What follows belongs to an exercise in optimizing a design on an open flow for small area; a production flow would make more cautious choices. The RTL was checked by simulation tests, not by an equivalence proof against the original design. The series may have gaps, and a smaller design here may also do less where the tests do not look.

[flow/config.mk]
export PLATFORM = sky130hd
export DESIGN_NAME = uart_top
export DESIGN_NICKNAME = uart_top
export VERILOG_FILES = /design/flow/design.v
export SDC_FILE = /design/flow/constraint.sdc
export NUM_CORES = 4
export LEC_CHECK = 0
export CAP_MARGIN = 20
export CORE_MARGIN = 2
export CORE_UTILIZATION = 40
export SLEW_MARGIN = 20
[flow/constraint.sdc]
create_clock -name core_clock -period 5.0 [get_ports {clk_i}]
set_input_delay 1.0000 -clock core_clock [delete_from_list [all_inputs] [get_ports {clk_i}]]
set_output_delay 1.0000 -clock core_clock [all_outputs]
set_load 0.01 [all_outputs]
[flow/design.v]
package uart_reg_pkg;
    typedef struct packed {
        reg        TX_EN;  
        reg        TX_CLR_OVRN;  
        reg        RX_EN;  
        reg        RX_CLR_OVRN;  
        reg [7:0]  TX_DATA;  
        reg [15:0]  BAUDDIV;  
    } config_reg_t;
    typedef struct packed {
        reg        RX_VALID;  
        reg        RX_OVRN;  
        reg [4:0]  RX_LVL;  
        reg        RX_BUSY;  
        reg        TX_OVRN;  
        reg [4:0]  TX_LVL;  
        reg        TX_BUSY;  
        reg [7:0]  RX_DATA;  
    } status_reg_t;
endpackage
module baud_gen #(
    parameter int DIV_W = 16
) (
    input wire             clk_i,
    input wire             reset_i,
    input wire             en_i,
    input wire [DIV_W-1:0] div_i,
    output reg             osr_tick_o
);
    reg [DIV_W-1:0] div_r;
    reg [DIV_W-1:0] div_cntr_r;
    reg             baud_clear_r;
    always_ff @(posedge clk_i) begin
        if (reset_i) begin
            div_r        <= 'd0;
            baud_clear_r <= 1'b0;
        end else if (div_i != div_r) begin
            div_r        <= div_i;
            baud_clear_r <= 1'b1;
        end else begin
            baud_clear_r <= 1'b0;
        end
    end
    always_ff @(posedge clk_i) begin
        if (reset_i) begin
            div_cntr_r <= 'd0;
            osr_tick_o <= 1'b0;
        end else if (baud_clear_r) begin
            div_cntr_r <= 'd0;
            osr_tick_o <= 1'b0;
        end else if (en_i) begin
             if (div_cntr_r == div_r-1) begin
                div_cntr_r <= 'd0;
                osr_tick_o <= 1'b1;
            end else begin
                div_cntr_r <= div_cntr_r + 1;
                osr_tick_o <= 1'b0;
            end
        end else begin
            div_cntr_r <= 'd0;
            osr_tick_o <= 1'b0;
        end
    end
endmodule
module baud_from_osr #(
    parameter int OSR = 16
) (
    input wire clk_i,
    input wire reset_i,
    input wire enable_i,
    input wire osr_tick_i,
    output reg baud_tick_o,
    output reg [$clog2(OSR)-1:0] osr_cntr_o
);
    always_ff @(posedge clk_i) begin : baud_cntr
        if (reset_i) begin
            baud_tick_o <= 1'b0;
            osr_cntr_o  <= 0;
        end else if (enable_i) begin
            if (osr_cntr_o == OSR-1 && osr_tick_i) begin
                baud_tick_o <= 1'b1;
                osr_cntr_o <= 0;
            end else if (osr_tick_i) begin
                baud_tick_o <= 1'b0;
                osr_cntr_o <= osr_cntr_o + 1;
            end else begin
                baud_tick_o <= 1'b0;
            end
        end else begin
            baud_tick_o <= 1'b0;
            osr_cntr_o <= 0;
        end
    end
endmodule
`timescale 1ns/1ps
module uart_fifo #(
    parameter int WIDTH = 8,
    parameter int DEPTH = 16
) (
    input  wire             clk_i,
    input  wire             reset_i,
    input  wire [WIDTH-1:0] wdata_i,
    input  wire             wen_i,
    input  wire             ren_i,
    output wire [WIDTH-1:0] rdata_o,
    input wire              clr_ovrn_i,
    output reg              ovrn_o,
    output reg [$clog2(DEPTH):0]   lvl_o,  
    output wire             valid_o,
    output wire             almost_empty_o,
    output wire             empty_o,
    output wire             almost_full_o,
    output wire             full_o
);
    localparam int ADDR_W = $clog2(DEPTH);
    reg [ADDR_W-1:0] write_ptr_r;
    reg [ADDR_W-1:0] read_ptr_r;
    reg [WIDTH-1:0] fifo_data_r [DEPTH-1:0];
    always_ff @(posedge clk_i) begin
        if (reset_i) begin
            write_ptr_r <= 0;
            read_ptr_r  <= 0;
            ovrn_o      <= 0;
            lvl_o       <= 0;
            for (int i=0; i < DEPTH; i++) begin
                fifo_data_r[i] <= 0;
            end
        end else begin
            if (wen_i && ~full_o) begin : write_logic
                fifo_data_r[write_ptr_r] <= wdata_i;
                if (write_ptr_r == DEPTH-1) write_ptr_r <= 0;
                else                        write_ptr_r <= write_ptr_r + 1;
            end
            if (ren_i && ~empty_o) begin : read_logic
                if (read_ptr_r == DEPTH-1) read_ptr_r <= 0;
                else                       read_ptr_r <= read_ptr_r + 1;
            end
            if (wen_i && full_o) ovrn_o <= 1'b1;
            else if (clr_ovrn_i) ovrn_o <= 1'b0;
            casez ({wen_i && ~full_o, ren_i && ~empty_o})
                2'b10: lvl_o <= lvl_o + 1;
                2'b01: lvl_o <= lvl_o - 1;
                default:;
            endcase
        end
    end
    assign valid_o        = ~empty_o;
    assign almost_empty_o = (lvl_o == 1);
    assign empty_o        = (lvl_o == 0);
    assign almost_full_o = (lvl_o == DEPTH-1);
    assign full_o        = (lvl_o == DEPTH);
    assign rdata_o = fifo_data_r[read_ptr_r];
endmodule
`timescale 1ns/1ps
module tx_engine #(
    parameter int OSR = 16  
) (
    input wire       clk_i,
    input wire       reset_i,
    input wire       osr_tick_i,
    input wire       tx_fifo_valid_i,
    input wire [7:0] tx_fifo_data_i,
    output reg       tx_fifo_ren_o,
    input wire       tx_en_i,
    output reg       tx_busy_o,
    output reg       transmit_bit_o
);
    typedef enum logic [3:0] {
        IDLE    = 4'b0001,
        FETCH   = 4'b0010,
        SEND    = 4'b0100,
        STOP    = 4'b1000
    } tx_state_t;
    tx_state_t tx_state_r;
    reg [7:0] transmit_byte_r;
    reg       transmit_en_r;
    reg       start_bit_sent_r;
    reg       stop_bit_sent_r;
    reg [3:0] transmit_cntr_r;
    reg       baud_tick_r;
    always_ff @(posedge clk_i) begin : tx_fsm
        if (reset_i) begin
            tx_state_r       <= IDLE;
            transmit_byte_r  <= 0;
            transmit_en_r    <= 1'b0;
            start_bit_sent_r <= 1'b0;
            stop_bit_sent_r  <= 1'b0;
            transmit_cntr_r  <= 0;
            tx_fifo_ren_o    <= 1'b0;
            tx_busy_o        <= 1'b0;
            transmit_bit_o   <= 1'b1;
        end else begin
            case (tx_state_r)
                IDLE:
                begin
                    if (tx_en_i && tx_fifo_valid_i) begin
                        tx_state_r    <= FETCH;
                        tx_busy_o     <= 1'b1;
                        tx_fifo_ren_o <= 1'b1;
                    end
                end
                FETCH:
                begin
                    tx_fifo_ren_o <= 1'b0;
                    transmit_byte_r <= tx_fifo_data_i;
                    tx_state_r      <= SEND;
                    transmit_en_r   <= 1'b1;
                end
                SEND:
                begin
                    if (baud_tick_r) begin
                        if (~start_bit_sent_r) begin
                            transmit_bit_o   <= 1'b0;
                            start_bit_sent_r <= 1'b1;
                        end else begin
                            if (transmit_cntr_r == 7) begin
                                tx_state_r       <= STOP;
                                transmit_bit_o   <= transmit_byte_r[0];
                            end else begin
                                transmit_bit_o  <= transmit_byte_r[0];
                                transmit_cntr_r <= transmit_cntr_r + 1;
                            end
                            transmit_byte_r <= transmit_byte_r >> 1;
                        end
                    end
                end
                STOP:
                begin
                    if (baud_tick_r) begin
                        if (stop_bit_sent_r) begin
                            tx_state_r       <= IDLE;
                            transmit_cntr_r  <= 0;
                            transmit_en_r    <= 1'b0;
                            stop_bit_sent_r  <= 1'b0;
                            start_bit_sent_r <= 1'b0;
                            tx_busy_o        <= 1'b0;
                        end else begin
                            stop_bit_sent_r <= 1'b1;
                            transmit_bit_o  <= 1'b1;
                        end
                    end
                end
            endcase
        end
    end
    baud_from_osr #(
        .OSR            (OSR)
    ) u_baud_from_osr (
        .clk_i          (clk_i),
        .reset_i        (reset_i),
        .enable_i       (transmit_en_r),
        .osr_tick_i     (osr_tick_i),
        .baud_tick_o    (baud_tick_r)
    );
endmodule
`timescale 1ns/1ps
module rx_engine #(
    parameter int OSR=16
) (
    input wire        clk_i,
    input wire        reset_i,
    input wire        osr_tick_i,
    output reg  [7:0] rx_fifo_data_o,
    output reg        rx_fifo_wen_o,
    input wire        recieve_bit_i,
    input wire        rx_en_i,
    output reg        rx_busy_o
);
    typedef enum logic [3:0] {
        MONITOR       = 4'b0001,
        START_VERIFY  = 4'b0010,
        RECIEVE       = 4'b0100,
        STOP          = 4'b1000
    } rx_state_t;
    rx_state_t            rx_state_r;
    reg                   recieve_en_r;
    reg [$clog2(OSR)-1:0] osr_cntr_r;
    reg [2:0]             recieve_cntr_r;
    wire                  majority;
    reg                   sample_valid;
    reg                   sample_en_r;
    reg                   sample_0;
    reg                   sample_1;
    reg                   sample_2;
    reg                   recieve_bit_s1r;
    reg                   recieve_bit_s2r;
    always_ff @(posedge clk_i) begin : recive_bit_sync
        if (reset_i) begin
            recieve_bit_s1r <= 1'b1;
            recieve_bit_s2r <= 1'b1;
        end else begin
            recieve_bit_s1r <= recieve_bit_i;
            recieve_bit_s2r <= recieve_bit_s1r;
        end
    end
    always_ff @(posedge clk_i) begin : rx_fsm
        if (reset_i) begin
            rx_state_r     <= MONITOR;
            recieve_en_r   <= 1'b0;
            recieve_cntr_r <= 0;
            rx_fifo_data_o <= 0;
            rx_fifo_wen_o  <= 1'b0;
            rx_busy_o      <= 1'b0;
        end else begin
            case (rx_state_r)
                MONITOR:
                begin
                    rx_fifo_wen_o <= 1'b0;
                    if (~recieve_bit_s2r && rx_en_i) begin
                        rx_state_r   <= START_VERIFY;
                        recieve_en_r <= 1'b1;
                        rx_busy_o    <= 1'b1;
                        sample_en_r  <= 1'b1;
                    end else begin
                        recieve_en_r <= 1'b0;
                        rx_busy_o    <= 1'b0;
                        sample_en_r  <= 1'b0;
                    end
                end
                START_VERIFY:
                begin
                    if (sample_valid) begin
                        if (~majority) rx_state_r <= RECIEVE;
                        else           rx_state_r <= MONITOR;
                    end
                end
                RECIEVE:
                begin
                    if (sample_valid) begin
                        if (recieve_cntr_r == 7) begin
                            rx_state_r     <= STOP;
                            recieve_cntr_r <= 0;
                        end else begin
                            recieve_cntr_r <= recieve_cntr_r + 1;
                        end
                        rx_fifo_data_o[recieve_cntr_r] <= majority;
                    end
                end
                STOP:
                begin
                    if (sample_valid) begin
                        rx_state_r   <= MONITOR;
                        recieve_en_r <= 1'b0;
                        rx_busy_o    <= 1'b0;
                        sample_en_r  <= 1'b0;
                        if (majority) rx_fifo_wen_o <= 1'b1;
                    end
                end
            endcase
        end
    end
    always_ff @(posedge clk_i) begin : sample_logic
        if (reset_i) begin
            sample_0     <= 1'b0;
            sample_1     <= 1'b0;
            sample_2     <= 1'b0;
            sample_valid <= 1'b0;
        end else if (osr_tick_i && sample_en_r) begin
            if (osr_cntr_r == (OSR/2 - 2)) begin
                sample_0 <= recieve_bit_s2r;
            end else if (osr_cntr_r == (OSR/2 - 1)) begin
                sample_1 <= recieve_bit_s2r;
            end else if (osr_cntr_r == (OSR/2)) begin
                sample_2     <= recieve_bit_s2r;
                sample_valid <= 1'b1;
            end
        end else begin
            sample_valid <= 1'b0;
        end
    end
    assign majority = (sample_0 && sample_1) ||
                      (sample_0 && sample_2) ||
                      (sample_1 && sample_2);
    baud_from_osr #(
        .OSR            (OSR)
    ) u_baud_from_osr (
        .clk_i          (clk_i),
        .reset_i        (reset_i),
        .enable_i       (recieve_en_r),
        .osr_tick_i     (osr_tick_i),
        .baud_tick_o    (),
        .osr_cntr_o     (osr_cntr_r)
    );
endmodule
`timescale 1ns/1ps
module uart_tx (
    input wire        clk_i,
    input wire        reset_i,
    input wire        osr_tick_i,
    input wire        tx_en_i,
    input wire        tx_clr_ovrn_i,
    input wire        tx_fifo_wen_i,
    input wire [7:0]  tx_fifo_wdata_i,
    output wire       tx_busy_o,
    output wire       tx_ovrn_o,
    output wire [4:0] tx_lvl_o,
    output wire       tx_data_o
);
    wire       tx_fifo_ren;
    wire [7:0] tx_fifo_rdata;
    wire       tx_fifo_valid;
    tx_engine u_tx_engine (
        .clk_i           (clk_i),
        .reset_i         (reset_i),
        .osr_tick_i      (osr_tick_i),
        .tx_fifo_valid_i (tx_fifo_valid),
        .tx_fifo_data_i  (tx_fifo_rdata),
        .tx_fifo_ren_o   (tx_fifo_ren),
        .tx_en_i         (tx_en_i),
        .tx_busy_o       (tx_busy_o),
        .transmit_bit_o  (tx_data_o)
    );
    uart_fifo #(
        .WIDTH  (8),
        .DEPTH  (16)
    ) u_tx_fifo (
        .clk_i           (clk_i),
        .reset_i         (reset_i),
        .wdata_i         (tx_fifo_wdata_i),
        .wen_i           (tx_fifo_wen_i),
        .ren_i           (tx_fifo_ren),
        .rdata_o         (tx_fifo_rdata),
        .clr_ovrn_i      (tx_clr_ovrn_i),
        .ovrn_o          (tx_ovrn_o),
        .lvl_o           (tx_lvl_o),
        .valid_o         (tx_fifo_valid),
        .almost_empty_o  (),
        .empty_o         (),
        .almost_full_o   (),
        .full_o          ()
    );
endmodule
`timescale 1ns/1ps
module uart_rx (
    input wire        clk_i,
    input wire        reset_i,
    input wire        osr_tick_i,
    input wire        rx_data_i,
    input wire        rx_en_i,
    input wire        rx_clr_ovrn_i,
    input wire        rx_fifo_ren_i,
    output wire       rx_busy_o,
    output wire       rx_ovrn_o,
    output wire [4:0] rx_lvl_o,
    output wire       rx_valid_o,
    output wire [7:0] rx_data_o
);
    wire [7:0] rx_fifo_wdata;
    wire       rx_fifo_wen;
    rx_engine u_rx_engine (
        .clk_i          (clk_i),
        .reset_i        (reset_i),
        .osr_tick_i     (osr_tick_i),
        .rx_fifo_data_o (rx_fifo_wdata),
        .rx_fifo_wen_o  (rx_fifo_wen),
        .recieve_bit_i  (rx_data_i),
        .rx_en_i        (rx_en_i),
        .rx_busy_o      (rx_busy_o)
    );
    uart_fifo #(
        .WIDTH  (8),
        .DEPTH  (16)
    ) u_rx_fifo (
        .clk_i           (clk_i),
        .reset_i         (reset_i),
        .wdata_i         (rx_fifo_wdata),
        .wen_i           (rx_fifo_wen),
        .ren_i           (rx_fifo_ren_i),
        .rdata_o         (rx_data_o),
        .clr_ovrn_i      (rx_clr_ovrn_i),
        .ovrn_o          (rx_ovrn_o),
        .lvl_o           (rx_lvl_o),
        .valid_o         (rx_valid_o),
        .almost_empty_o  (),
        .empty_o         (),
        .almost_full_o   (),
        .full_o          ()
    );
endmodule
`timescale 1ns / 1ps
import uart_reg_pkg::*;
module uart_regfile (
    input logic         clk_i,
    input logic         reset_i,
    output uart_reg_pkg::config_reg_t config_grp,
    input uart_reg_pkg::status_reg_t status_grp,
    input logic         reg_we_i,
    input logic [4:0]  reg_waddr_i,
    input logic [31:0]  reg_wdata_i,
    input  logic [4:0] reg_raddr_i,
    output logic [31:0] reg_rdata_o
);
    always_ff @(posedge clk_i) begin : reg_write_ff
        if (reset_i) begin
            config_grp.TX_EN        <= 1'h0;
            config_grp.TX_CLR_OVRN  <= 1'h0;
            config_grp.RX_EN        <= 1'h0;
            config_grp.RX_CLR_OVRN  <= 1'h0;
            config_grp.TX_DATA      <= 8'h00;
            config_grp.BAUDDIV      <= 16'h0029;
        end else if (reg_we_i) begin
            case (reg_waddr_i)
                5'h0:
                begin
                    config_grp.TX_EN        <= reg_wdata_i[0];
                    config_grp.TX_CLR_OVRN  <= reg_wdata_i[1];
                    config_grp.RX_EN        <= reg_wdata_i[2];
                    config_grp.RX_CLR_OVRN  <= reg_wdata_i[3];
                end
                5'h8:
                begin
                    config_grp.TX_DATA      <= reg_wdata_i[7:0];
                end
                5'h10:
                begin
                    config_grp.BAUDDIV      <= reg_wdata_i[15:0];
                end
                endcase
        end
    end
    always_comb begin : reg_read_comb
        reg_rdata_o = 32'h0;
        case (reg_raddr_i)
            5'h0:
            begin
                reg_rdata_o[0]     = config_grp.TX_EN;
                reg_rdata_o[1]     = config_grp.TX_CLR_OVRN;
                reg_rdata_o[2]     = config_grp.RX_EN;
                reg_rdata_o[3]     = config_grp.RX_CLR_OVRN;
            end
            5'h8:
            begin
                reg_rdata_o[7:0]   = config_grp.TX_DATA;
            end
            5'h10:
            begin
                reg_rdata_o[15:0]  = config_grp.BAUDDIV;
            end
            5'h4:
            begin
                reg_rdata_o[0]     = status_grp.RX_VALID;
                reg_rdata_o[1]     = status_grp.RX_OVRN;
                reg_rdata_o[6:2]   = status_grp.RX_LVL;
                reg_rdata_o[7]     = status_grp.RX_BUSY;
                reg_rdata_o[8]     = status_grp.TX_OVRN;
                reg_rdata_o[13:9]  = status_grp.TX_LVL;
                reg_rdata_o[14]    = status_grp.TX_BUSY;
            end
            5'hC:
            begin
                reg_rdata_o[7:0]   = status_grp.RX_DATA;
            end
        endcase
    end
endmodule
`timescale 1ns/1ps
import uart_reg_pkg::*;
module uart_reg_interface (
    input wire pclk_i,
    input wire reset_i,
    input wire        psel_i,
    input wire        penable_i,
    input wire        pwrite_i,
    input wire [4:0] paddr_i,
    input wire [31:0] pwdata_i,
    output wire [31:0] prdata_o,
    output wire       pready_o,
    output wire       pslverr_o,
    output wire       rx_fifo_ren_o,
    output wire       tx_fifo_wen_o,
    output wire [7:0] tx_fifo_wdata_o,
    output uart_reg_pkg::config_reg_t config_grp,
    input uart_reg_pkg::status_reg_t status_grp
);
    wire        reg_we;
    wire [31:0] reg_rdata;
    assign reg_we    = psel_i && penable_i && pwrite_i;
    assign rx_fifo_ren_o = psel_i && penable_i && !pwrite_i &&
                           (paddr_i == 5'hC);
    assign tx_fifo_wen_o   = reg_we && (paddr_i == 5'h8);
    assign tx_fifo_wdata_o = pwdata_i[7:0];
    assign pready_o  = 1'b1;
    assign pslverr_o = psel_i && (paddr_i > 5'h10);
    assign prdata_o  = reg_rdata;
    uart_regfile u_uart_regfile (
        .clk_i       (pclk_i),
        .reset_i     (reset_i),
        .config_grp  (config_grp),
        .status_grp  (status_grp),
        .reg_we_i    (reg_we),
        .reg_waddr_i (paddr_i),
        .reg_wdata_i (pwdata_i),
        .reg_raddr_i (paddr_i),
        .reg_rdata_o (reg_rdata)
    );
endmodule
`timescale 1ns/1ps
import uart_reg_pkg::*;
module uart_top (
    input wire         clk_i,
    input wire         reset_i,
    input wire         rx_data_i,
    output wire        tx_data_o,
    input wire         psel_i,
    input wire         penable_i,
    input wire         pwrite_i,
    input wire  [4:0]  paddr_i,
    input wire  [31:0] pwdata_i,
    output wire [31:0] prdata_o,
    output wire        pready_o,
    output wire        pslverr_o
);
    uart_reg_pkg::config_reg_t config_grp;
    uart_reg_pkg::status_reg_t status_grp;
    wire        rx_fifo_ren;
    wire        tx_fifo_wen;
    wire [7:0]  tx_fifo_wdata;
    wire         osr_tick;
    uart_reg_interface u_uart_reg_interface (
        .pclk_i      (clk_i),
        .reset_i     (reset_i),
        .psel_i      (psel_i),
        .penable_i   (penable_i),
        .pwrite_i    (pwrite_i),
        .paddr_i     (paddr_i),
        .pwdata_i    (pwdata_i),
        .prdata_o    (prdata_o),
        .pready_o    (pready_o),
        .pslverr_o   (pslverr_o),
        .rx_fifo_ren_o(rx_fifo_ren),
        .tx_fifo_wen_o(tx_fifo_wen),
        .tx_fifo_wdata_o(tx_fifo_wdata),
        .config_grp  (config_grp),
        .status_grp  (status_grp)
    );
    baud_gen u_baud_gen (
        .clk_i      (clk_i),
        .reset_i    (reset_i),
        .en_i       (config_grp.TX_EN || config_grp.RX_EN),
        .div_i      (config_grp.BAUDDIV),
        .osr_tick_o (osr_tick)
    );
    uart_rx u_uart_rx (
        .clk_i       (clk_i),
        .reset_i     (reset_i),
        .osr_tick_i  (osr_tick),
        .rx_data_i   (rx_data_i),
        .rx_en_i     (config_grp.RX_EN),
        .rx_clr_ovrn_i(config_grp.RX_CLR_OVRN),
        .rx_fifo_ren_i(rx_fifo_ren),
        .rx_busy_o   (status_grp.RX_BUSY),
        .rx_ovrn_o   (status_grp.RX_OVRN),
        .rx_lvl_o    (status_grp.RX_LVL),
        .rx_valid_o  (status_grp.RX_VALID),
        .rx_data_o   (status_grp.RX_DATA)
    );
    uart_tx u_uart_tx (
        .clk_i       (clk_i),
        .reset_i     (reset_i),
        .osr_tick_i  (osr_tick),
        .tx_en_i     (config_grp.TX_EN),
        .tx_clr_ovrn_i(config_grp.TX_CLR_OVRN),
        .tx_fifo_wen_i(tx_fifo_wen),
        .tx_fifo_wdata_i(tx_fifo_wdata),
        .tx_busy_o   (status_grp.TX_BUSY),
        .tx_ovrn_o   (status_grp.TX_OVRN),
        .tx_lvl_o    (status_grp.TX_LVL),
        .tx_data_o   (tx_data_o)
    );
endmodule
[flow/run.sh]
#!/bin/bash
# synth_recipe.tcl (not shown) runs the flow's synth.tcl, then flattens the netlist and writes it again
# the make line also repeats each setting of config.mk as NAME=value (left out here)
make -C /OpenROAD-flow-scripts/flow DESIGN_CONFIG=/design/flow/config.mk WORK_HOME=/design/flow/orfs CLKGATE_MAP_FILE= SYNTH_SCRIPT=/design/flow/synth_recipe.tcl finish
### Zoomed window, run 1

Region (87, 42) to (137, 92) um. Cells in grey, sequential cells in the stronger grey; small squares are vias.
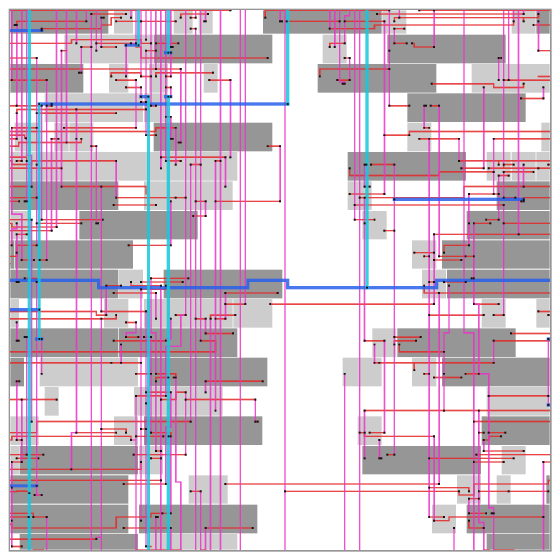
met3: marked blue. met4: marked cyan. met2: marked magenta. met1: marked red.
Most frequent: edfxtp_1 (32), and2_1 (25), mux4_2 (7). Netlist names of flops here include u_uart_rx.u_rx_fifo.fifo_data_r (18), u_uart_tx.u_tx_fifo.fifo_data_r (14). 83 logic cells have their middle in the window. Sequential cells in the window: 32.

### Local utilization, run 1

22 x 22 tiles, from dark blue (low) to red (high), 0 to 100% covered.
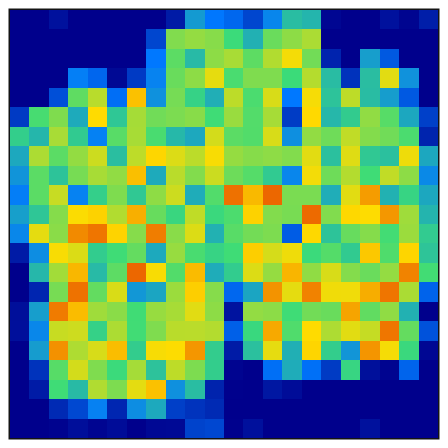
The fullest tile reaches 88%. 9.5% of the tiles are over 75% full. The emptiest ninth of the die: north-west. The mean over all tiles is 42%.
utilization after layout: 0.455
Core ar.: 47800 um^2

==> flow_metrics.py, run 1 <==
metrics = {
    "synth": {
        "yosys.area_share.adder": 0.0219,
        "synth_cell_types": 78,
        "avgSynthCellArea_um2": 12.0,
        "synth_edf_count": 257,
        "synth_top_family_by_area": "simple AND/OR/NAND/NOR gates",
        "yosys_warnings": 6,
        "synthFlopType": "edfxtp_1",
    },
    "worst_setup_path": {
        "worstPathRequired_ns": 4.00,
        "path_cells": "clkdlybuf4s50_1 -> or4_1 -> nor2_1 -> a222oi_1 -> o21ai_0 -> clkdlybuf4s50_1",
        "endpoint_kind": "output port",
        "path_delay_family": "buffers and inverters",
        "cp_num_buf_inv": 2,
        "arrival_ns": 3.70,
        "reg2reg_slack_ns": 1.68,
        "crit_type": "primary input to output port",
        "critPathSlowestCell": "or4_1",
        "max_stage_delay_ns": 0.75,
        "path_common_cell": "clkdlybuf4s50_1",
        "start_kind": "primary input",
    },
    "final_layout": {
        "buffers": 60,
        "final.fill_count": 4371,
        "reg.largest.list": "u_uart_rx.u_rx_fifo.fifo_data_r x128, u_uart_tx.u_tx_fifo.fifo_data_r x128, u_uart_reg_interface.u_uart_regfile.config_grp x28",
        "postLayoutCellArea_um2": 21800,
        "layout-drive-gt1-share": 0.127,
        "nClkBuffers": 63,
        "fin_nets": 1719,
        "layout_commonest_cell": "and2_1",
    },
    "route": {
        "drtPass1Iterations": 5,
        "routed_wirelength_mm": 44.4,
        "via_per_inst": 5.28,
        "ant_nets": 0,
        "vias": 12100,
    },
    "run": {
        "cap_violations": 0,
    },
    "clocking": {
        "cts_tree": "done",
        "insertion_delay_ns": 0.56,
        "clock_sinks": 409,
        "cts_buffers": 44,
    },
    "hold_path": {
        "hold_class": "flip-flop to flip-flop",
        "holdPathEnd": "u_uart_rx.u_rx_engine.recieve_bit_s2r",
        "holdCritStartpoint": "u_uart_rx.u_rx_engine.recieve_bit_s1r",
    },
    "global_route": {
        "grt_max_degree": 118,
    },
    "outcome": {
        "status": "timing/DRC/antenna clean",
    },
    "sta": {
        "finalWorstSetupSlack_ns": 0.299,
        "final_max_slew_viol_count": 0,
        "rsz0062_at_grt": "no",
        "timing.fmax_mhz": 213,
        "finalHoldViolCount": 0,
        "period_needed_ns": 4.70,
        "finalSetupViolCount": 0,
    },
    "floorplan": {
        "dieArea_um2": 50400,
    },
}
### Placed cells, one colour a class, run 1

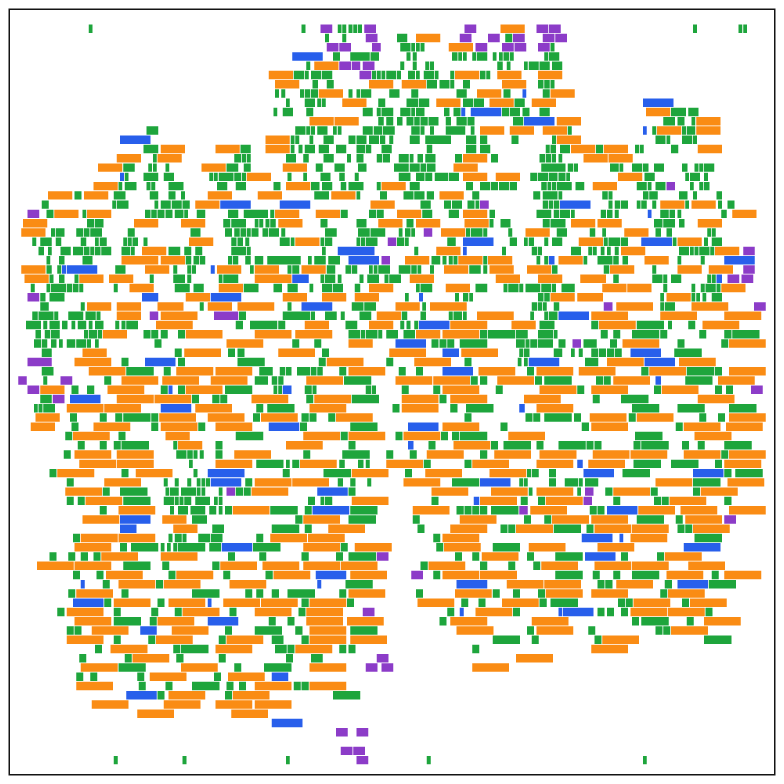
clock drivers and dummy loads: marked blue, cells 79. all other logic: marked green, cells 1129. flip-flops: marked orange, cells 409. other buffers and delay cells: marked purple, cells 60.

### Wires at chosen ports, followed through buffers, run 1

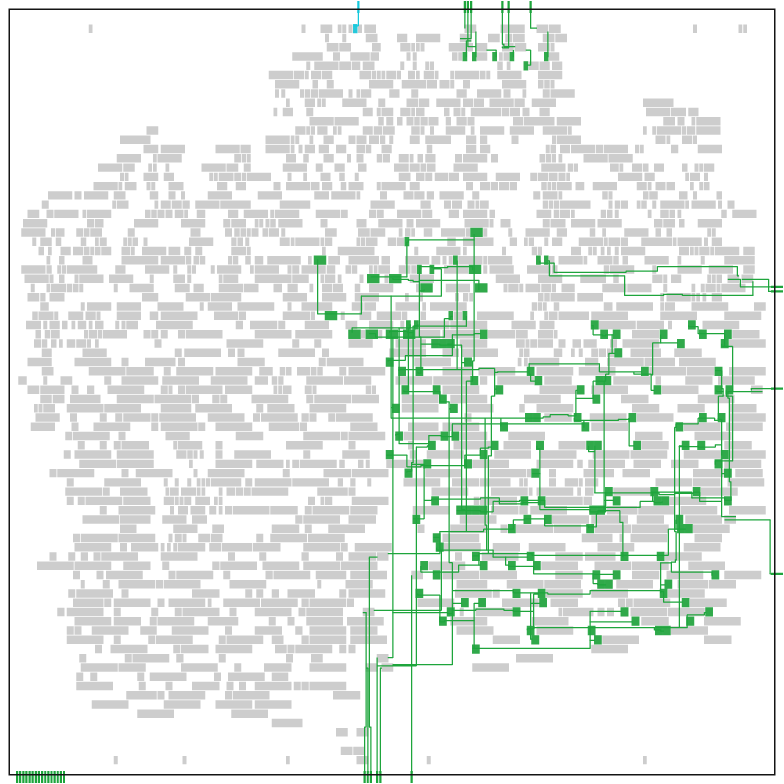
pready_o: marked cyan, direction output, edge north, end cells 1, buffers 0, wire 5.60 um. pwdata_i: marked green, direction input, edge 22 south, 6 north, 4 east, end cells 156, buffers 16, wire 3180 um.
Ports: 78
PortBufs: 44

-- run 1: worst register-to-register path, cell delays in order (launching register included) --
cell	delay (ns)
dfxtp_1	0.37
nor4_1	0.67
a21boi_1	0.36
inv_1	0.23
ha_1	0.25
inv_1	0.10
fa_1	0.38
nor2b_1	0.16
o21ai_0	0.12
and3_1	0.19
nor3_1	0.17
xnor2_1	0.14
nor2_1	0.05
-- run 1: metal layers --
metal  part of all wire  global-route usage
met5                  0                   0
met3              0.039              0.0287
met4              0.031              0.0607
met2               0.48               0.298
met1               0.45               0.241
-- run 1: how the worst max path moves through the flow --
stage	startpoint	to	slack (ns)	cells after the start
final	paddr_i[2]	prdata_o[4]	0.30	6
after global routing	paddr_i[2]	prdata_o[4]	0.22	6
after CTS	paddr_i[2]	prdata_o[5]	0.25	6
after detailed placement	paddr_i[2]	prdata_o[5]	0.26	6
after global placement	paddr_i[2]	prdata_o[5]	0.27	6
after floorplan	paddr_i[4]	u_uart_rx.u_rx_fifo.lvl_o[4]	1.43	13
--- run 2 (changed files replaced; the others as in run 1) ---
==> flow/design.v <==
package uart_reg_pkg;
    typedef struct packed {
        reg        TX_EN;  
        reg        TX_CLR_OVRN;  
        reg        RX_EN;  
        reg        RX_CLR_OVRN;  
        reg [7:0]  TX_DATA;  
        reg [15:0]  BAUDDIV;  
    } config_reg_t;
    typedef struct packed {
        reg        RX_VALID;  
        reg        RX_OVRN;  
        reg [4:0]  RX_LVL;  
        reg        RX_BUSY;  
        reg        TX_OVRN;  
        reg [4:0]  TX_LVL;  
        reg        TX_BUSY;  
        reg [7:0]  RX_DATA;  
    } status_reg_t;
endpackage
`timescale 1ns/1ps
module uart_top (
    input wire         clk_i,
    input wire         reset_i,
    input wire         rx_data_i,
    output wire        tx_data_o,
    input wire         psel_i,
    input wire         penable_i,
    input wire         pwrite_i,
    input wire  [4:0]  paddr_i,
    input wire  [31:0] pwdata_i,
    output reg  [31:0] prdata_o,
    output wire        pready_o,
    output wire        pslverr_o
);
    wire acc    = psel_i & penable_i;
    wire wr     = acc & pwrite_i;
    wire rd     = acc & ~pwrite_i;
    wire a_cfg  = (paddr_i == 5'h00);
    wire a_txd  = (paddr_i == 5'h08);
    wire a_rxd  = (paddr_i == 5'h0C);
    wire a_baud = (paddr_i == 5'h10);
    assign pready_o  = 1'b1;
    assign pslverr_o = psel_i & paddr_i[4] & (|paddr_i[3:0]);
    reg        tx_en, tx_clr, rx_en, rx_clr;
    reg [7:0]  tx_data_r;
    reg [15:0] baud_div;
    always @(posedge clk_i) begin
        if (reset_i) begin
            tx_en     <= 1'b0;
            tx_clr    <= 1'b0;
            rx_en     <= 1'b0;
            rx_clr    <= 1'b0;
            tx_data_r <= 8'h00;
            baud_div  <= 16'h0029;
        end else begin
            if (wr & a_cfg) begin
                tx_en  <= pwdata_i[0];
                tx_clr <= pwdata_i[1];
                rx_en  <= pwdata_i[2];
                rx_clr <= pwdata_i[3];
            end
            if (wr & a_txd)  tx_data_r <= pwdata_i[7:0];
            if (wr & a_baud) baud_div  <= pwdata_i[15:0];
        end
    end
    reg [15:0] bcnt;
    reg        tick;
    reg        bpend, bclr;
    wire       ben   = tx_en | rx_en;
    wire       bfire = (bcnt == 16'd1);
    always @(posedge clk_i) begin
        bpend <= ~reset_i & wr & a_baud & (pwdata_i[15:0] != baud_div);
        bclr  <= ~reset_i & bpend;
        tick  <= ~reset_i & ben & ~bclr & bfire;
        if (reset_i | ~ben | bclr | bfire) bcnt <= baud_div;
        else                               bcnt <= bcnt - 16'd1;
    end
    reg [7:0] txf [0:15];
    reg [4:0] tx_lvl;
    reg       tx_ovrn;
    wire      tx_full  = tx_lvl[4];
    wire      tx_wr    = wr & a_txd;
    wire      tx_push  = tx_wr & ~tx_full;
    wire      tx_pop;
    wire [7:0] tx_head;
    integer i;
    always @(posedge clk_i) begin
        if (tx_push) begin
            txf[0] <= pwdata_i[7:0];
            for (i = 1; i < 16; i = i + 1) txf[i] <= txf[i-1];
        end
    end
    wire [7:0] txm [0:15];
    genvar g;
    generate
        for (g = 0; g < 16; g = g + 1) begin : g_txm
            assign txm[g] = txf[(g + 15) % 16];
        end
    endgenerate
    assign tx_head = txm[tx_lvl[3:0]];
    always @(posedge clk_i) begin
        if (reset_i) begin
            tx_lvl  <= 5'd0;
            tx_ovrn <= 1'b0;
        end else begin
            if (tx_push & ~tx_pop)      tx_lvl <= tx_lvl + 5'd1;
            else if (~tx_push & tx_pop) tx_lvl <= tx_lvl - 5'd1;
            if (tx_wr & tx_full) tx_ovrn <= 1'b1;
            else if (tx_clr)     tx_ovrn <= 1'b0;
        end
    end
    localparam [3:0] T_IDLE = 4'd0, T_FETCH = 4'd1, T_STOP = 4'd12;
    reg [3:0] tst;
    reg [7:0] tbyte;
    reg [3:0] tcnt;
    reg       tbt;
    wire      tact = (tst != T_IDLE) & (tst != T_FETCH);
    assign    tx_pop = (tst == T_FETCH);
    always @(posedge clk_i) begin
        if (reset_i) begin
            tst <= T_IDLE;
        end else begin
            case (tst)
                T_IDLE:  if (tx_en & (tx_lvl != 5'd0)) tst <= T_FETCH;
                T_FETCH: tst <= 4'd2;
                default: if (tbt) tst <= (tst == T_STOP) ? T_IDLE : tst + 4'd1;
            endcase
        end
        if (tst == T_FETCH) tbyte <= tx_head;
        if (reset_i | ~tact) tcnt <= 4'd0;
        else if (tick)       tcnt <= tcnt + 4'd1;
        tbt <= ~reset_i & tact & tick & (tcnt == 4'd15);
    end
    wire tdata_ph = (tst >= 4'd4) & (tst <= 4'd11);
    wire [2:0] tbit = {tst[3], tst[1:0]};
    assign tx_data_o = (tst == 4'd3) ? 1'b0 : (tdata_ph ? tbyte[tbit] : 1'b1);
    wire tx_busy = (tst != T_IDLE);
    localparam [3:0] R_MON = 4'd0, R_PUSH = 4'd1, R_FS = 4'd2, R_SV = 4'd3, R_STOP = 4'd12;
    reg       s1, s2;
    reg [3:0] rst_q;
    reg [7:0] rbyte;
    reg [3:0] rcnt;
    reg       sp, sq, svalid;
    wire      rbusy = (rst_q != R_MON) & (rst_q != R_PUSH);
    wire      rmon  = (rst_q == R_MON) | (rst_q == R_PUSH) | (rst_q == R_FS);
    wire      rdata_ph = (rst_q >= 4'd4) & (rst_q <= 4'd11);
    always @(posedge clk_i) begin
        if (reset_i) begin
            s1 <= 1'b1;
            s2 <= 1'b1;
        end else begin
            s1 <= rx_data_i;
            s2 <= s1;
        end
    end
    always @(posedge clk_i) begin
        if (reset_i) begin
            rst_q <= R_MON;
        end else if (rmon) begin
            rst_q <= (~s2 & rx_en) ? R_SV : R_MON;
        end else if (svalid) begin
            if (rst_q == R_SV)        rst_q <= sp ? R_FS : 4'd4;
            else if (rst_q == R_STOP) rst_q <= sp ? R_PUSH : R_MON;
            else                      rst_q <= rst_q + 4'd1;
        end
        if (svalid & rdata_ph) rbyte <= {sp, rbyte[7:1]};
        if (reset_i | ~rbusy) rcnt <= 4'd0;
        else if (tick)        rcnt <= rcnt + 4'd1;
        if (tick & rbusy) begin
            if (rcnt == 4'd6) begin
                sp <= s2;
                sq <= s2;
            end else if (rcnt == 4'd7) begin
                sp <= sp & s2;
                sq <= sq | s2;
            end else if (rcnt == 4'd8) begin
                sp <= sp | (sq & s2);
            end
        end
        svalid <= ~reset_i & tick & rbusy & (rcnt == 4'd8);
    end
    reg [7:0] rxf [0:15];
    reg [4:0] rx_lvl;
    reg       rx_ovrn;
    wire      rx_full  = rx_lvl[4];
    wire      rx_wen   = (rst_q == R_PUSH);
    wire      rx_push  = rx_wen & ~rx_full;
    wire      rx_valid = (rx_lvl != 5'd0);
    wire      rx_pop   = rd & a_rxd & rx_valid;
    always @(posedge clk_i) begin
        if (rx_push) begin
            rxf[0] <= rbyte;
            for (i = 1; i < 16; i = i + 1) rxf[i] <= rxf[i-1];
        end
    end
    wire [7:0] rxm [0:15];
    generate
        for (g = 0; g < 16; g = g + 1) begin : g_rxm
            assign rxm[g] = rxf[(g + 15) % 16];
        end
    endgenerate
    wire [7:0] rx_head = rxm[rx_lvl[3:0]];
    always @(posedge clk_i) begin
        if (reset_i) begin
            rx_lvl  <= 5'd0;
            rx_ovrn <= 1'b0;
        end else begin
            if (rx_push & ~rx_pop)      rx_lvl <= rx_lvl + 5'd1;
            else if (~rx_push & rx_pop) rx_lvl <= rx_lvl - 5'd1;
            if (rx_wen & rx_full) rx_ovrn <= 1'b1;
            else if (rx_clr)      rx_ovrn <= 1'b0;
        end
    end
    always @(*) begin
        prdata_o = 32'h0;
        case (paddr_i)
            5'h00: prdata_o[3:0]  = {rx_clr, rx_en, tx_clr, tx_en};
            5'h04: prdata_o[14:0] = {tx_busy, tx_lvl, tx_ovrn, rbusy, rx_lvl, rx_ovrn, rx_valid};
            5'h08: prdata_o[7:0]  = tx_data_r;
            5'h0C: prdata_o[7:0]  = rx_head;
            5'h10: prdata_o[15:0] = baud_div;
            default: ;
        endcase
    end
endmodule
==> flow/config.mk <==
export PLATFORM = sky130hd
export DESIGN_NAME = uart_top
export DESIGN_NICKNAME = uart_top
export VERILOG_FILES = /design/flow/design.v
export SDC_FILE = /design/flow/constraint.sdc
export NUM_CORES = 4
export LEC_CHECK = 0
export ABC_AREA = 1
export CAP_MARGIN = 20
export CORE_MARGIN = 2
export CORE_UTILIZATION = 60
export CTS_BUF_LIST = sky130_fd_sc_hd__clkbuf_4
export CTS_CLUSTER_SIZE = 20
export SLEW_MARGIN = 20
### Local utilization, run 2

16 x 16 tiles, from dark blue (low) to red (high), 0 to 100% covered.
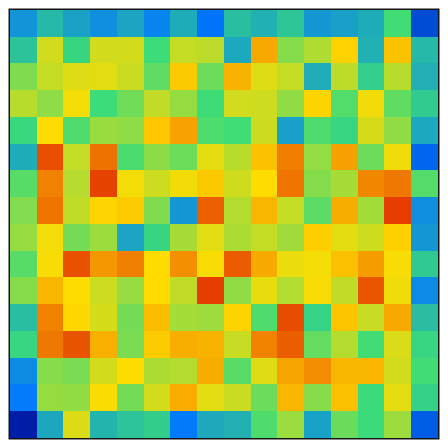
25% of the tiles are over 75% full. The fullest tile reaches 93%. The mean over all tiles is 63%.

### Path with the least slack, run 2

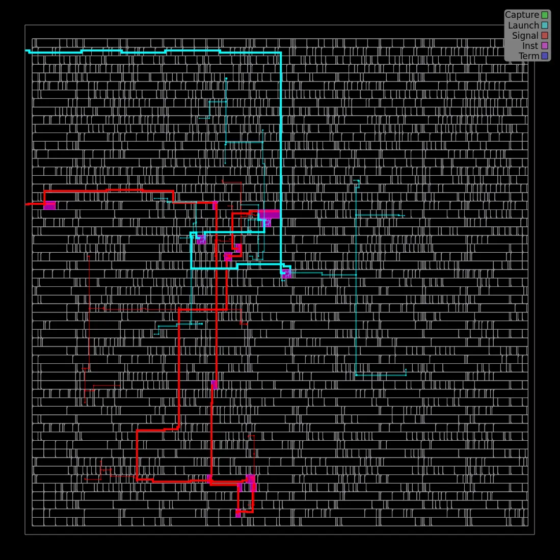
Finished Layout Cells: 1946
Fin Setup TNS: 0 ns
Worst Slack Setup Final: 0.529 ns
crit path time final: 4.47 ns
utilization after layout: 0.689

### Wires at chosen ports, followed through buffers, run 2

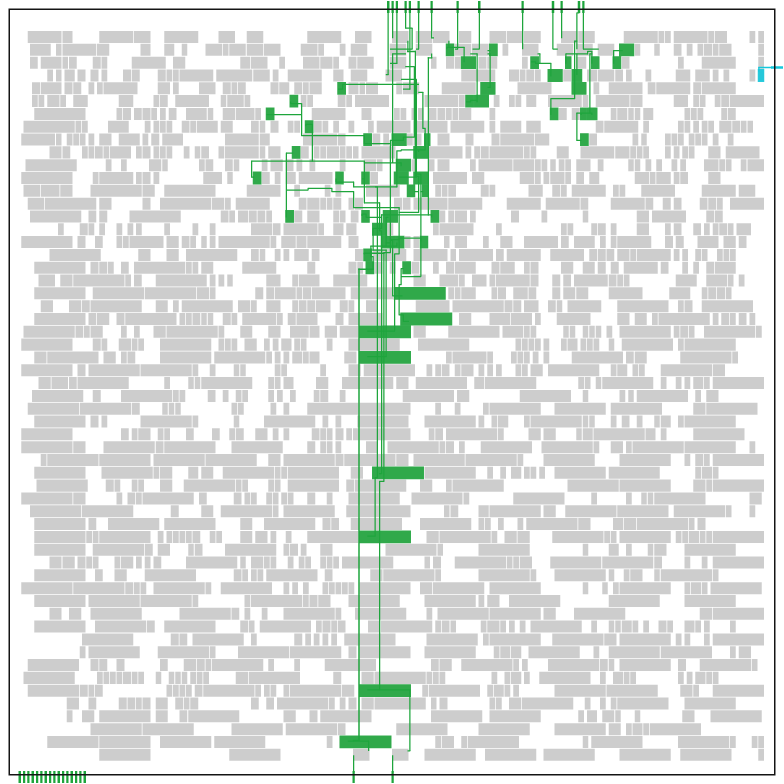
pready_o: marked cyan, direction output, edge east, end cells 1, buffers 0, wire 3.40 um. pwdata_i: marked green, direction input, edge 18 south, 14 north, end cells 54, buffers 16, wire 1170 um.

==> run 2 against run 1 <==
Against the previous run: still clean; clock skew up 0.041 ns; area after synthesis decreased by 23%; largest cell class unchanged; highest routed layer unchanged.
==> flow_metrics.py, run 2 <==
metrics = {
    "synth": {
        "yosys_warnings": 3,
        "yosys.area_share.xor_xnor": 0.0210,
        "yosys.area_share.adder": 0.0235,
        "synth_top_family_by_area": "simple AND/OR/NAND/NOR gates",
        "avgSynthCellArea_um2": 10.4,
        "syn_area_um2": 15000,
        "synthArstFlopShare": 0,
        "ys_seq_elements": 353,
        "synth_compound_area_frac": 0.0505,
        "yosys-mux-area-fraction": 0,
        "yosys-top-cells-count": "nand2_1, edfxtp_1, nor2_1",
        "synthFlopType": "edfxtp_1",
        "synth_edf_count": 274,
        "yosysMostFrequentCell": "nand2_1",
        "synth_cell_types": 39,
        "synth_area_leaders": "edfxtp_1, dfxtp_1, nand2_1",
        "netlist.area_leader.share": 0.548,
    },
    "global_route": {
        "grt_use_met2": 0.398,
        "grt-busiest-layer": "met2",
        "globalRouteMet3Util": 0.0426,
        "grt_max_degree": 129,
        "grt_pass1_wl_mm": 51.9,
        "grt_use_met1": 0.349,
    },
    "final_layout": {
        "nClkBuffers": 133,
        "final.fill_count": 1893,
        "clk_share": 0.0674,
        "multi_input_area_um2": 4600,
        "multi_input_area_share": 0.273,
        "reg.largest.list": "rxf x128, txf x128",
        "multiInputCombCellCount": 956,
        "area_share_nonclk_buffers": 0.0309,
        "layout-drive-gt1-share": 0.107,
        "layout_commonest_cell": "nand2_1",
        "fin_nets": 1624,
        "antenna_cells": 1,
        "buffers": 53,
    },
    "hold_path": {
        "holdCritStartpoint": "bpend",
        "min_path_cells": 2,
        "hold_class": "flip-flop to flip-flop",
        "holdPathEnd": "bclr",
    },
    "clocking": {
        "cts.htree.levels": 3,
        "cts_buffers": 90,
        "cts_hold_buf": 0,
        "cts_tree": "done",
        "ctsResizeCount": 0,
        "insertion_delay_ns": 0.71,
        "clock_sinks": 353,
    },
    "worst_setup_path": {
        "path_common_cell": "nand2_1",
        "arrival_ns": 3.47,
        "worstPathRequired_ns": 4.00,
        "critPathSlowestCell": "nor2_2",
        "path_cells": "inv_1 -> nor2_2 -> buf_4 -> nand3_1 -> nand2_1 -> nor2_1 -> nand2_1 -> o21ai_1 -> nand2_1 -> clkdlybuf4s50_1",
        "r2r_end": "rx_lvl[3]",
        "start_kind": "flip-flop",
        "r2r-start": "rst_q[2]",
        "max_stage_delay_ns": 0.68,
        "path_delay_family": "simple AND/OR/NAND/NOR gates",
        "cp_num_buf_inv": 3,
        "crit_start": "rx_lvl[1]",
        "reg2reg_slack_ns": 2.14,
        "reg2reg_depth": 13,
        "critPathCapture": "prdata_o[3]",
        "crit_type": "flip-flop to output port",
        "worst-path-stages": 10,
        "endpoint_kind": "output port",
    },
    "sta": {
        "finalSetupViolCount": 0,
        "finalHoldWorstSlack_ns": 0.395,
        "final_max_slew_viol_count": 0,
        "skew_ns": 0.0503,
        "rsz0062_at_grt": "no",
        "finalHoldViolCount": 0,
        "timing.fmax_mhz": 224,
    },
    "route": {
        "routed_wirelength_mm": 32.6,
        "vias": 10500,
        "ant_nets": 0,
        "drtPass1Iterations": 5,
        "top_layer": "met4",
        "wl_met2_mm": 15.4,
        "wl_met3_mm": 1.52,
        "met1_length_mm": 14.7,
        "via_per_inst": 5.40,
        "wire_per_inst_um": 16.7,
    },
    "placement": {
        "hpwlAfterDp_mm": 21.4,
        "dp_cells": 1786,
        "portBuffers": 44,
    },
    "floorplan": {
        "fp.coreArea_um2": 24500,
        "initial_utilization": 0.613,
        "dieArea_um2": 26300,
        "ios": 78,
    },
    "outcome": {
        "status": "timing/DRC/antenna clean",
    },
    "run": {
        "cap_violations": 0,
    },
}
==> run 2: changes by cell type in the layout (fill, tap and decap cells not counted), sizes merged, moves of 14 or more <==
cell / delta
inv: +62
xnor2: -29
clkbuf: +70
o22ai: +14
nor2b: -23
dfxtp: -73
nand2: +278
o21ai: +39
mux2i: -33
mux4: -77
and2: -262
nand3: +122
or2: -27
edfxtp: +17
==> run 2: stage by stage <==
step / cell area [um^2] / setup WS, ns
3_3_place_gp: 15700 / 0.659
5_1_grt: 16900 / 0.325
4_1_cts: 16900 / 0.443
3_5_place_dp: 15700 / 0.634
2_1_floorplan: 15100 / -0.0963
6_report: 16900 / 0.529
==> run 2: logic make-up (layout without fill, tap and decap cells) <==
| family | count (synthesis) | count (layout) |
|---|---|---|
| adders and majority gates | 27 | 27 |
| and+or+nand+nor | 732 | 732 |
| xor gates and xnor gates | 36 | 36 |
| DFF | 353 | 353 |
| AOI/OAI and AO/OA | 144 | 144 |
| buffers and inverters | 149 | 312 |
| other | 2 | 18 |
==> run 3, diff against run 2 <==
--- a/flow/config.mk
+++ b/flow/config.mk
@@ -9,6 +9,6 @@
 export CAP_MARGIN = 20
 export CORE_MARGIN = 2
 export CORE_UTILIZATION = 60
-export CTS_BUF_LIST = sky130_fd_sc_hd__clkbuf_4
-export CTS_CLUSTER_SIZE = 20
+export CTS_BUF_LIST = sky130_fd_sc_hd__clkbuf_8
+export CTS_CLUSTER_SIZE = 40
 export SLEW_MARGIN = 20
### Path with the least slack, run 3

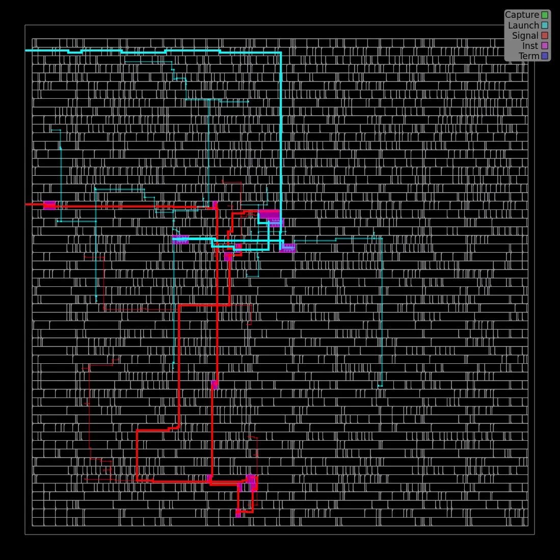
Finished Layout Cells: 1886
crit path time final: 4.44 ns
Worst Slack Setup Final: 0.565 ns
utilization after layout: 0.683

### Placed cells, one colour a class, run 3

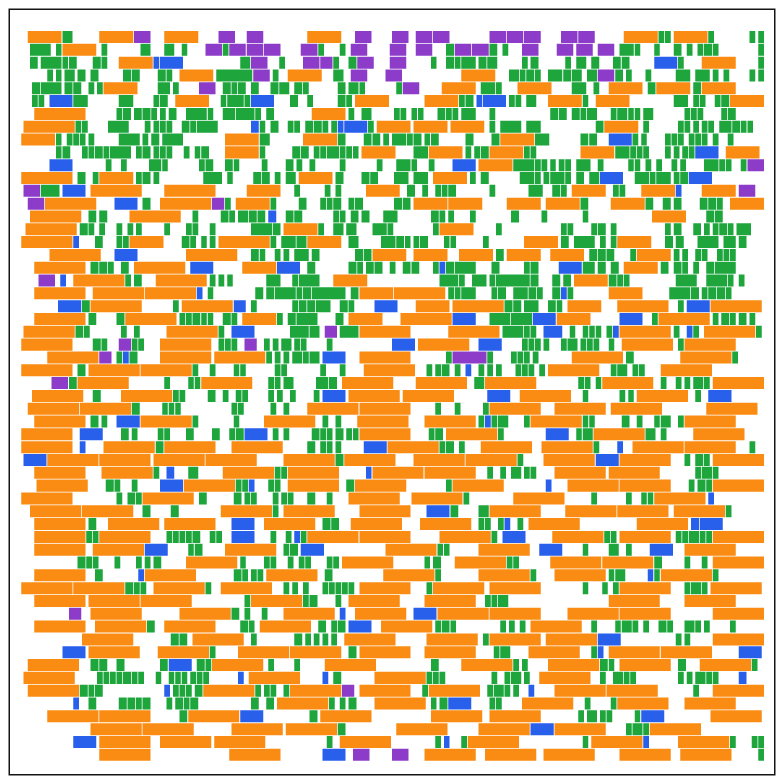
all other logic: marked green, cells 1056. other buffers and delay cells: marked purple, cells 53. flip-flops: marked orange, cells 353. clock drivers and dummy loads: marked blue, cells 100.
Core ar.: 24500 um^2
post-layout instance area: 16700 um^2
Seq area share: 0.587
Cell Rows: 57

### Wires at chosen ports, followed through buffers, run 3

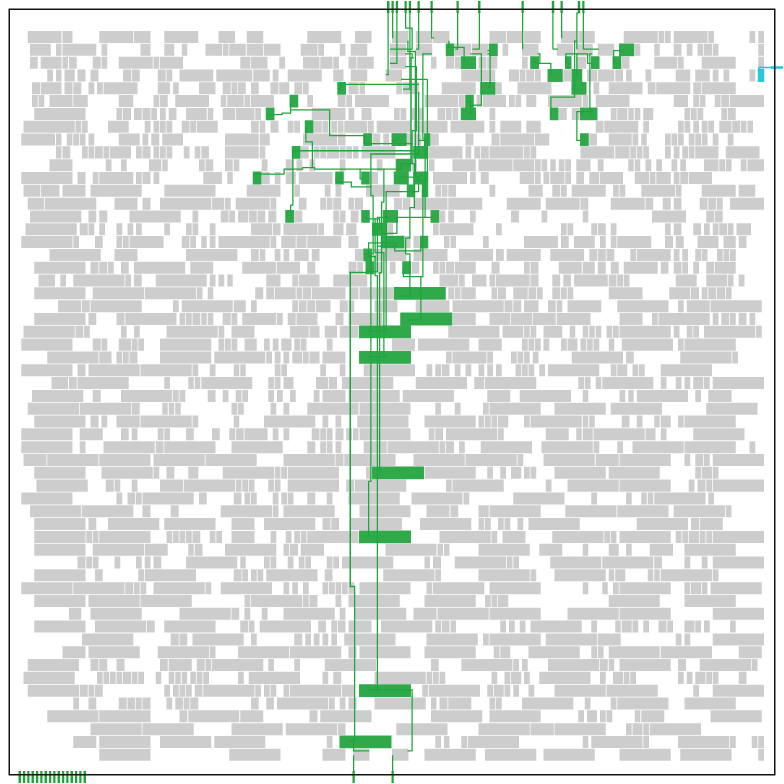
pwdata_i: marked green, direction input, edge 18 south, 14 north, end cells 54, buffers 16, wire 1180 um. pready_o: marked cyan, direction output, edge east, end cells 1, buffers 0, wire 3.40 um.

==> run 3 against run 2 <==
Against the previous run: still clean on timing, DRC and antenna; non-clock buffer count unchanged; via count shrank 2.3%; critical path type unchanged; highest routed layer unchanged.
==> flow_metrics.py, run 3 <==
metrics = {
    "outcome": {
        "status": "timing/DRC/antenna clean",
    },
    "final_layout": {
        "layout_commonest_cell": "nand2_1",
        "fin_nets": 1588,
    },
    "placement": {
        "portBuffers": 44,
    },
    "floorplan": {
        "ios": 78,
        "initial_utilization": 0.613,
    },
    "clocking": {
        "insertion_delay_ns": 0.59,
        "cts_buffers": 54,
        "cts_tree": "done",
        "cts.htree.levels": 2,
        "clock_sinks": 353,
        "cts_hold_buf": 0,
    },
    "worst_setup_path": {
        "r2r_end": "rx_lvl[3]",
        "reg2reg_depth": 12,
        "cp_num_buf_inv": 3,
        "crit_type": "flip-flop to output port",
        "arrival_ns": 3.44,
        "endpoint_kind": "output port",
        "crit_start": "rx_lvl[1]",
        "r2r-start": "rx_lvl[0]",
        "critPathCapture": "prdata_o[3]",
        "critPathSlowestCell": "nor2_2",
    },
    "sta": {
        "timing.setup.tns_ns": 0,
        "rsz0062_at_grt": "no",
        "finalHoldViolCount": 0,
    },
    "route": {
        "wire_per_inst_um": 17.2,
        "wl_met2_mm": 15.0,
        "wl_met3_mm": 1.64,
        "via_per_inst": 5.45,
    },
    "run": {
        "cap_violations": 0,
    },
    "hold_path": {
        "min_path_cells": 1,
        "holdPathEnd": "s2",
    },
    "global_route": {
        "grt_use_met2": 0.392,
        "grt_pass1_wl_mm": 51.1,
        "globalRouteMet3Util": 0.0352,
        "grt-busiest-layer": "met2",
        "grt_use_met1": 0.352,
    },
    "synth": {
        "synthFlopType": "edfxtp_1",
        "synth_edf_count": 274,
        "ys_seq_elements": 353,
        "synth_compound_area_frac": 0.0505,
        "synth_cell_types": 39,
        "avgSynthCellArea_um2": 10.4,
    },
}
[run 3: cell counts after synthesis]
Identical to the previous run, type by type.
[run 3: worst reg2reg max path, stage by stage (launching register included)]
cell	delay, ns
dfxtp_1	0.41
nor2_2	0.14
buf_4	0.34
nand2_2	0.36
o21ai_0	0.27
ha_1	0.21
inv_1	0.11
ha_1	0.34
a21oi_1	0.14
nand2_1	0.08
xor2_1	0.14
o21ai_0	0.14
inv_1	0.05
[run 3: through the flow]
stage | setup WS [ns] | utilization
2_1_floorplan | -0.0963 | -
3_3_place_gp | 0.659 | 0.643
3_5_place_dp | 0.634 | 0.643
4_1_cts | 0.532 | 0.683
5_1_grt | 0.411 | 0.683
6_report | 0.565 | 0.683
[run 3: final cells by class]
class	count	area, um^2
fillers	1872	7750
repair buffers	53	520
inverters	100	379
clock inverters	40	168
clock buffers	60	826
multi-input cells	956	4600
flip-flops and latches	353	9810
well taps	324	405
==> run 4, diff against run 3 <==
==> flow/config.mk (replaced) <==
export PLATFORM = sky130hd
export DESIGN_NAME = uart_top
export DESIGN_NICKNAME = uart_top
export VERILOG_FILES = /design/flow/design.v
export SDC_FILE = /design/flow/constraint.sdc
export NUM_CORES = 4
export LEC_CHECK = 0
export CAP_MARGIN = 20
export CORE_MARGIN = 2
export CORE_UTILIZATION = 40
export SLEW_MARGIN = 20
### Zoomed window, run 4

Region (74, 35) to (124, 85) um. Cells in grey, sequential cells in the stronger grey; small squares are vias.
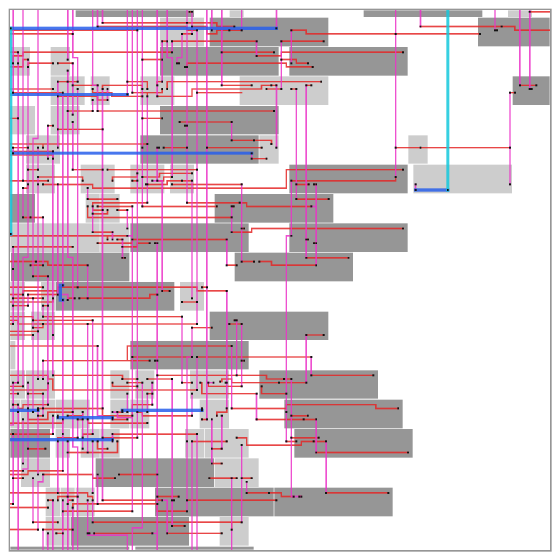
met4: marked cyan. met3: marked blue. met1: marked red. met2: marked magenta.
Sequential cells in the window: 22. Netlist names of flops here include rxf (21), txf (1). Most frequent: edfxtp_1 (22), o21ai_0 (7), nand3_1 (5). 71 logic cells have their middle in the window.

### Wires at chosen ports, followed through buffers, run 4

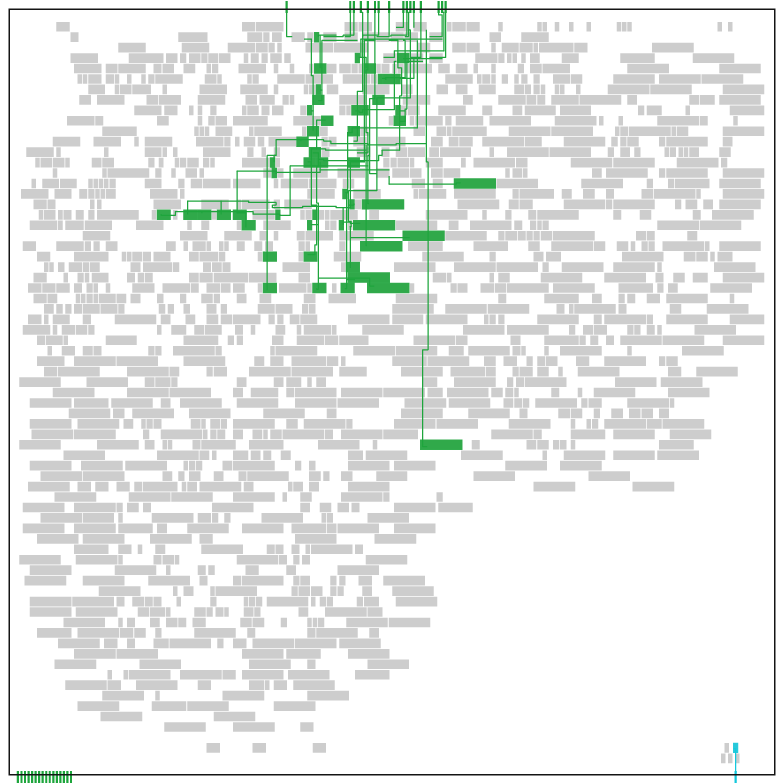
pwdata_i: marked green, direction input, edge 16 north, 16 south, end cells 52, buffers 16, wire 1300 um. pready_o: marked cyan, direction output, edge south, end cells 1, buffers 0, wire 6.80 um.

### Clock tree after CTS, run 4

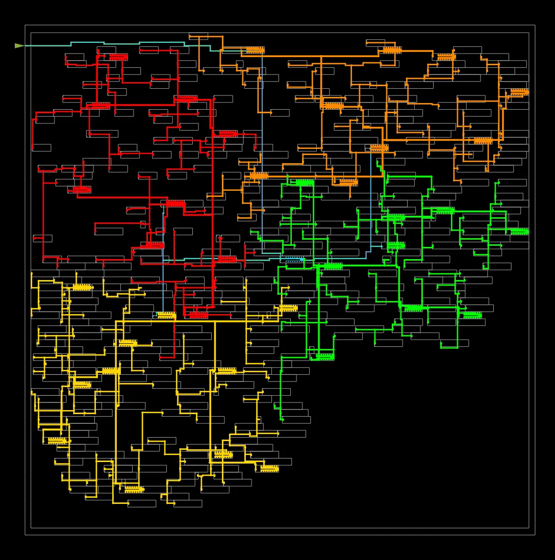
Clock Sinks: 353
CTS Root Buffer Type: clkbuf_16

==> run 4 against run 3 <==
Against the previous run: final cell count fell by 6.3%; flip-flop and latch count did not move; largest cell class unchanged; fmax fell by 3.9%.
==> flow_metrics.py, run 4 <==
metrics = {
    "outcome": {
        "status": "timing/DRC/antenna clean",
    },
    "synth": {
        "synth_compound_area_frac": 0.122,
        "synthFlopType": "edfxtp_1",
        "synth_area_leaders": "edfxtp_1, dfxtp_1, nand2_1",
        "synth_edf_count": 274,
        "avgSynthCellArea_um2": 12.9,
        "yosys.area_share.xor_xnor": 0.0248,
        "synth_cell_types": 78,
        "yosys-top-cells-count": "edfxtp_1, nand2_1, dfxtp_1",
        "syn_area_um2": 15200,
        "ys_seq_elements": 353,
    },
    "worst_setup_path": {
        "arrival_ns": 3.61,
        "r2r-start": "rx_lvl[1]",
        "cp_num_buf_inv": 4,
        "reg2reg_depth": 11,
        "critPathSlowestCell": "clkdlybuf4s50_1",
        "path_delay_family": "buffers and inverters",
        "endpoint_kind": "output port",
        "crit_type": "primary input to output port",
        "reg2reg_slack_ns": 1.52,
        "r2r_end": "rx_lvl[4]",
    },
    "floorplan": {
        "initial_utilization": 0.405,
        "fp.coreArea_um2": 37500,
        "ios": 78,
        "row_count": 71,
        "die_h_um": 199,
    },
    "hold_path": {
        "min_path_cells": 1,
        "holdPathEnd": "s2",
    },
    "sta": {
        "period_needed_ns": 4.61,
        "timing.setup.tns_ns": 0,
        "finalHoldViolCount": 0,
        "rsz0062_at_grt": "no",
        "finalWorstSetupSlack_ns": 0.387,
    },
    "clocking": {
        "cts.htree.levels": 2,
        "clk_path_buf_depth": 3,
        "cts_tree": "done",
        "cts_hold_buf": 0,
        "insertion_delay_ns": 0.54,
        "cts_buffers": 39,
    },
    "run": {
        "cap_violations": 0,
    },
    "global_route": {
        "grt_use_met1": 0.266,
        "grt-busiest-layer": "met2",
        "globalRouteMet3Util": 0.0309,
        "grt_use_met2": 0.278,
        "grt_pass1_wl_mm": 55.5,
    },
    "final_layout": {
        "syn_to_final_growth_pct": 14.5,
        "postLayoutCellArea_um2": 17400,
        "utilization": 0.464,
        "layout_commonest_cell": "edfxtp_1",
        "fin_nets": 1298,
        "instances_no_fill": 1768,
        "layout-drive-gt1-share": 0.115,
    },
    "route": {
        "route.detailed.drc": 0,
        "routed_wirelength_mm": 35.8,
        "wire_per_inst_um": 20.3,
        "via_per_inst": 5.48,
        "wl_met2_mm": 16.4,
        "wl_met3_mm": 2.04,
    },
    "placement": {
        "portBuffers": 44,
        "place_ws_ns": 0.422,
    },
}
run 4: layout make-up:
| type | count | area, um^2 |
|---|---|---|
| Clock buffer | 47 | 1030 |
| Clock inverter | 23 | 203 |
| Fill cell | 3441 | 20100 |
| Inverter | 32 | 120 |
| Multi-Input combinational cell | 731 | 4950 |
| Sequential cell | 353 | 9810 |
| Tap cell | 511 | 639 |
| Timing Repair Buffer | 71 | 638 |
run 4: worst max-delay path by stage:
stage / start / to / slack [ns]
floorplan: paddr_i[4] / tx_lvl[4] / -1.29
global placement: paddr_i[1] / prdata_o[3] / 0.42
detailed placement: paddr_i[1] / prdata_o[3] / 0.42
CTS: rx_lvl[3] / prdata_o[0] / 0.40
global route: rx_lvl[3] / prdata_o[0] / 0.22
finish: paddr_i[3] / prdata_o[5] / 0.39
==> run 5, diff against run 4 <==
==> flow/flow/run.sh (new file) <==
#!/bin/bash
set -euo pipefail
export BUFFER_PORTS_ARGS="-buffer_cell sky130_fd_sc_hd__buf_1"
export CTS_ARGS="-sink_clustering_enable -repair_clock_nets -dont_use_dummy_load -buf_list sky130_fd_sc_hd__clkbuf_16 -sink_clustering_size 30 -sink_clustering_max_diameter 60"
bash standard.sh > flow_make.log 2>&1
==> flow/standard.sh (new file) <==
#!/bin/bash
# synth_recipe.tcl (not shown) runs the flow's synth.tcl, then flattens the netlist and writes it again
# the make line also repeats each setting of config.mk as NAME=value (left out here)
make -C /OpenROAD-flow-scripts/flow DESIGN_CONFIG=/design/flow/config.mk WORK_HOME=/design/flow/orfs CLKGATE_MAP_FILE= SYNTH_SCRIPT=/design/flow/synth_recipe.tcl "${@:-finish}"
--- a/flow/config.mk
+++ b/flow/config.mk
@@ -5,7 +5,8 @@
 export SDC_FILE = /design/flow/constraint.sdc
 export NUM_CORES = 4
 export LEC_CHECK = 0
+export ABC_AREA = 1
 export CAP_MARGIN = 20
 export CORE_MARGIN = 2
-export CORE_UTILIZATION = 40
+export CORE_UTILIZATION = 60
 export SLEW_MARGIN = 20
removed: flow/run.sh
### Wires at chosen ports, followed through buffers, run 5

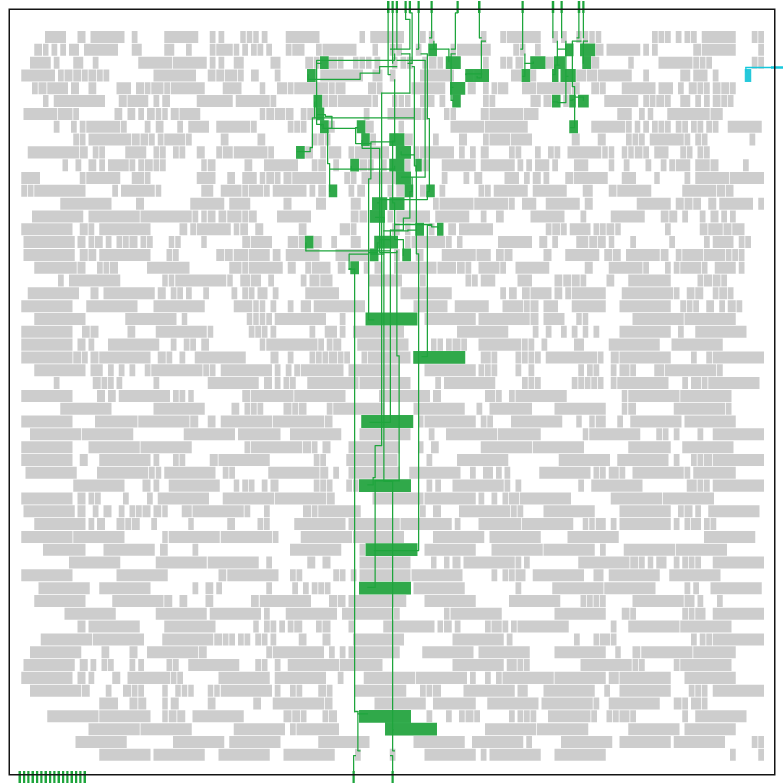
pwdata_i: marked green, direction input, edge 18 south, 14 north, end cells 54, buffers 16, wire 1230 um. pready_o: marked cyan, direction output, edge east, end cells 1, buffers 0, wire 6.10 um.

### Local utilization, run 5

16 x 16 tiles, from dark blue (low) to red (high), 0 to 100% covered.
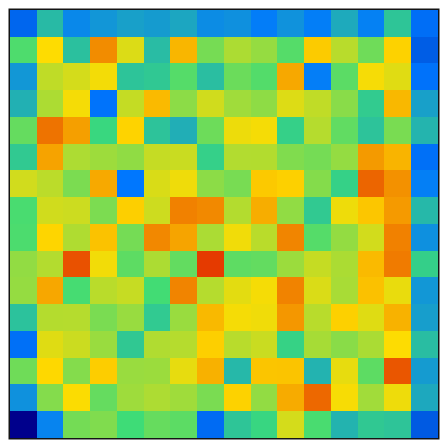
The mean over all tiles is 60%. 20% of the tiles are over 75% full. The fullest tile reaches 93%. 0.40% of the tiles are nearly empty.
Initial Utilization: 0.613
utilization after layout: 0.659

### Path with the least slack, run 5

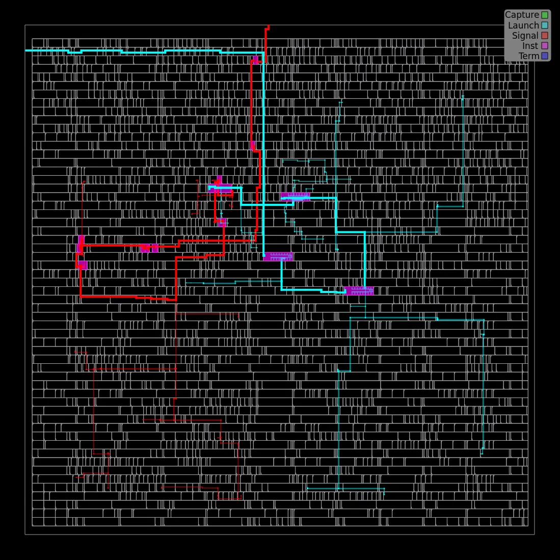
Finished Layout Cells: 1812
Worst Slack Setup Final: 0.979 ns
crit path time final: 4.02 ns

==> run 5 against run 4 <==
Against the previous run: die area is 34% lower; non-clock buffer count is 20 lower; via count is 4.0% higher; fmax is 15% higher; hold slack hardly changed; first-iteration DRC count is 6.3% lower; critical path depth is 1 higher; area after synthesis is 1.2% lower.
==> flow_metrics.py, run 5 <==
metrics = {
    "outcome": {
        "status": "timing/DRC/antenna clean",
    },
    "floorplan": {
        "die_x_um": 162,
        "dieArea_um2": 26300,
        "row_count": 57,
        "fp.coreArea_um2": 24500,
        "ios": 78,
        "die_h_um": 162,
    },
    "synth": {
        "ys_seq_elements": 353,
        "synth_edf_count": 274,
        "synth_cell_types": 39,
        "synthFlopType": "edfxtp_1",
        "syn_area_um2": 15000,
        "yosys_warnings": 3,
        "yosys-top-cells-count": "nand2_1, edfxtp_1, nor2_1",
        "synth_area_leaders": "edfxtp_1, dfxtp_1, nand2_1",
        "avgSynthCellArea_um2": 10.4,
    },
    "worst_setup_path": {
        "endpoint_kind": "output port",
        "critPathCapture": "prdata_o[4]",
        "reg2reg_slack_ns": 2.12,
        "r2r_end": "rx_lvl[3]",
        "crit_start": "rx_lvl[1]",
        "reg2reg_depth": 12,
        "r2r-start": "rx_lvl[0]",
        "arrival_ns": 3.02,
        "crit_type": "flip-flop to output port",
    },
    "global_route": {
        "antenna_found_initial": 0,
        "overflow": 0,
        "grt_pass1_wl_mm": 50.0,
        "grtUsageTotal": 0.241,
        "grt_pass1_vias": 9402,
    },
    "route": {
        "wire_per_inst_um": 17.4,
        "wl_met3_mm": 1.45,
        "route.detailed.drc": 0,
        "wl_met2_mm": 15.0,
        "routed_wirelength_mm": 31.5,
        "top_layer": "met4",
        "vias": 10100,
        "via_per_inst": 5.56,
    },
    "run": {
        "cap_violations": 0,
    },
    "clocking": {
        "cts_hold_buf": 0,
        "insertion_delay_ns": 0.56,
        "clockRootBuffer": "clkbuf_16",
        "cts_tree": "done",
        "cts_buffers": 28,
        "clk_path_buf_depth": 3,
        "cts.htree.levels": 1,
        "clock_sinks": 353,
    },
    "final_layout": {
        "syn_to_final_growth_pct": 7.51,
        "layout_commonest_cell": "nand2_1",
        "layout-drive-gt1-share": 0.0410,
        "multi_input_area_um2": 4600,
        "fin_nets": 1560,
        "postLayoutCellArea_um2": 16100,
        "seq_area_um2": 9810,
        "final.fill_count": 1975,
    },
    "sta": {
        "rsz0062_at_grt": "no",
        "finalHoldViolCount": 0,
        "timing.fmax_mhz": 249,
        "finalHoldWorstSlack_ns": 0.406,
        "timing.setup.tns_ns": 0,
        "slew_headroom": 0.306,
    },
    "placement": {
        "portBuffers": 44,
        "place_ws_ns": 1.36,
    },
    "hold_path": {
        "min_path_cells": 2,
        "holdPathEnd": "bclr",
    },
}
## run 5: layout make-up
| class | instances | area share |
|---|---|---|
| repair buffers | 51 | 0.0145 |
| inverters | 100 | 0.0235 |
| well taps | 324 | 0.0251 |
| flip-flops and latches | 353 | 0.608 |
| clock buffers | 28 | 0.0434 |
| multi-input cells | 956 | 0.285 |
## run 5: logic make-up after synthesis
family,share of synthesized area
adder cells (fa/ha/maj),0.0235
flip-flops,0.654
AND/OR/NAND/NOR,0.206
buffers and inverters,0.0444
other,0.000501
AO/OA/AOI/OAI,0.0504
XOR/XNOR,0.0210
## run 5: critical path, cell delays in order (launching register included)
cell,delay [ns]
dfxtp_1,0.54
inv_1,0.16
nor2_2,0.80
buf_4,0.27
nand3_1,0.07
nand2_1,0.13
nor2_1,0.05
nand2_1,0.05
o21ai_1,0.11
nand2_1,0.11
buf_1,0.17
## run 5: layer usage
metal  up-vias  track usage
met3        62       0.0253
met2       260        0.403
met4         0       0.0829
li1       4951            -
met5         -            0
met1      4796        0.335
==> run 6, diff against run 5 <==
==> flow/flow/run.sh (replaced) <==
#!/bin/bash
set -euo pipefail
export BUFFER_PORTS_ARGS="-buffer_cell sky130_fd_sc_hd__buf_1"
export CTS_ARGS="-sink_clustering_enable -repair_clock_nets -dont_use_dummy_load -buf_list sky130_fd_sc_hd__clkbuf_8 -sink_clustering_size 16 -sink_clustering_max_diameter 50"
bash standard.sh > flow_make.log 2>&1
### Wires at chosen ports, followed through buffers, run 6

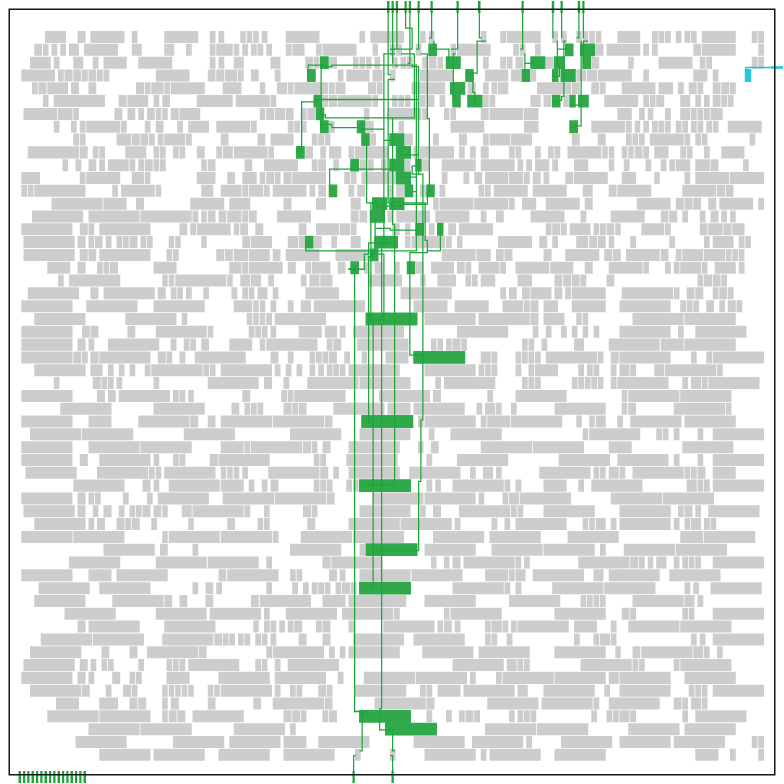
pwdata_i: marked green, direction input, edge 18 south, 14 north, end cells 54, buffers 16, wire 1240 um. pready_o: marked cyan, direction output, edge east, end cells 1, buffers 0, wire 6.10 um.

### Local utilization, run 6

16 x 16 tiles, from dark blue (low) to red (high), 0 to 100% covered.
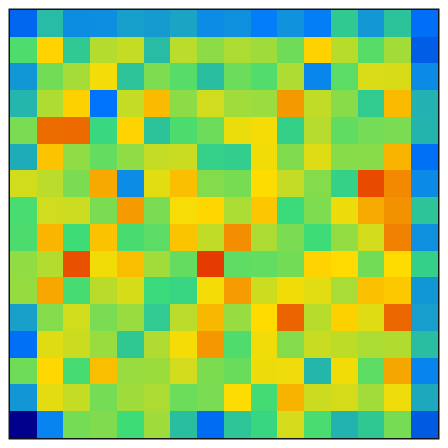
0.40% of the tiles are nearly empty. The mean over all tiles is 59%. 18% of the tiles are over 75% full. The fullest tile reaches 93%.

### Placed cells, one colour a class, run 6

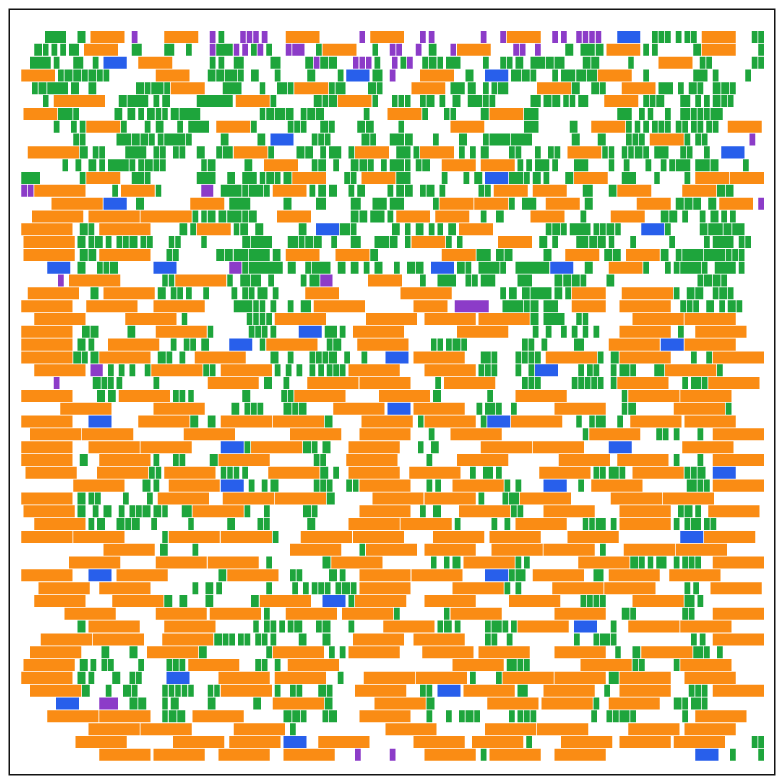
flip-flops: marked orange, cells 353. cells driving clock nets: marked blue, cells 37. other buffers and delay cells: marked purple, cells 51. all other logic: marked green, cells 1056.
post-layout instance area: 15900 um^2
Seq area share: 0.615
utilization after layout: 0.652

==> run 6 against run 5 <==
Against the previous run: still clean on timing, DRC and antenna; count of clock-buffer cells in the layout increased by 9; critical path depth unchanged; register-to-register slack about the same; via count increased by 0.79%; worst setup slack improved by 0.042 ns; area after synthesis unchanged.
==> flow_metrics.py, run 6 <==
metrics = {
    "outcome": {
        "status": "timing/DRC/antenna clean",
    },
    "final_layout": {
        "multi_input_area_share": 0.289,
        "area_share_nonclk_buffers": 0.0147,
        "seq_cells": 353,
        "multi_input_area_um2": 4600,
        "largestClassByArea": "sequential cells",
        "fin_nets": 1569,
        "layout_commonest_cell": "nand2_1",
        "multiInputCombCellCount": 956,
        "buffers": 51,
        "n_all_inverters": 100,
        "final.fill_count": 2012,
    },
    "clocking": {
        "cts_tree": "done",
        "clock_sinks": 353,
        "clk_path_buf_depth": 3,
        "cts_hold_buf": 0,
    },
    "synth": {
        "synthSimpleGateAreaFrac": 0.206,
        "synth_compound_area_frac": 0.0505,
        "synthFlopType": "edfxtp_1",
        "yosys.area_share.adder": 0.0235,
        "yosys-top-cells-count": "nand2_1, edfxtp_1, nor2_1",
        "synth_area_leaders": "edfxtp_1, dfxtp_1, nand2_1",
    },
    "floorplan": {
        "die_h_um": 162,
        "die_x_um": 162,
        "fp.coreArea_um2": 24500,
        "taps": 324,
        "dieArea_um2": 26300,
        "ios": 78,
    },
    "global_route": {
        "grtUsageTotal": 0.242,
        "antenna_found_initial": 0,
        "overflow": 0,
    },
    "route": {
        "routed_wirelength_mm": 31.4,
        "route.detailed.drc": 0,
        "via_per_inst": 5.57,
        "wire_per_inst_um": 17.3,
    },
    "worst_setup_path": {
        "endpoint_kind": "output port",
        "crit_type": "flip-flop to output port",
        "arrival_ns": 2.98,
    },
    "sta": {
        "slew_headroom": 0.318,
        "rsz0062_at_grt": "no",
        "period_needed_ns": 3.98,
        "finalHoldWorstSlack_ns": 0.395,
    },
    "run": {
        "cap_violations": 0,
    },
    "placement": {
        "portBuffers": 44,
    },
}
-- run 6: cell counts after synthesis --
Identical to the previous run, type by type.
-- run 6: worst max-delay path: stages, from the launching register on --
cell and delay (ns):
dfxtp_1 0.54, inv_1 0.16, nor2_2 0.78, buf_4 0.27, nand3_1 0.07, nand2_1 0.13
nor2_1 0.05, nand2_1 0.05, o21ai_1 0.11, nand2_1 0.11, buf_1 0.16
-- run 6: final timing paths --
kind                       to  slack (ns)  depth (start not counted)
hold reg to reg     rxf[0][0]        0.39                          0
hold / removal      rxf[0][0]        0.39                          0
setup / recovery  prdata_o[4]        1.02                         10
setup reg to reg    rx_lvl[3]        2.13                         12
-- run 6: metrics by stage --
stage,worst slack [ns],TNS (ns),instance area (um^2)
final,1.02,0,15900
after floorplan,-0.0963,-0.138,15100
after detailed placement,1.36,0,15400
after global placement,1.36,0,15400
after CTS,0.995,0,15900
after global routing,0.834,0,15900
-- run 6: metal layers --
| metal | track usage | vias to the layer above |
|---|---|---|
| li1 | - | 4965 |
| met1 | 0.334 | 4837 |
| met2 | 0.399 | 281 |
| met3 | 0.0322 | 66 |
| met4 | 0.0885 | 0 |
| met5 | 0 | - |
## Run 7: files that changed since run 6, shown whole
==> flow/design.v <==
package uart_reg_pkg;
    typedef struct packed {
        reg        TX_EN;  
        reg        TX_CLR_OVRN;  
        reg        RX_EN;  
        reg        RX_CLR_OVRN;  
        reg [7:0]  TX_DATA;  
        reg [15:0]  BAUDDIV;  
    } config_reg_t;
    typedef struct packed {
        reg        RX_VALID;  
        reg        RX_OVRN;  
        reg [4:0]  RX_LVL;  
        reg        RX_BUSY;  
        reg        TX_OVRN;  
        reg [4:0]  TX_LVL;  
        reg        TX_BUSY;  
        reg [7:0]  RX_DATA;  
    } status_reg_t;
endpackage
`timescale 1ns/1ps
module uart_top (
    input wire         clk_i,
    input wire         reset_i,
    input wire         rx_data_i,
    output wire        tx_data_o,
    input wire         psel_i,
    input wire         penable_i,
    input wire         pwrite_i,
    input wire  [4:0]  paddr_i,
    input wire  [31:0] pwdata_i,
    output reg  [31:0] prdata_o,
    output wire        pready_o,
    output wire        pslverr_o
);
    wire acc    = psel_i & penable_i;
    wire wr     = acc & pwrite_i;
    wire rd     = acc & ~pwrite_i;
    wire a_cfg  = (paddr_i == 5'h00);
    wire a_txd  = (paddr_i == 5'h08);
    wire a_rxd  = (paddr_i == 5'h0C);
    wire a_baud = (paddr_i == 5'h10);
    assign pready_o  = 1'b1;
    assign pslverr_o = psel_i & paddr_i[4] & (|paddr_i[3:0]);
    reg        tx_en, tx_clr, rx_en, rx_clr;
    reg [7:0]  tx_data_r;
    reg [15:0] baud_div;
    always @(posedge clk_i) begin
        if (reset_i) begin
            tx_en     <= 1'b0;
            tx_clr    <= 1'b0;
            rx_en     <= 1'b0;
            rx_clr    <= 1'b0;
            tx_data_r <= 8'h00;
            baud_div  <= 16'h0029;
        end else begin
            if (wr & a_cfg) begin
                tx_en  <= pwdata_i[0];
                tx_clr <= pwdata_i[1];
                rx_en  <= pwdata_i[2];
                rx_clr <= pwdata_i[3];
            end
            if (wr & a_txd)  tx_data_r <= pwdata_i[7:0];
            if (wr & a_baud) baud_div  <= pwdata_i[15:0];
        end
    end
    wire       tick;
    wire       tx_busy, tx_ovrn, rx_busy, rx_ovrn;
    wire [4:0] tx_lvl, rx_lvl;
    wire [7:0] rx_head;
    wire       rx_valid = (rx_lvl != 5'd0);
    uart_baud u_baud (
        .clk_i(clk_i), .reset_i(reset_i),
        .en_i(tx_en | rx_en), .div_i(baud_div),
        .wr_i(wr & a_baud), .wdata_i(pwdata_i[15:0]),
        .tick_o(tick)
    );
    uart_txp u_tx (
        .clk_i(clk_i), .reset_i(reset_i), .tick_i(tick),
        .en_i(tx_en), .clr_i(tx_clr),
        .wr_i(wr & a_txd), .wdata_i(pwdata_i[7:0]),
        .lvl_o(tx_lvl), .ovrn_o(tx_ovrn), .busy_o(tx_busy),
        .tx_o(tx_data_o)
    );
    uart_rxp u_rx (
        .clk_i(clk_i), .reset_i(reset_i), .tick_i(tick),
        .en_i(rx_en), .clr_i(rx_clr), .rx_i(rx_data_i),
        .pop_i(rd & a_rxd & rx_valid),
        .lvl_o(rx_lvl), .ovrn_o(rx_ovrn), .busy_o(rx_busy),
        .head_o(rx_head)
    );
    always @(*) begin
        prdata_o = 32'h0;
        case (paddr_i)
            5'h00: prdata_o[3:0]  = {rx_clr, rx_en, tx_clr, tx_en};
            5'h04: prdata_o[14:0] = {tx_busy, tx_lvl, tx_ovrn, rx_busy, rx_lvl, rx_ovrn, rx_valid};
            5'h08: prdata_o[7:0]  = tx_data_r;
            5'h0C: prdata_o[7:0]  = rx_head;
            5'h10: prdata_o[15:0] = baud_div;
            default: ;
        endcase
    end
endmodule
module uart_baud (
    input  wire        clk_i,
    input  wire        reset_i,
    input  wire        en_i,
    input  wire [15:0] div_i,
    input  wire        wr_i,
    input  wire [15:0] wdata_i,
    output reg         tick_o
);
    reg [15:0] bcnt;
    reg        bpend, bclr;
    wire       bfire = (bcnt == 16'd1);
    always @(posedge clk_i) begin
        bpend  <= wr_i & (wdata_i != div_i);
        bclr   <= bpend;
        tick_o <= en_i & ~bclr & bfire;
        if (~en_i | bclr | bfire) bcnt <= div_i;
        else                      bcnt <= bcnt - 16'd1;
    end
endmodule
module uart_txp (
    input  wire       clk_i,
    input  wire       reset_i,
    input  wire       tick_i,
    input  wire       en_i,
    input  wire       clr_i,
    input  wire       wr_i,
    input  wire [7:0] wdata_i,
    output reg  [4:0] lvl_o,
    output reg        ovrn_o,
    output wire       busy_o,
    output wire       tx_o
);
    localparam [3:0] T_IDLE = 4'd0, T_FETCH = 4'd1, T_STOP = 4'd12;
    reg [7:0] fifo [0:15];
    reg [3:0] st;
    reg [7:0] tbyte;
    reg [3:0] cnt;
    reg       btick;
    wire full = lvl_o[4];
    wire push = wr_i & ~full;
    wire pop  = (st == T_FETCH);
    wire act  = (st != T_IDLE) & (st != T_FETCH);
    integer i;
    always @(posedge clk_i) begin
        if (push) begin
            fifo[0] <= wdata_i;
            for (i = 1; i < 16; i = i + 1) fifo[i] <= fifo[i-1];
        end
    end
    wire [7:0] rot [0:15];
    genvar g;
    generate
        for (g = 0; g < 16; g = g + 1) begin : g_rot
            assign rot[g] = fifo[(g + 15) % 16];
        end
    endgenerate
    wire [7:0] head = rot[lvl_o[3:0]];
    always @(posedge clk_i) begin
        if (reset_i) begin
            lvl_o  <= 5'd0;
            ovrn_o <= 1'b0;
            st     <= T_IDLE;
        end else begin
            if (push & ~pop)      lvl_o <= lvl_o + 5'd1;
            else if (~push & pop) lvl_o <= lvl_o - 5'd1;
            if (wr_i & full) ovrn_o <= 1'b1;
            else if (clr_i)  ovrn_o <= 1'b0;
            case (st)
                T_IDLE:  if (en_i & (lvl_o != 5'd0)) st <= T_FETCH;
                T_FETCH: st <= 4'd2;
                default: if (btick) st <= (st == T_STOP) ? T_IDLE : st + 4'd1;
            endcase
        end
        if (pop) tbyte <= head;
        if (~act)        cnt <= 4'd0;
        else if (tick_i) cnt <= cnt + 4'd1;
        btick <= act & tick_i & (cnt == 4'd15);
    end
    wire dph = (st >= 4'd4) & (st <= 4'd11);
    assign tx_o   = (st == 4'd3) ? 1'b0 : (dph ? tbyte[{st[3], st[1:0]}] : 1'b1);
    assign busy_o = (st != T_IDLE);
endmodule
module uart_rxp (
    input  wire       clk_i,
    input  wire       reset_i,
    input  wire       tick_i,
    input  wire       en_i,
    input  wire       clr_i,
    input  wire       rx_i,
    input  wire       pop_i,
    output reg  [4:0] lvl_o,
    output reg        ovrn_o,
    output wire       busy_o,
    output wire [7:0] head_o
);
    localparam [3:0] R_MON = 4'd0, R_PUSH = 4'd1, R_FS = 4'd2, R_SV = 4'd3, R_STOP = 4'd12;
    reg       s1, s2;
    reg [3:0] st;
    reg [7:0] rbyte;
    reg [3:0] cnt;
    reg       sp, sq, svalid;
    reg [7:0] fifo [0:15];
    wire mon  = (st == R_MON) | (st == R_PUSH) | (st == R_FS);
    wire dph  = (st >= 4'd4) & (st <= 4'd11);
    wire full = lvl_o[4];
    wire wen  = (st == R_PUSH);
    wire push = wen & ~full;
    assign busy_o = (st != R_MON) & (st != R_PUSH);
    always @(posedge clk_i) begin
        s1 <= rx_i;
        s2 <= s1;
    end
    always @(posedge clk_i) begin
        if (reset_i) begin
            st     <= R_MON;
            lvl_o  <= 5'd0;
            ovrn_o <= 1'b0;
        end else begin
            if (mon) begin
                st <= (~s2 & en_i) ? R_SV : R_MON;
            end else if (svalid) begin
                if (st == R_SV)        st <= sp ? R_FS : 4'd4;
                else if (st == R_STOP) st <= sp ? R_PUSH : R_MON;
                else                   st <= st + 4'd1;
            end
            if (push & ~pop_i)      lvl_o <= lvl_o + 5'd1;
            else if (~push & pop_i) lvl_o <= lvl_o - 5'd1;
            if (wen & full)  ovrn_o <= 1'b1;
            else if (clr_i)  ovrn_o <= 1'b0;
        end
        if (svalid & dph) rbyte <= {sp, rbyte[7:1]};
        if (~busy_o)     cnt <= 4'd0;
        else if (tick_i) cnt <= cnt + 4'd1;
        if (tick_i & busy_o) begin
            if (cnt == 4'd6) begin
                sp <= s2;
                sq <= s2;
            end else if (cnt == 4'd7) begin
                sp <= sp & s2;
                sq <= sq | s2;
            end else if (cnt == 4'd8) begin
                sp <= sp | (sq & s2);
            end
        end
        svalid <= tick_i & busy_o & (cnt == 4'd8);
    end
    integer i;
    always @(posedge clk_i) begin
        if (push) begin
            fifo[0] <= rbyte;
            for (i = 1; i < 16; i = i + 1) fifo[i] <= fifo[i-1];
        end
    end
    wire [7:0] rot [0:15];
    genvar g;
    generate
        for (g = 0; g < 16; g = g + 1) begin : g_rot
            assign rot[g] = fifo[(g + 15) % 16];
        end
    endgenerate
    assign head_o = rot[lvl_o[3:0]];
endmodule
==> flow/flow/run.sh <==
#!/bin/bash
set -euo pipefail
export BUFFER_PORTS_ARGS="-buffer_cell sky130_fd_sc_hd__buf_1"
export CTS_ARGS="-sink_clustering_enable -repair_clock_nets -dont_use_dummy_load -buf_list sky130_fd_sc_hd__clkbuf_8 -sink_clustering_size 20 -sink_clustering_max_diameter 50"
bash standard.sh > flow_make.log 2>&1
==> flow/config.mk <==
export PLATFORM = sky130hd
export DESIGN_NAME = uart_top
export DESIGN_NICKNAME = uart_top
export VERILOG_FILES = /design/flow/design.v
export SDC_FILE = /design/flow/constraint.sdc
export NUM_CORES = 4
export LEC_CHECK = 0
export ABC_AREA = 1
export CAP_MARGIN = 20
export CORE_MARGIN = 2
export CORE_UTILIZATION = 70
export SLEW_MARGIN = 20
### Clock tree after CTS, run 7

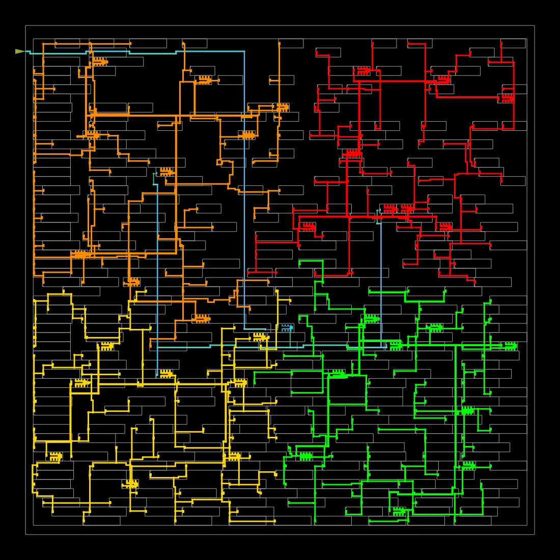
CTS Buf Count: 35
FF+latch count: 353

### Path with the least slack, run 7

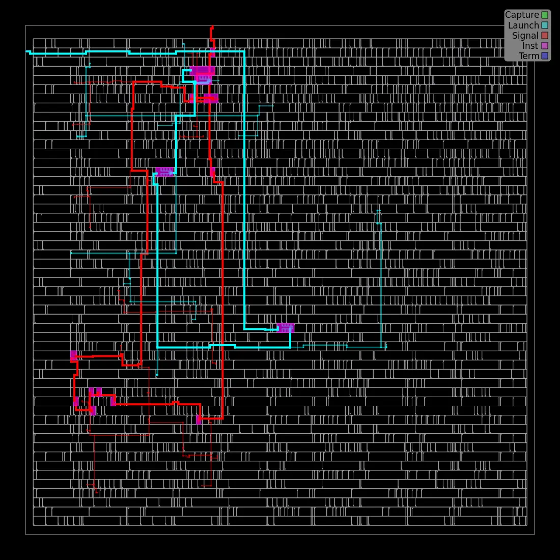
Finished Layout Cells: 1813
utilization after layout: 0.756
Worst Slack Setup Final: 1.33 ns
crit path time final: 3.67 ns

### Placed cells, one colour a class, run 7

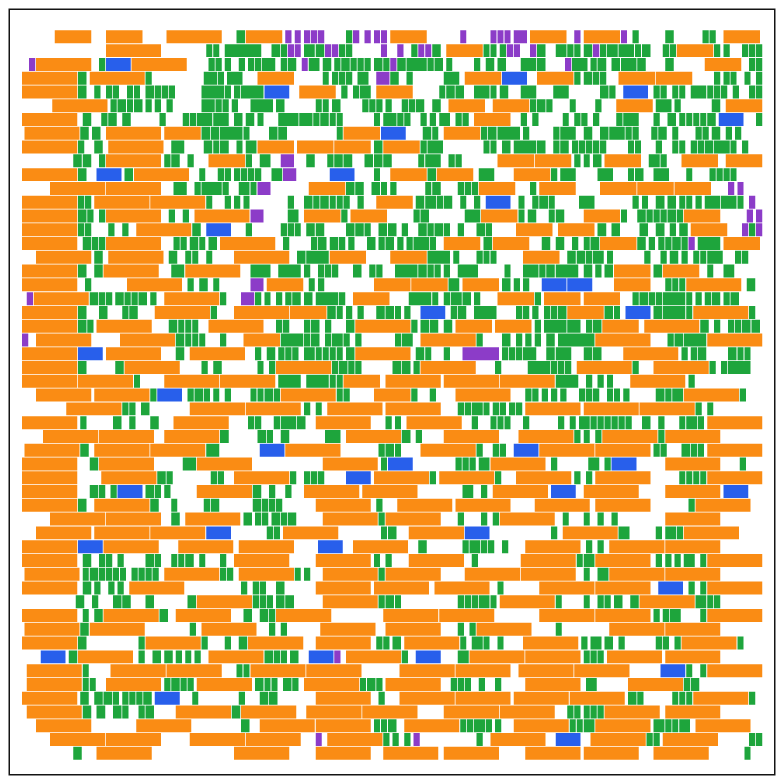
cells driving clock nets: marked blue, cells 35. flip-flops: marked orange, cells 353. all other logic: marked green, cells 1097. other buffers and delay cells: marked purple, cells 53.
Seq area share: 0.615
Core ar.: 21100 um^2
post-layout instance area: 16000 um^2
Cell Rows: 53

==> run 7 against run 6 <==
Against the previous run: still clean on timing, DRC and antenna; fmax rose by 8.6%; critical path depth rose by 1; via count rose by 2.2%; final cell count fell by 0.44%; flip-flop and latch count did not move; utilization rose by 10 points; critical path type unchanged; critical endpoint is now prdata_o[7]; largest cell class unchanged.
==> flow_metrics.py, run 7 <==
metrics = {
    "worst_setup_path": {
        "path_max_fanout": 27,
        "start_kind": "flip-flop",
        "arrival_ns": 2.67,
        "cp_num_buf_inv": 3,
        "reg2reg_slack_ns": 1.97,
        "worst-path-stages": 11,
        "critPathSlowestCell": "nor2_4",
        "path_common_cell": "nand2_1",
        "crit_start": "u_rx.lvl_o[1]",
        "critPathCapture": "prdata_o[7]",
        "worstPathRequired_ns": 4.00,
        "reg2reg_depth": 14,
        "max_stage_delay_ns": 0.60,
        "crit_type": "flip-flop to output port",
        "endpoint_kind": "output port",
        "r2r_end": "u_rx.lvl_o[4]",
        "r2r-start": "u_rx.lvl_o[0]",
        "path_cells": "inv_2 -> nor2_4 -> nand3_1 -> nand2_1 -> nor2_1 -> nand2_1 -> inv_1 -> nand2_1 -> nand2_1 -> nand2_1 -> buf_1",
        "path_delay_family": "simple AND/OR/NAND/NOR gates",
    },
    "global_route": {
        "antenna_found_initial": 0,
        "grt_max_degree": 129,
        "overflow": 0,
        "grt_pass1_wl_mm": 49.3,
        "grtUsageTotal": 0.280,
    },
    "hold_path": {
        "holdPathEnd": "u_baud.bclr",
        "hold_class": "flip-flop to flip-flop",
        "holdCritStartpoint": "u_baud.bpend",
        "min_path_cells": 0,
    },
    "route": {
        "route.detailed.drc": 0,
        "via_per_inst": 5.72,
        "drtIter0Drc": 862,
        "wire_per_inst_um": 17.4,
        "drtPass1Iterations": 5,
        "ant_nets": 0,
        "routed_wirelength_mm": 31.5,
        "vias": 10400,
    },
    "clocking": {
        "cts_tree": "done",
        "cts.htree.levels": 2,
        "cts_hold_buf": 0,
        "cts_setup_buffers": 0,
        "clk_path_buf_depth": 3,
        "insertion_delay_ns": 0.57,
        "clockRootBuffer": "clkbuf_8",
        "clock_sinks": 353,
    },
    "synth": {
        "ys_seq_elements": 353,
        "yosysSeqAreaShare": 0.650,
        "syn_area_um2": 15100,
        "yosysMostFrequentCell": "nand2_1",
        "synth_area_leaders": "edfxtp_1, dfxtp_1, nand2_1",
        "synthArstFlopShare": 0,
        "netlist.area_leader.share": 0.545,
        "avgSynthCellArea_um2": 10.2,
        "synthFlopType": "edfxtp_1",
        "synth_cell_types": 33,
        "yosys-top-cells-count": "nand2_1, edfxtp_1, nor2_1",
        "yosysTopAreaCell": "edfxtp_1",
        "yosys_warnings": 6,
    },
    "sta": {
        "finalHoldViolCount": 0,
        "worstMarginPinSlew_ns": 1.03,
        "slew_headroom": 0.311,
        "finalSetupViolCount": 0,
        "timing.fmax_mhz": 273,
        "rsz0062_at_grt": "no",
        "timing.setup.tns_ns": 0,
        "skew_ns": 0.0813,
        "finalHoldWorstSlack_ns": 0.331,
        "final_max_slew_viol_count": 0,
    },
    "final_layout": {
        "layout_commonest_cell": "nand2_1",
        "layout-drive-gt1-share": 0.0429,
        "most-common-layout-cells": "nand2_1, edfxtp_1, nor2_1",
        "fin_nets": 1610,
        "syn_to_final_growth_pct": 5.70,
        "reg.largest.list": "u_rx.fifo x128, u_tx.fifo x128",
        "antenna_cells": 0,
    },
    "placement": {
        "placed_area_um2": 15500,
        "place.gp.congestion": 0.912,
        "portBuffers": 44,
        "place_ws_ns": 1.46,
        "hpwlAfterDp_mm": 21.2,
        "dp_cells": 1778,
    },
    "outcome": {
        "status": "timing/DRC/antenna clean",
    },
    "floorplan": {
        "die_x_um": 151,
        "ios": 78,
        "die_h_um": 151,
        "dieArea_um2": 22700,
        "initial_utilization": 0.716,
    },
    "run": {
        "cap_violations": 0,
    },
}
run 7: area by class of cell:
| cell class | instances | area, um^2 |
|---|---|---|
| Inverter | 120 | 450 |
| Timing Repair Buffer | 53 | 245 |
| Multi-Input combinational cell | 977 | 4620 |
| Sequential cell | 353 | 9810 |
| Tap cell | 275 | 344 |
| Clock buffer | 35 | 482 |
| Fill cell | 1438 | 5140 |
run 7: per-layer routing:
metal / track usage / wire, um
met3: 0.0404 / 1830
met2: 0.464 / 15100
met5: 0 / 0
met4: 0.133 / 1250
met1: 0.368 / 13400
run 7: cells by family after synthesis:
family,count (synthesis),synth area share
xor+xnor,31,0.0180
buf+inv,170,0.0485
other cells,2,0.000498
compound gates,127,0.0449
flops,353,0.650
fa+ha+maj,27,0.0234
simple gates,775,0.215
==> run 8, diff against run 7 <==
==> flow/flow/run.sh (replaced) <==
#!/bin/bash
set -euo pipefail
export BUFFER_PORTS_ARGS="-buffer_cell sky130_fd_sc_hd__buf_1"
export CTS_ARGS="-sink_clustering_enable -repair_clock_nets -dont_use_dummy_load -buf_list sky130_fd_sc_hd__clkbuf_16 -sink_clustering_size 40 -sink_clustering_max_diameter 50"
bash standard.sh > flow_make.log 2>&1
--- a/flow/config.mk
+++ b/flow/config.mk
@@ -8,5 +8,5 @@
 export ABC_AREA = 1
 export CAP_MARGIN = 20
 export CORE_MARGIN = 2
-export CORE_UTILIZATION = 70
+export CORE_UTILIZATION = 60
 export SLEW_MARGIN = 20
### Clock tree after CTS, run 8

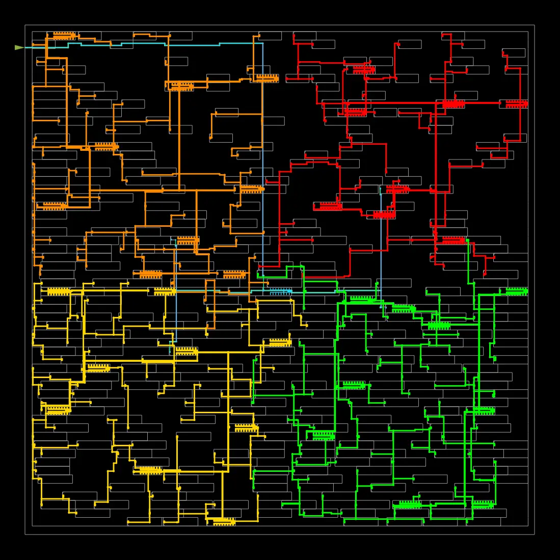
CTS H-tree lvls: 2
CTS Buf Count: 36

### Path with the least slack, run 8

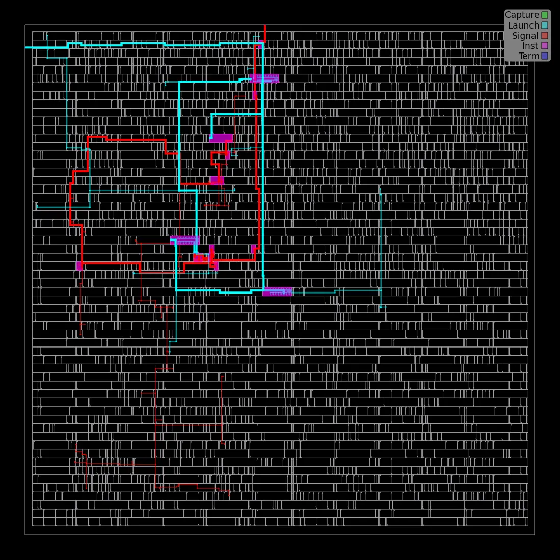
crit path time final: 3.82 ns
utilization after layout: 0.658

### Wires at chosen ports, followed through buffers, run 8

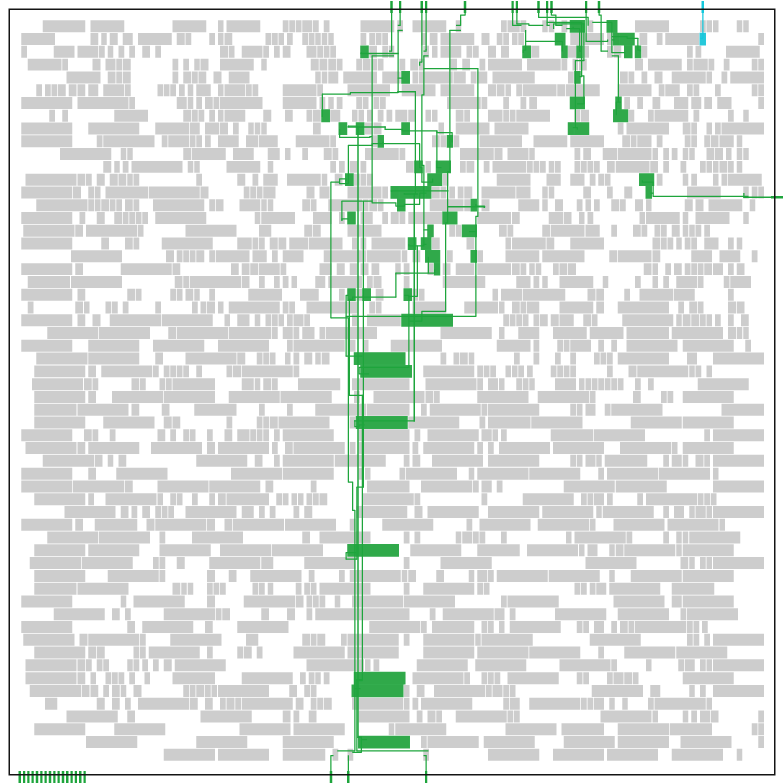
pready_o: marked cyan, direction output, edge north, end cells 1, buffers 0, wire 6.10 um. pwdata_i: marked green, direction input, edge 19 south, 12 north, 1 east, end cells 56, buffers 16, wire 1340 um.

==> run 8 against run 7 <==
Against the previous run: sequential share of layout area down 1.8 points; clock skew down 0.040 ns; largest cell class unchanged; die area rose by 16%; fmax is 4.2% lower; final cell count increased by 3.0%; via count decreased by 1.1%; non-clock buffer count shrank 2; highest routed layer unchanged; still clean on timing, DRC and antenna; critical path depth did not move; global-route usage fell by 3.8 points.
==> flow_metrics.py, run 8 <==
metrics = {
    "outcome": {
        "status": "timing/DRC/antenna clean",
    },
    "synth": {
        "synthArstFlopShare": 0,
        "yosysTopAreaCell": "edfxtp_1",
        "yosysSeqAreaShare": 0.650,
        "yosys-top-cells-count": "nand2_1, edfxtp_1, nor2_1",
        "yosys_warnings": 6,
        "yosysMostFrequentCell": "nand2_1",
        "avgSynthCellArea_um2": 10.2,
        "synth_area_leaders": "edfxtp_1, dfxtp_1, nand2_1",
    },
    "global_route": {
        "grtUsageTotal": 0.242,
        "grt_use_met2": 0.397,
        "globalRouteMet3Util": 0.0331,
        "antenna_found_initial": 0,
        "grt_max_degree": 129,
        "grt_use_met1": 0.337,
        "grt-busiest-layer": "met2",
    },
    "floorplan": {
        "row_count": 58,
        "dieArea_um2": 26400,
        "ios": 78,
        "initial_utilization": 0.604,
    },
    "final_layout": {
        "instances_no_fill": 1867,
        "fin_nets": 1609,
        "layout-drive-gt1-share": 0.0423,
        "layout_commonest_cell": "nand2_1",
        "syn_to_final_growth_pct": 8.87,
        "reg.largest.list": "u_rx.fifo x128, u_tx.fifo x128",
    },
    "worst_setup_path": {
        "critPathSlowestCell": "nor2_4",
        "endpoint_kind": "output port",
        "path_common_cell": "nand2_1",
        "crit_type": "flip-flop to output port",
        "path_cells": "inv_1 -> nor2_4 -> nand3_1 -> nand2_1 -> inv_1 -> nand2_1 -> nor2_1 -> nand2_1 -> nand2_1 -> nand2_1 -> buf_1",
        "arrival_ns": 2.82,
        "path_max_fanout": 32,
        "start_kind": "flip-flop",
    },
    "route": {
        "wire_per_inst_um": 17.0,
        "drtPass1Iterations": 5,
        "route.detailed.drc": 0,
        "wl_met2_mm": 15.1,
        "vias": 10300,
        "met1_length_mm": 14.3,
    },
    "sta": {
        "rsz0062_at_grt": "no",
        "worstMarginPinSlew_ns": 1.10,
        "finalWorstSetupSlack_ns": 1.18,
        "finalHoldWorstSlack_ns": 0.322,
        "slew_headroom": 0.269,
    },
    "placement": {
        "placed_area_um2": 15500,
        "place_ws_ns": 1.34,
        "dp_cells": 1831,
    },
    "hold_path": {
        "hold_class": "flip-flop to flip-flop",
    },
    "clocking": {
        "cts_hold_buf": 0,
        "insertion_delay_ns": 0.51,
        "cts_setup_buffers": 0,
    },
    "run": {
        "cap_violations": 0,
    },
}
run 8: cell count changes in the layout (fill, tap and decap cells not counted), sizes merged:
cell    delta
buf        -2
clkbuf     +1
run 8: cell families after synthesis:
group,share of synthesized area
XOR/XNOR,0.0180
adder cells (fa/ha/maj),0.0234
AND/OR/NAND/NOR,0.215
flip-flops,0.650
buffers and inverters,0.0485
other,0.000498
AO/OA/AOI/OAI,0.0449
run 8: cell type report:
| cell class | instances | area (um^2) |
|---|---|---|
| repair buffers | 51 | 230 |
| multi-input cells | 977 | 4620 |
| inverters | 120 | 450 |
| fillers | 2051 | 8540 |
| flip-flops and latches | 353 | 9810 |
| well taps | 330 | 413 |
| clock buffers | 36 | 901 |
run 8: path summary, 6_finish.rpt:
| kind | start | end | slack, ns | cells past startpoint |
|---|---|---|---|---|
| worst max-delay path | u_rx.lvl_o[0] | prdata_o[1] | 1.18 | 11 |
| worst min-delay path | u_baud.bpend | u_baud.bclr | 0.32 | 0 |
| worst max register to register | u_rx.lvl_o[0] | u_rx.lvl_o[4] | 1.90 | 14 |
| worst min register to register | u_baud.bpend | u_baud.bclr | 0.32 | 0 |
==> run 9, diff against run 8 <==
==> flow/flow/run.sh (replaced) <==
#!/bin/bash
set -euo pipefail
export BUFFER_PORTS_ARGS="-buffer_cell sky130_fd_sc_hd__buf_1"
export CTS_ARGS='-sink_clustering_enable -repair_clock_nets -dont_use_dummy_load -buf_list {sky130_fd_sc_hd__clkbuf_4 sky130_fd_sc_hd__clkbuf_8}'
bash standard.sh > flow_make.log 2>&1
### Path with the least slack, run 9

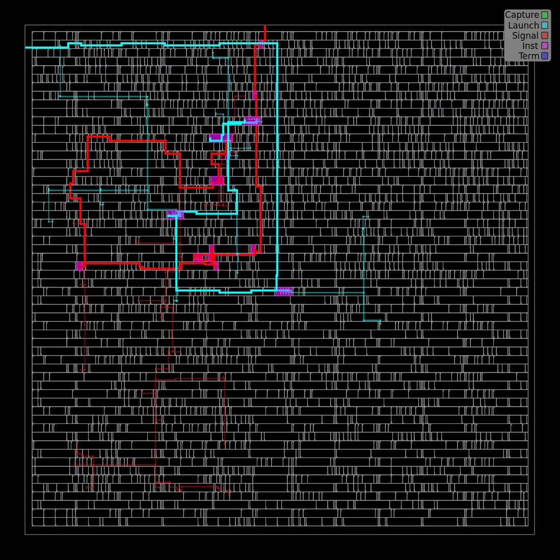
Finished Layout Cells: 1889
crit path time final: 3.92 ns
utilization after layout: 0.655
Worst Slack Setup Final: 1.08 ns

### Local utilization, run 9

16 x 16 tiles, from dark blue (low) to red (high), 0 to 100% covered.
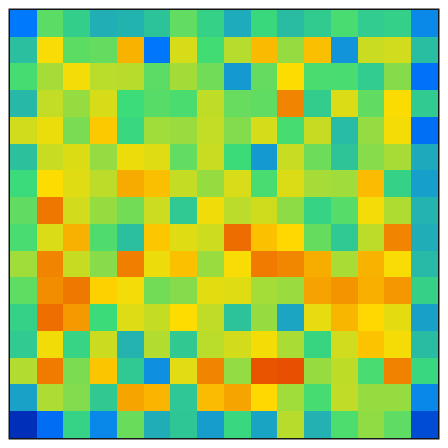
18% of the tiles are over 75% full. The mean over all tiles is 60%. The fullest tile reaches 91%.
Initial Utilization: 0.604
Core ar.: 25000 um^2

### Placed cells, one colour a class, run 9

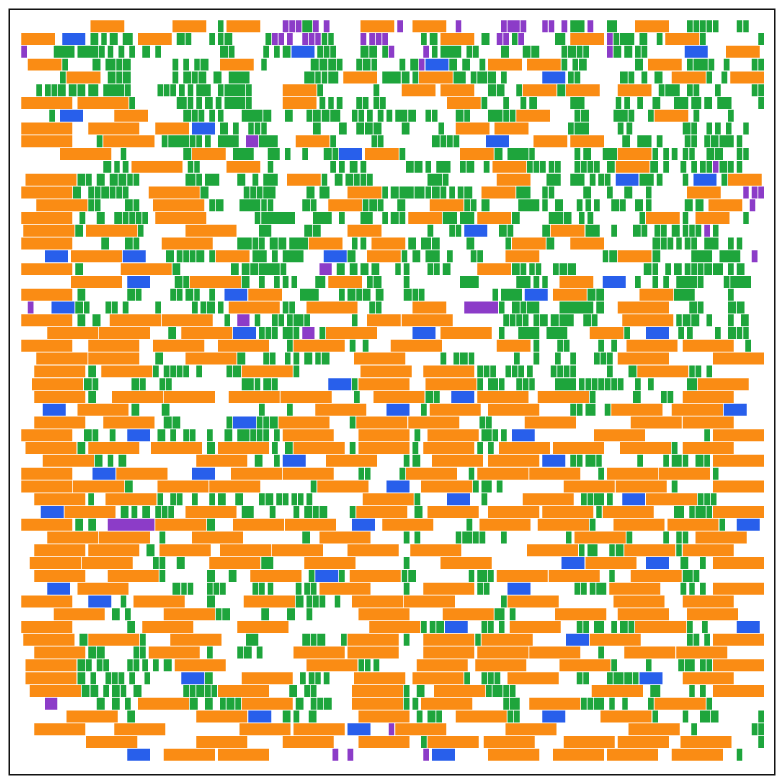
other buffers and delay cells: marked purple, cells 52. all other logic: marked green, cells 1097. cells driving clock nets: marked blue, cells 57. flip-flops: marked orange, cells 353.
post-layout instance area: 16300 um^2
Cell Rows: 58
Seq area share: 0.600

==> run 9 against run 8 <==
Against the previous run: register-to-register slack worse by 0.03 ns; global-route usage about the same; synthesized cell count unchanged; fmax down 2.4%; final area down 0.54%; area after synthesis unchanged; wire length about the same; utilization down 0.36 points; non-clock buffer count up 1; count of clock-buffer cells in the layout up 21; critical endpoint unchanged; largest cell class unchanged.
==> flow_metrics.py, run 9 <==
metrics = {
    "synth": {
        "yosysMostFrequentCell": "nand2_1",
        "synthSimpleGateAreaFrac": 0.215,
        "yosysTopAreaCell": "edfxtp_1",
        "synth_compound_area_frac": 0.0449,
        "syn_area_um2": 15100,
        "synth_cell_types": 33,
        "avgSynthCellArea_um2": 10.2,
        "ys_seq_elements": 353,
        "synthFlopType": "edfxtp_1",
        "yosysSeqAreaShare": 0.650,
        "synth_area_leaders": "edfxtp_1, dfxtp_1, nand2_1",
        "yosys-mux-area-fraction": 0,
        "yosys-top-cells-count": "nand2_1, edfxtp_1, nor2_1",
        "yosys_warnings": 6,
        "yosys.area_share.adder": 0.0234,
        "yosys.area_share.xor_xnor": 0.0180,
        "synth_top_family_by_area": "simple AND/OR/NAND/NOR gates",
        "netlist.area_leader.share": 0.545,
        "synthArstFlopShare": 0,
    },
    "worst_setup_path": {
        "critPathSlowestCell": "nor2_4",
        "cp_num_buf_inv": 3,
        "r2r_end": "u_rx.lvl_o[4]",
        "path_delay_family": "simple AND/OR/NAND/NOR gates",
        "path_max_fanout": 32,
        "reg2reg_depth": 14,
        "crit_type": "flip-flop to output port",
        "worstPathRequired_ns": 4.00,
        "worst-path-stages": 11,
        "reg2reg_slack_ns": 1.87,
        "endpoint_kind": "output port",
        "path_cells": "inv_1 -> nor2_4 -> nand3_1 -> nand2_1 -> inv_1 -> nand2_1 -> nor2_1 -> nand2_1 -> nand2_1 -> nand2_1 -> buf_1",
        "r2r-start": "u_rx.lvl_o[1]",
        "path_common_cell": "nand2_1",
        "start_kind": "flip-flop",
        "crit_start": "u_rx.lvl_o[0]",
        "arrival_ns": 2.92,
        "critPathCapture": "prdata_o[1]",
    },
    "hold_path": {
        "min_path_cells": 0,
        "hold_class": "flip-flop to flip-flop",
        "holdCritStartpoint": "u_baud.bpend",
        "holdPathEnd": "u_baud.bclr",
    },
    "global_route": {
        "antenna_found_initial": 0,
        "grt_max_degree": 129,
        "grt_pass1_wl_mm": 50.1,
        "overflow": 0,
        "grtUsageTotal": 0.242,
    },
    "floorplan": {
        "ios": 78,
        "dieArea_um2": 26400,
    },
    "placement": {
        "placed_area_um2": 15500,
        "place_ws_ns": 1.34,
        "portBuffers": 44,
        "dp_cells": 1831,
    },
    "final_layout": {
        "layout-drive-gt1-share": 0.0558,
        "antenna_cells": 0,
        "syn_to_final_growth_pct": 8.28,
        "layout_commonest_cell": "nand2_1",
        "final.fill_count": 2066,
        "most-common-layout-cells": "nand2_1, edfxtp_1, nor2_1",
        "reg.largest.list": "u_rx.fifo x128, u_tx.fifo x128",
        "fin_nets": 1631,
    },
    "clocking": {
        "cts_setup_buffers": 0,
        "cts.htree.levels": 2,
        "insertion_delay_ns": 0.59,
        "cts_tree": "done",
        "ctsResizeCount": 0,
        "clk_path_buf_depth": 3,
        "cts_buffers": 57,
        "clockRootBuffer": "clkbuf_8",
        "cts_hold_buf": 0,
    },
    "sta": {
        "finalHoldWorstSlack_ns": 0.330,
        "slew_headroom": 0.356,
        "worstMarginPinSlew_ns": 0.965,
        "finalSetupViolCount": 0,
        "rsz0062_at_grt": "no",
        "timing.setup.tns_ns": 0,
    },
    "route": {
        "drtPass1Iterations": 5,
        "route.detailed.drc": 0,
        "wire_per_inst_um": 16.8,
        "via_per_inst": 5.43,
        "vias": 10300,
    },
    "outcome": {
        "status": "timing/DRC/antenna clean",
    },
    "run": {
        "cap_violations": 0,
    },
}
[run 9: cell types whose count changed in the layout (fill, tap and decap cells not counted)]
cell,before,now
clkbuf_16,36,0
clkbuf_8,0,57
buf_16,0,1
[run 9: area by class of cell]
cell class,count,area [um^2],share of cell area
timing repair buffer,52,258,0.0158
inverter,120,450,0.0276
clock buffer,57,785,0.0480
multi-input combinational,977,4620,0.283
sequential,353,9810,0.600
tap,330,413,0.0253
[run 9: layer usage]
| metal | vias up | GRT usage | wire length, um |
|---|---|---|---|
| met4 | 0 | 0.0841 | 922 |
| met3 | 70 | 0.0339 | 1390 |
| met2 | 260 | 0.395 | 15000 |
| li1 | 5098 | - | - |
| met5 | - | 0 | 0 |
| met1 | 4825 | 0.336 | 14400 |

==> gallery <==
Placed cells, one colour a class.
shot_01.png
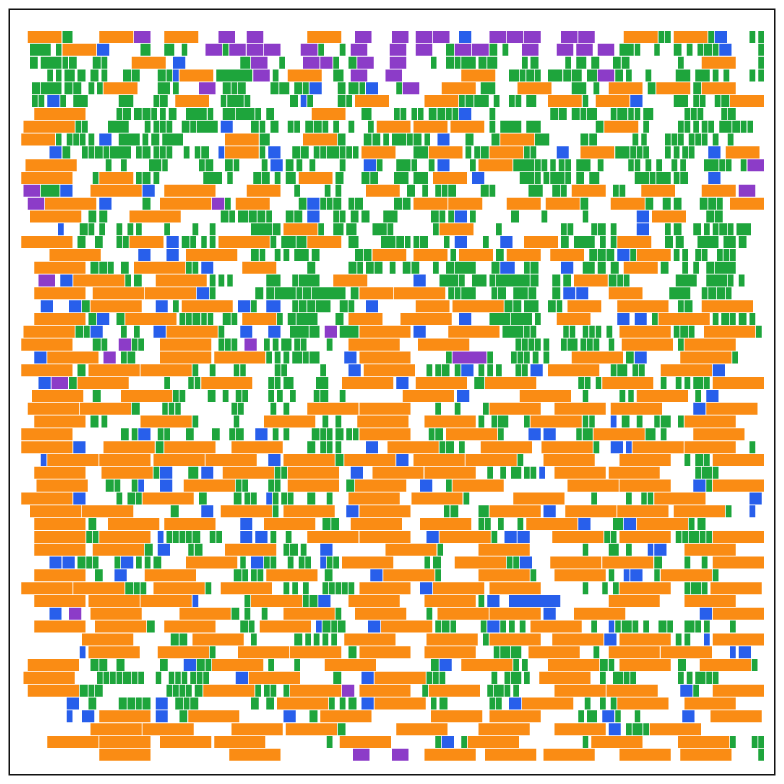
shot_02.png
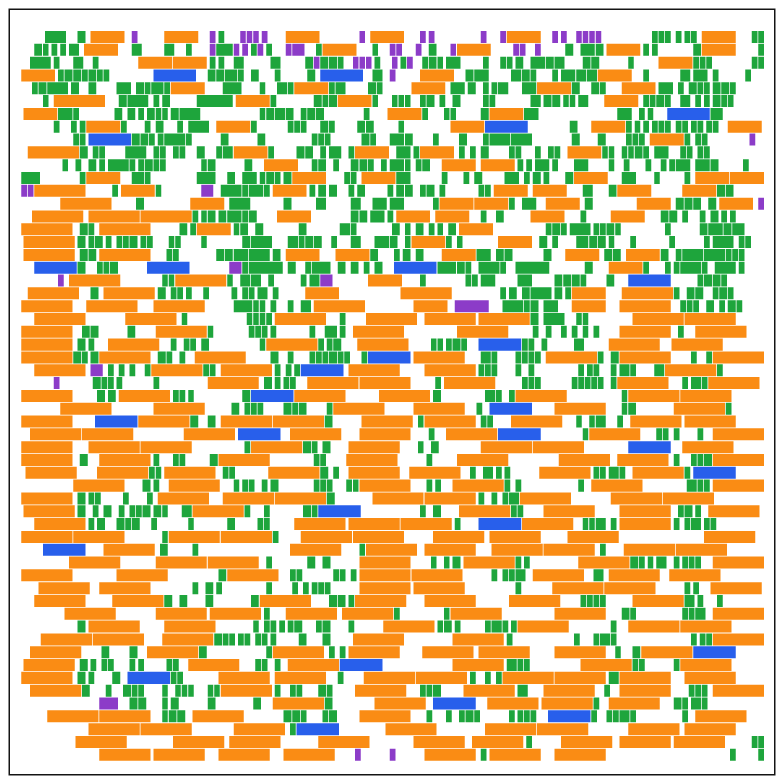
shot_03.png
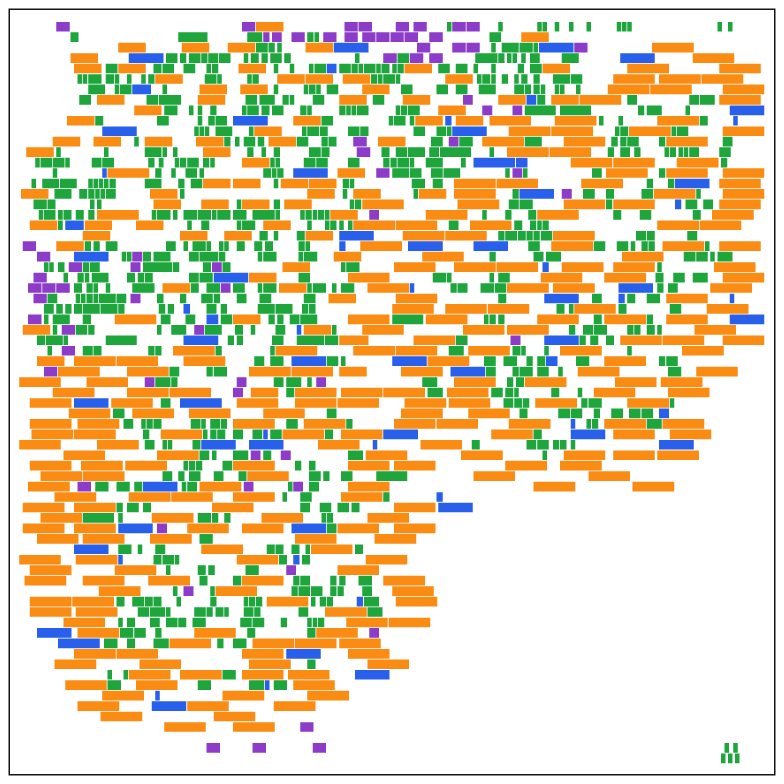
shot_04.png
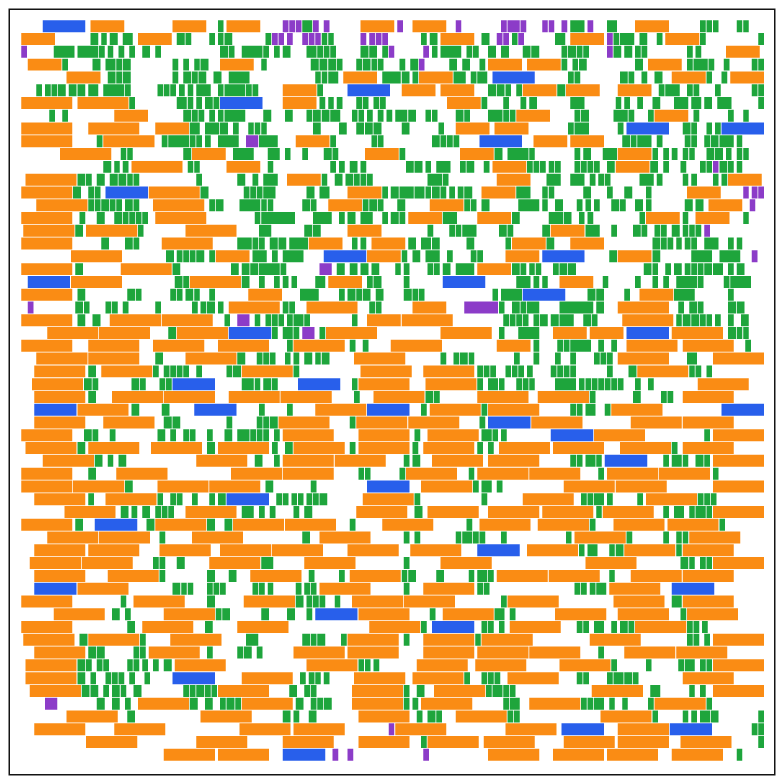
- lowest utilization: shot_03.png
shot_01.png comes from run 2.
shot_02.png comes from run 5.
shot_03.png comes from run 4.
shot_04.png comes from run 8.


==> layout pictures side by side <==
Path with the least slack.
picture 1
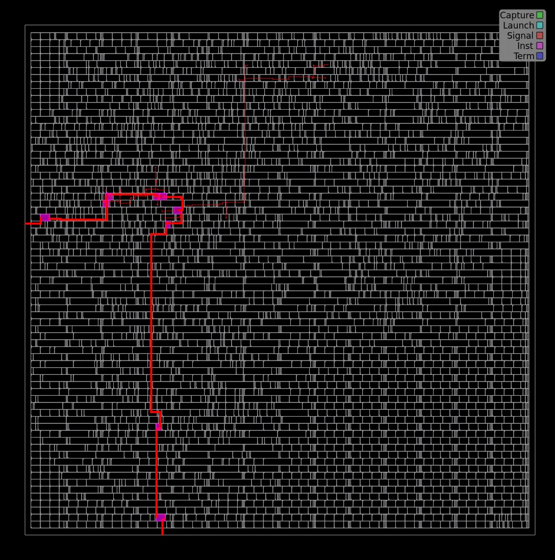
picture 2
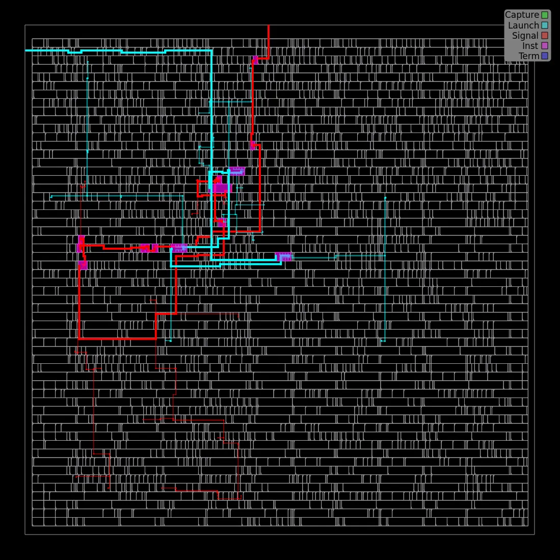
Run 4 is picture 1.
Run 6 is picture 2.
- highest utilization: picture 2

## separate check: timing with driven ports
How much do the figures lean on ideal ports? The routed layouts below were timed once more, with nothing changed but the port constraints.
Step 1 sets driving cells, clkbuf_16 on the clock port and buf_2 on the other inputs (assumed; they add their load-dependent delay and slew).
Step 2, shift: input delay + t, output delay - t, t = (earliest + latest rising clock arrival at the registers) / 2. This alone moves slack from input paths to output paths.
Three values: no drivers, after step 1, after step 2; two values: the first two.
| run | shift t [ns] | setup WS [ns] | worst hold slack (ns) | clock arrival spread, ns | cell pins on the clock port's net |
|---|---|---|---|---|---|
| run 1 | 0.611 | 0.299 / 0.268 / 0.268 | 0.407 / 0.407 / 0.407 | 0.018 / 0.018 | 1 |
| run 2 | 0.725 | 0.529 / 0.484 / 0.606 | 0.395 / 0.395 / 0.395 | 0.054 / 0.054 | 1 |
| run 3 | 0.617 | 0.565 / 0.522 / 0.583 | 0.411 / 0.411 / 0.411 | 0.037 / 0.037 | 1 |
| run 4 | 0.583 | 0.387 / 0.346 / 0.361 | 0.407 / 0.407 / 0.407 | 0.018 / 0.017 | 1 |
| run 5 | 0.589 | 0.979 / 0.930 / 1.294 | 0.406 / 0.406 / 0.406 | 0.047 / 0.046 | 1 |
| run 6 | 0.579 | 1.021 / 0.974 / 1.328 | 0.395 / 0.395 / 0.395 | 0.048 / 0.048 | 1 |
| run 7 | 0.578 | 1.335 / 1.288 / 1.412 | 0.331 / 0.331 / 0.331 | 0.081 / 0.081 | 1 |
| run 8 | 0.543 | 1.175 / 1.124 / 1.252 | 0.322 / 0.322 / 0.322 | 0.053 / 0.053 | 1 |
| run 9 | 0.607 | 1.083 / 1.035 / 1.271 | 0.330 / 0.330 / 0.330 | 0.062 / 0.061 | 1 |
After both steps every run listed still meets setup and hold. For run 1, which loses most, drivers alone change the setup slack by -0.031 ns; drivers and shift together by -0.031 ns.
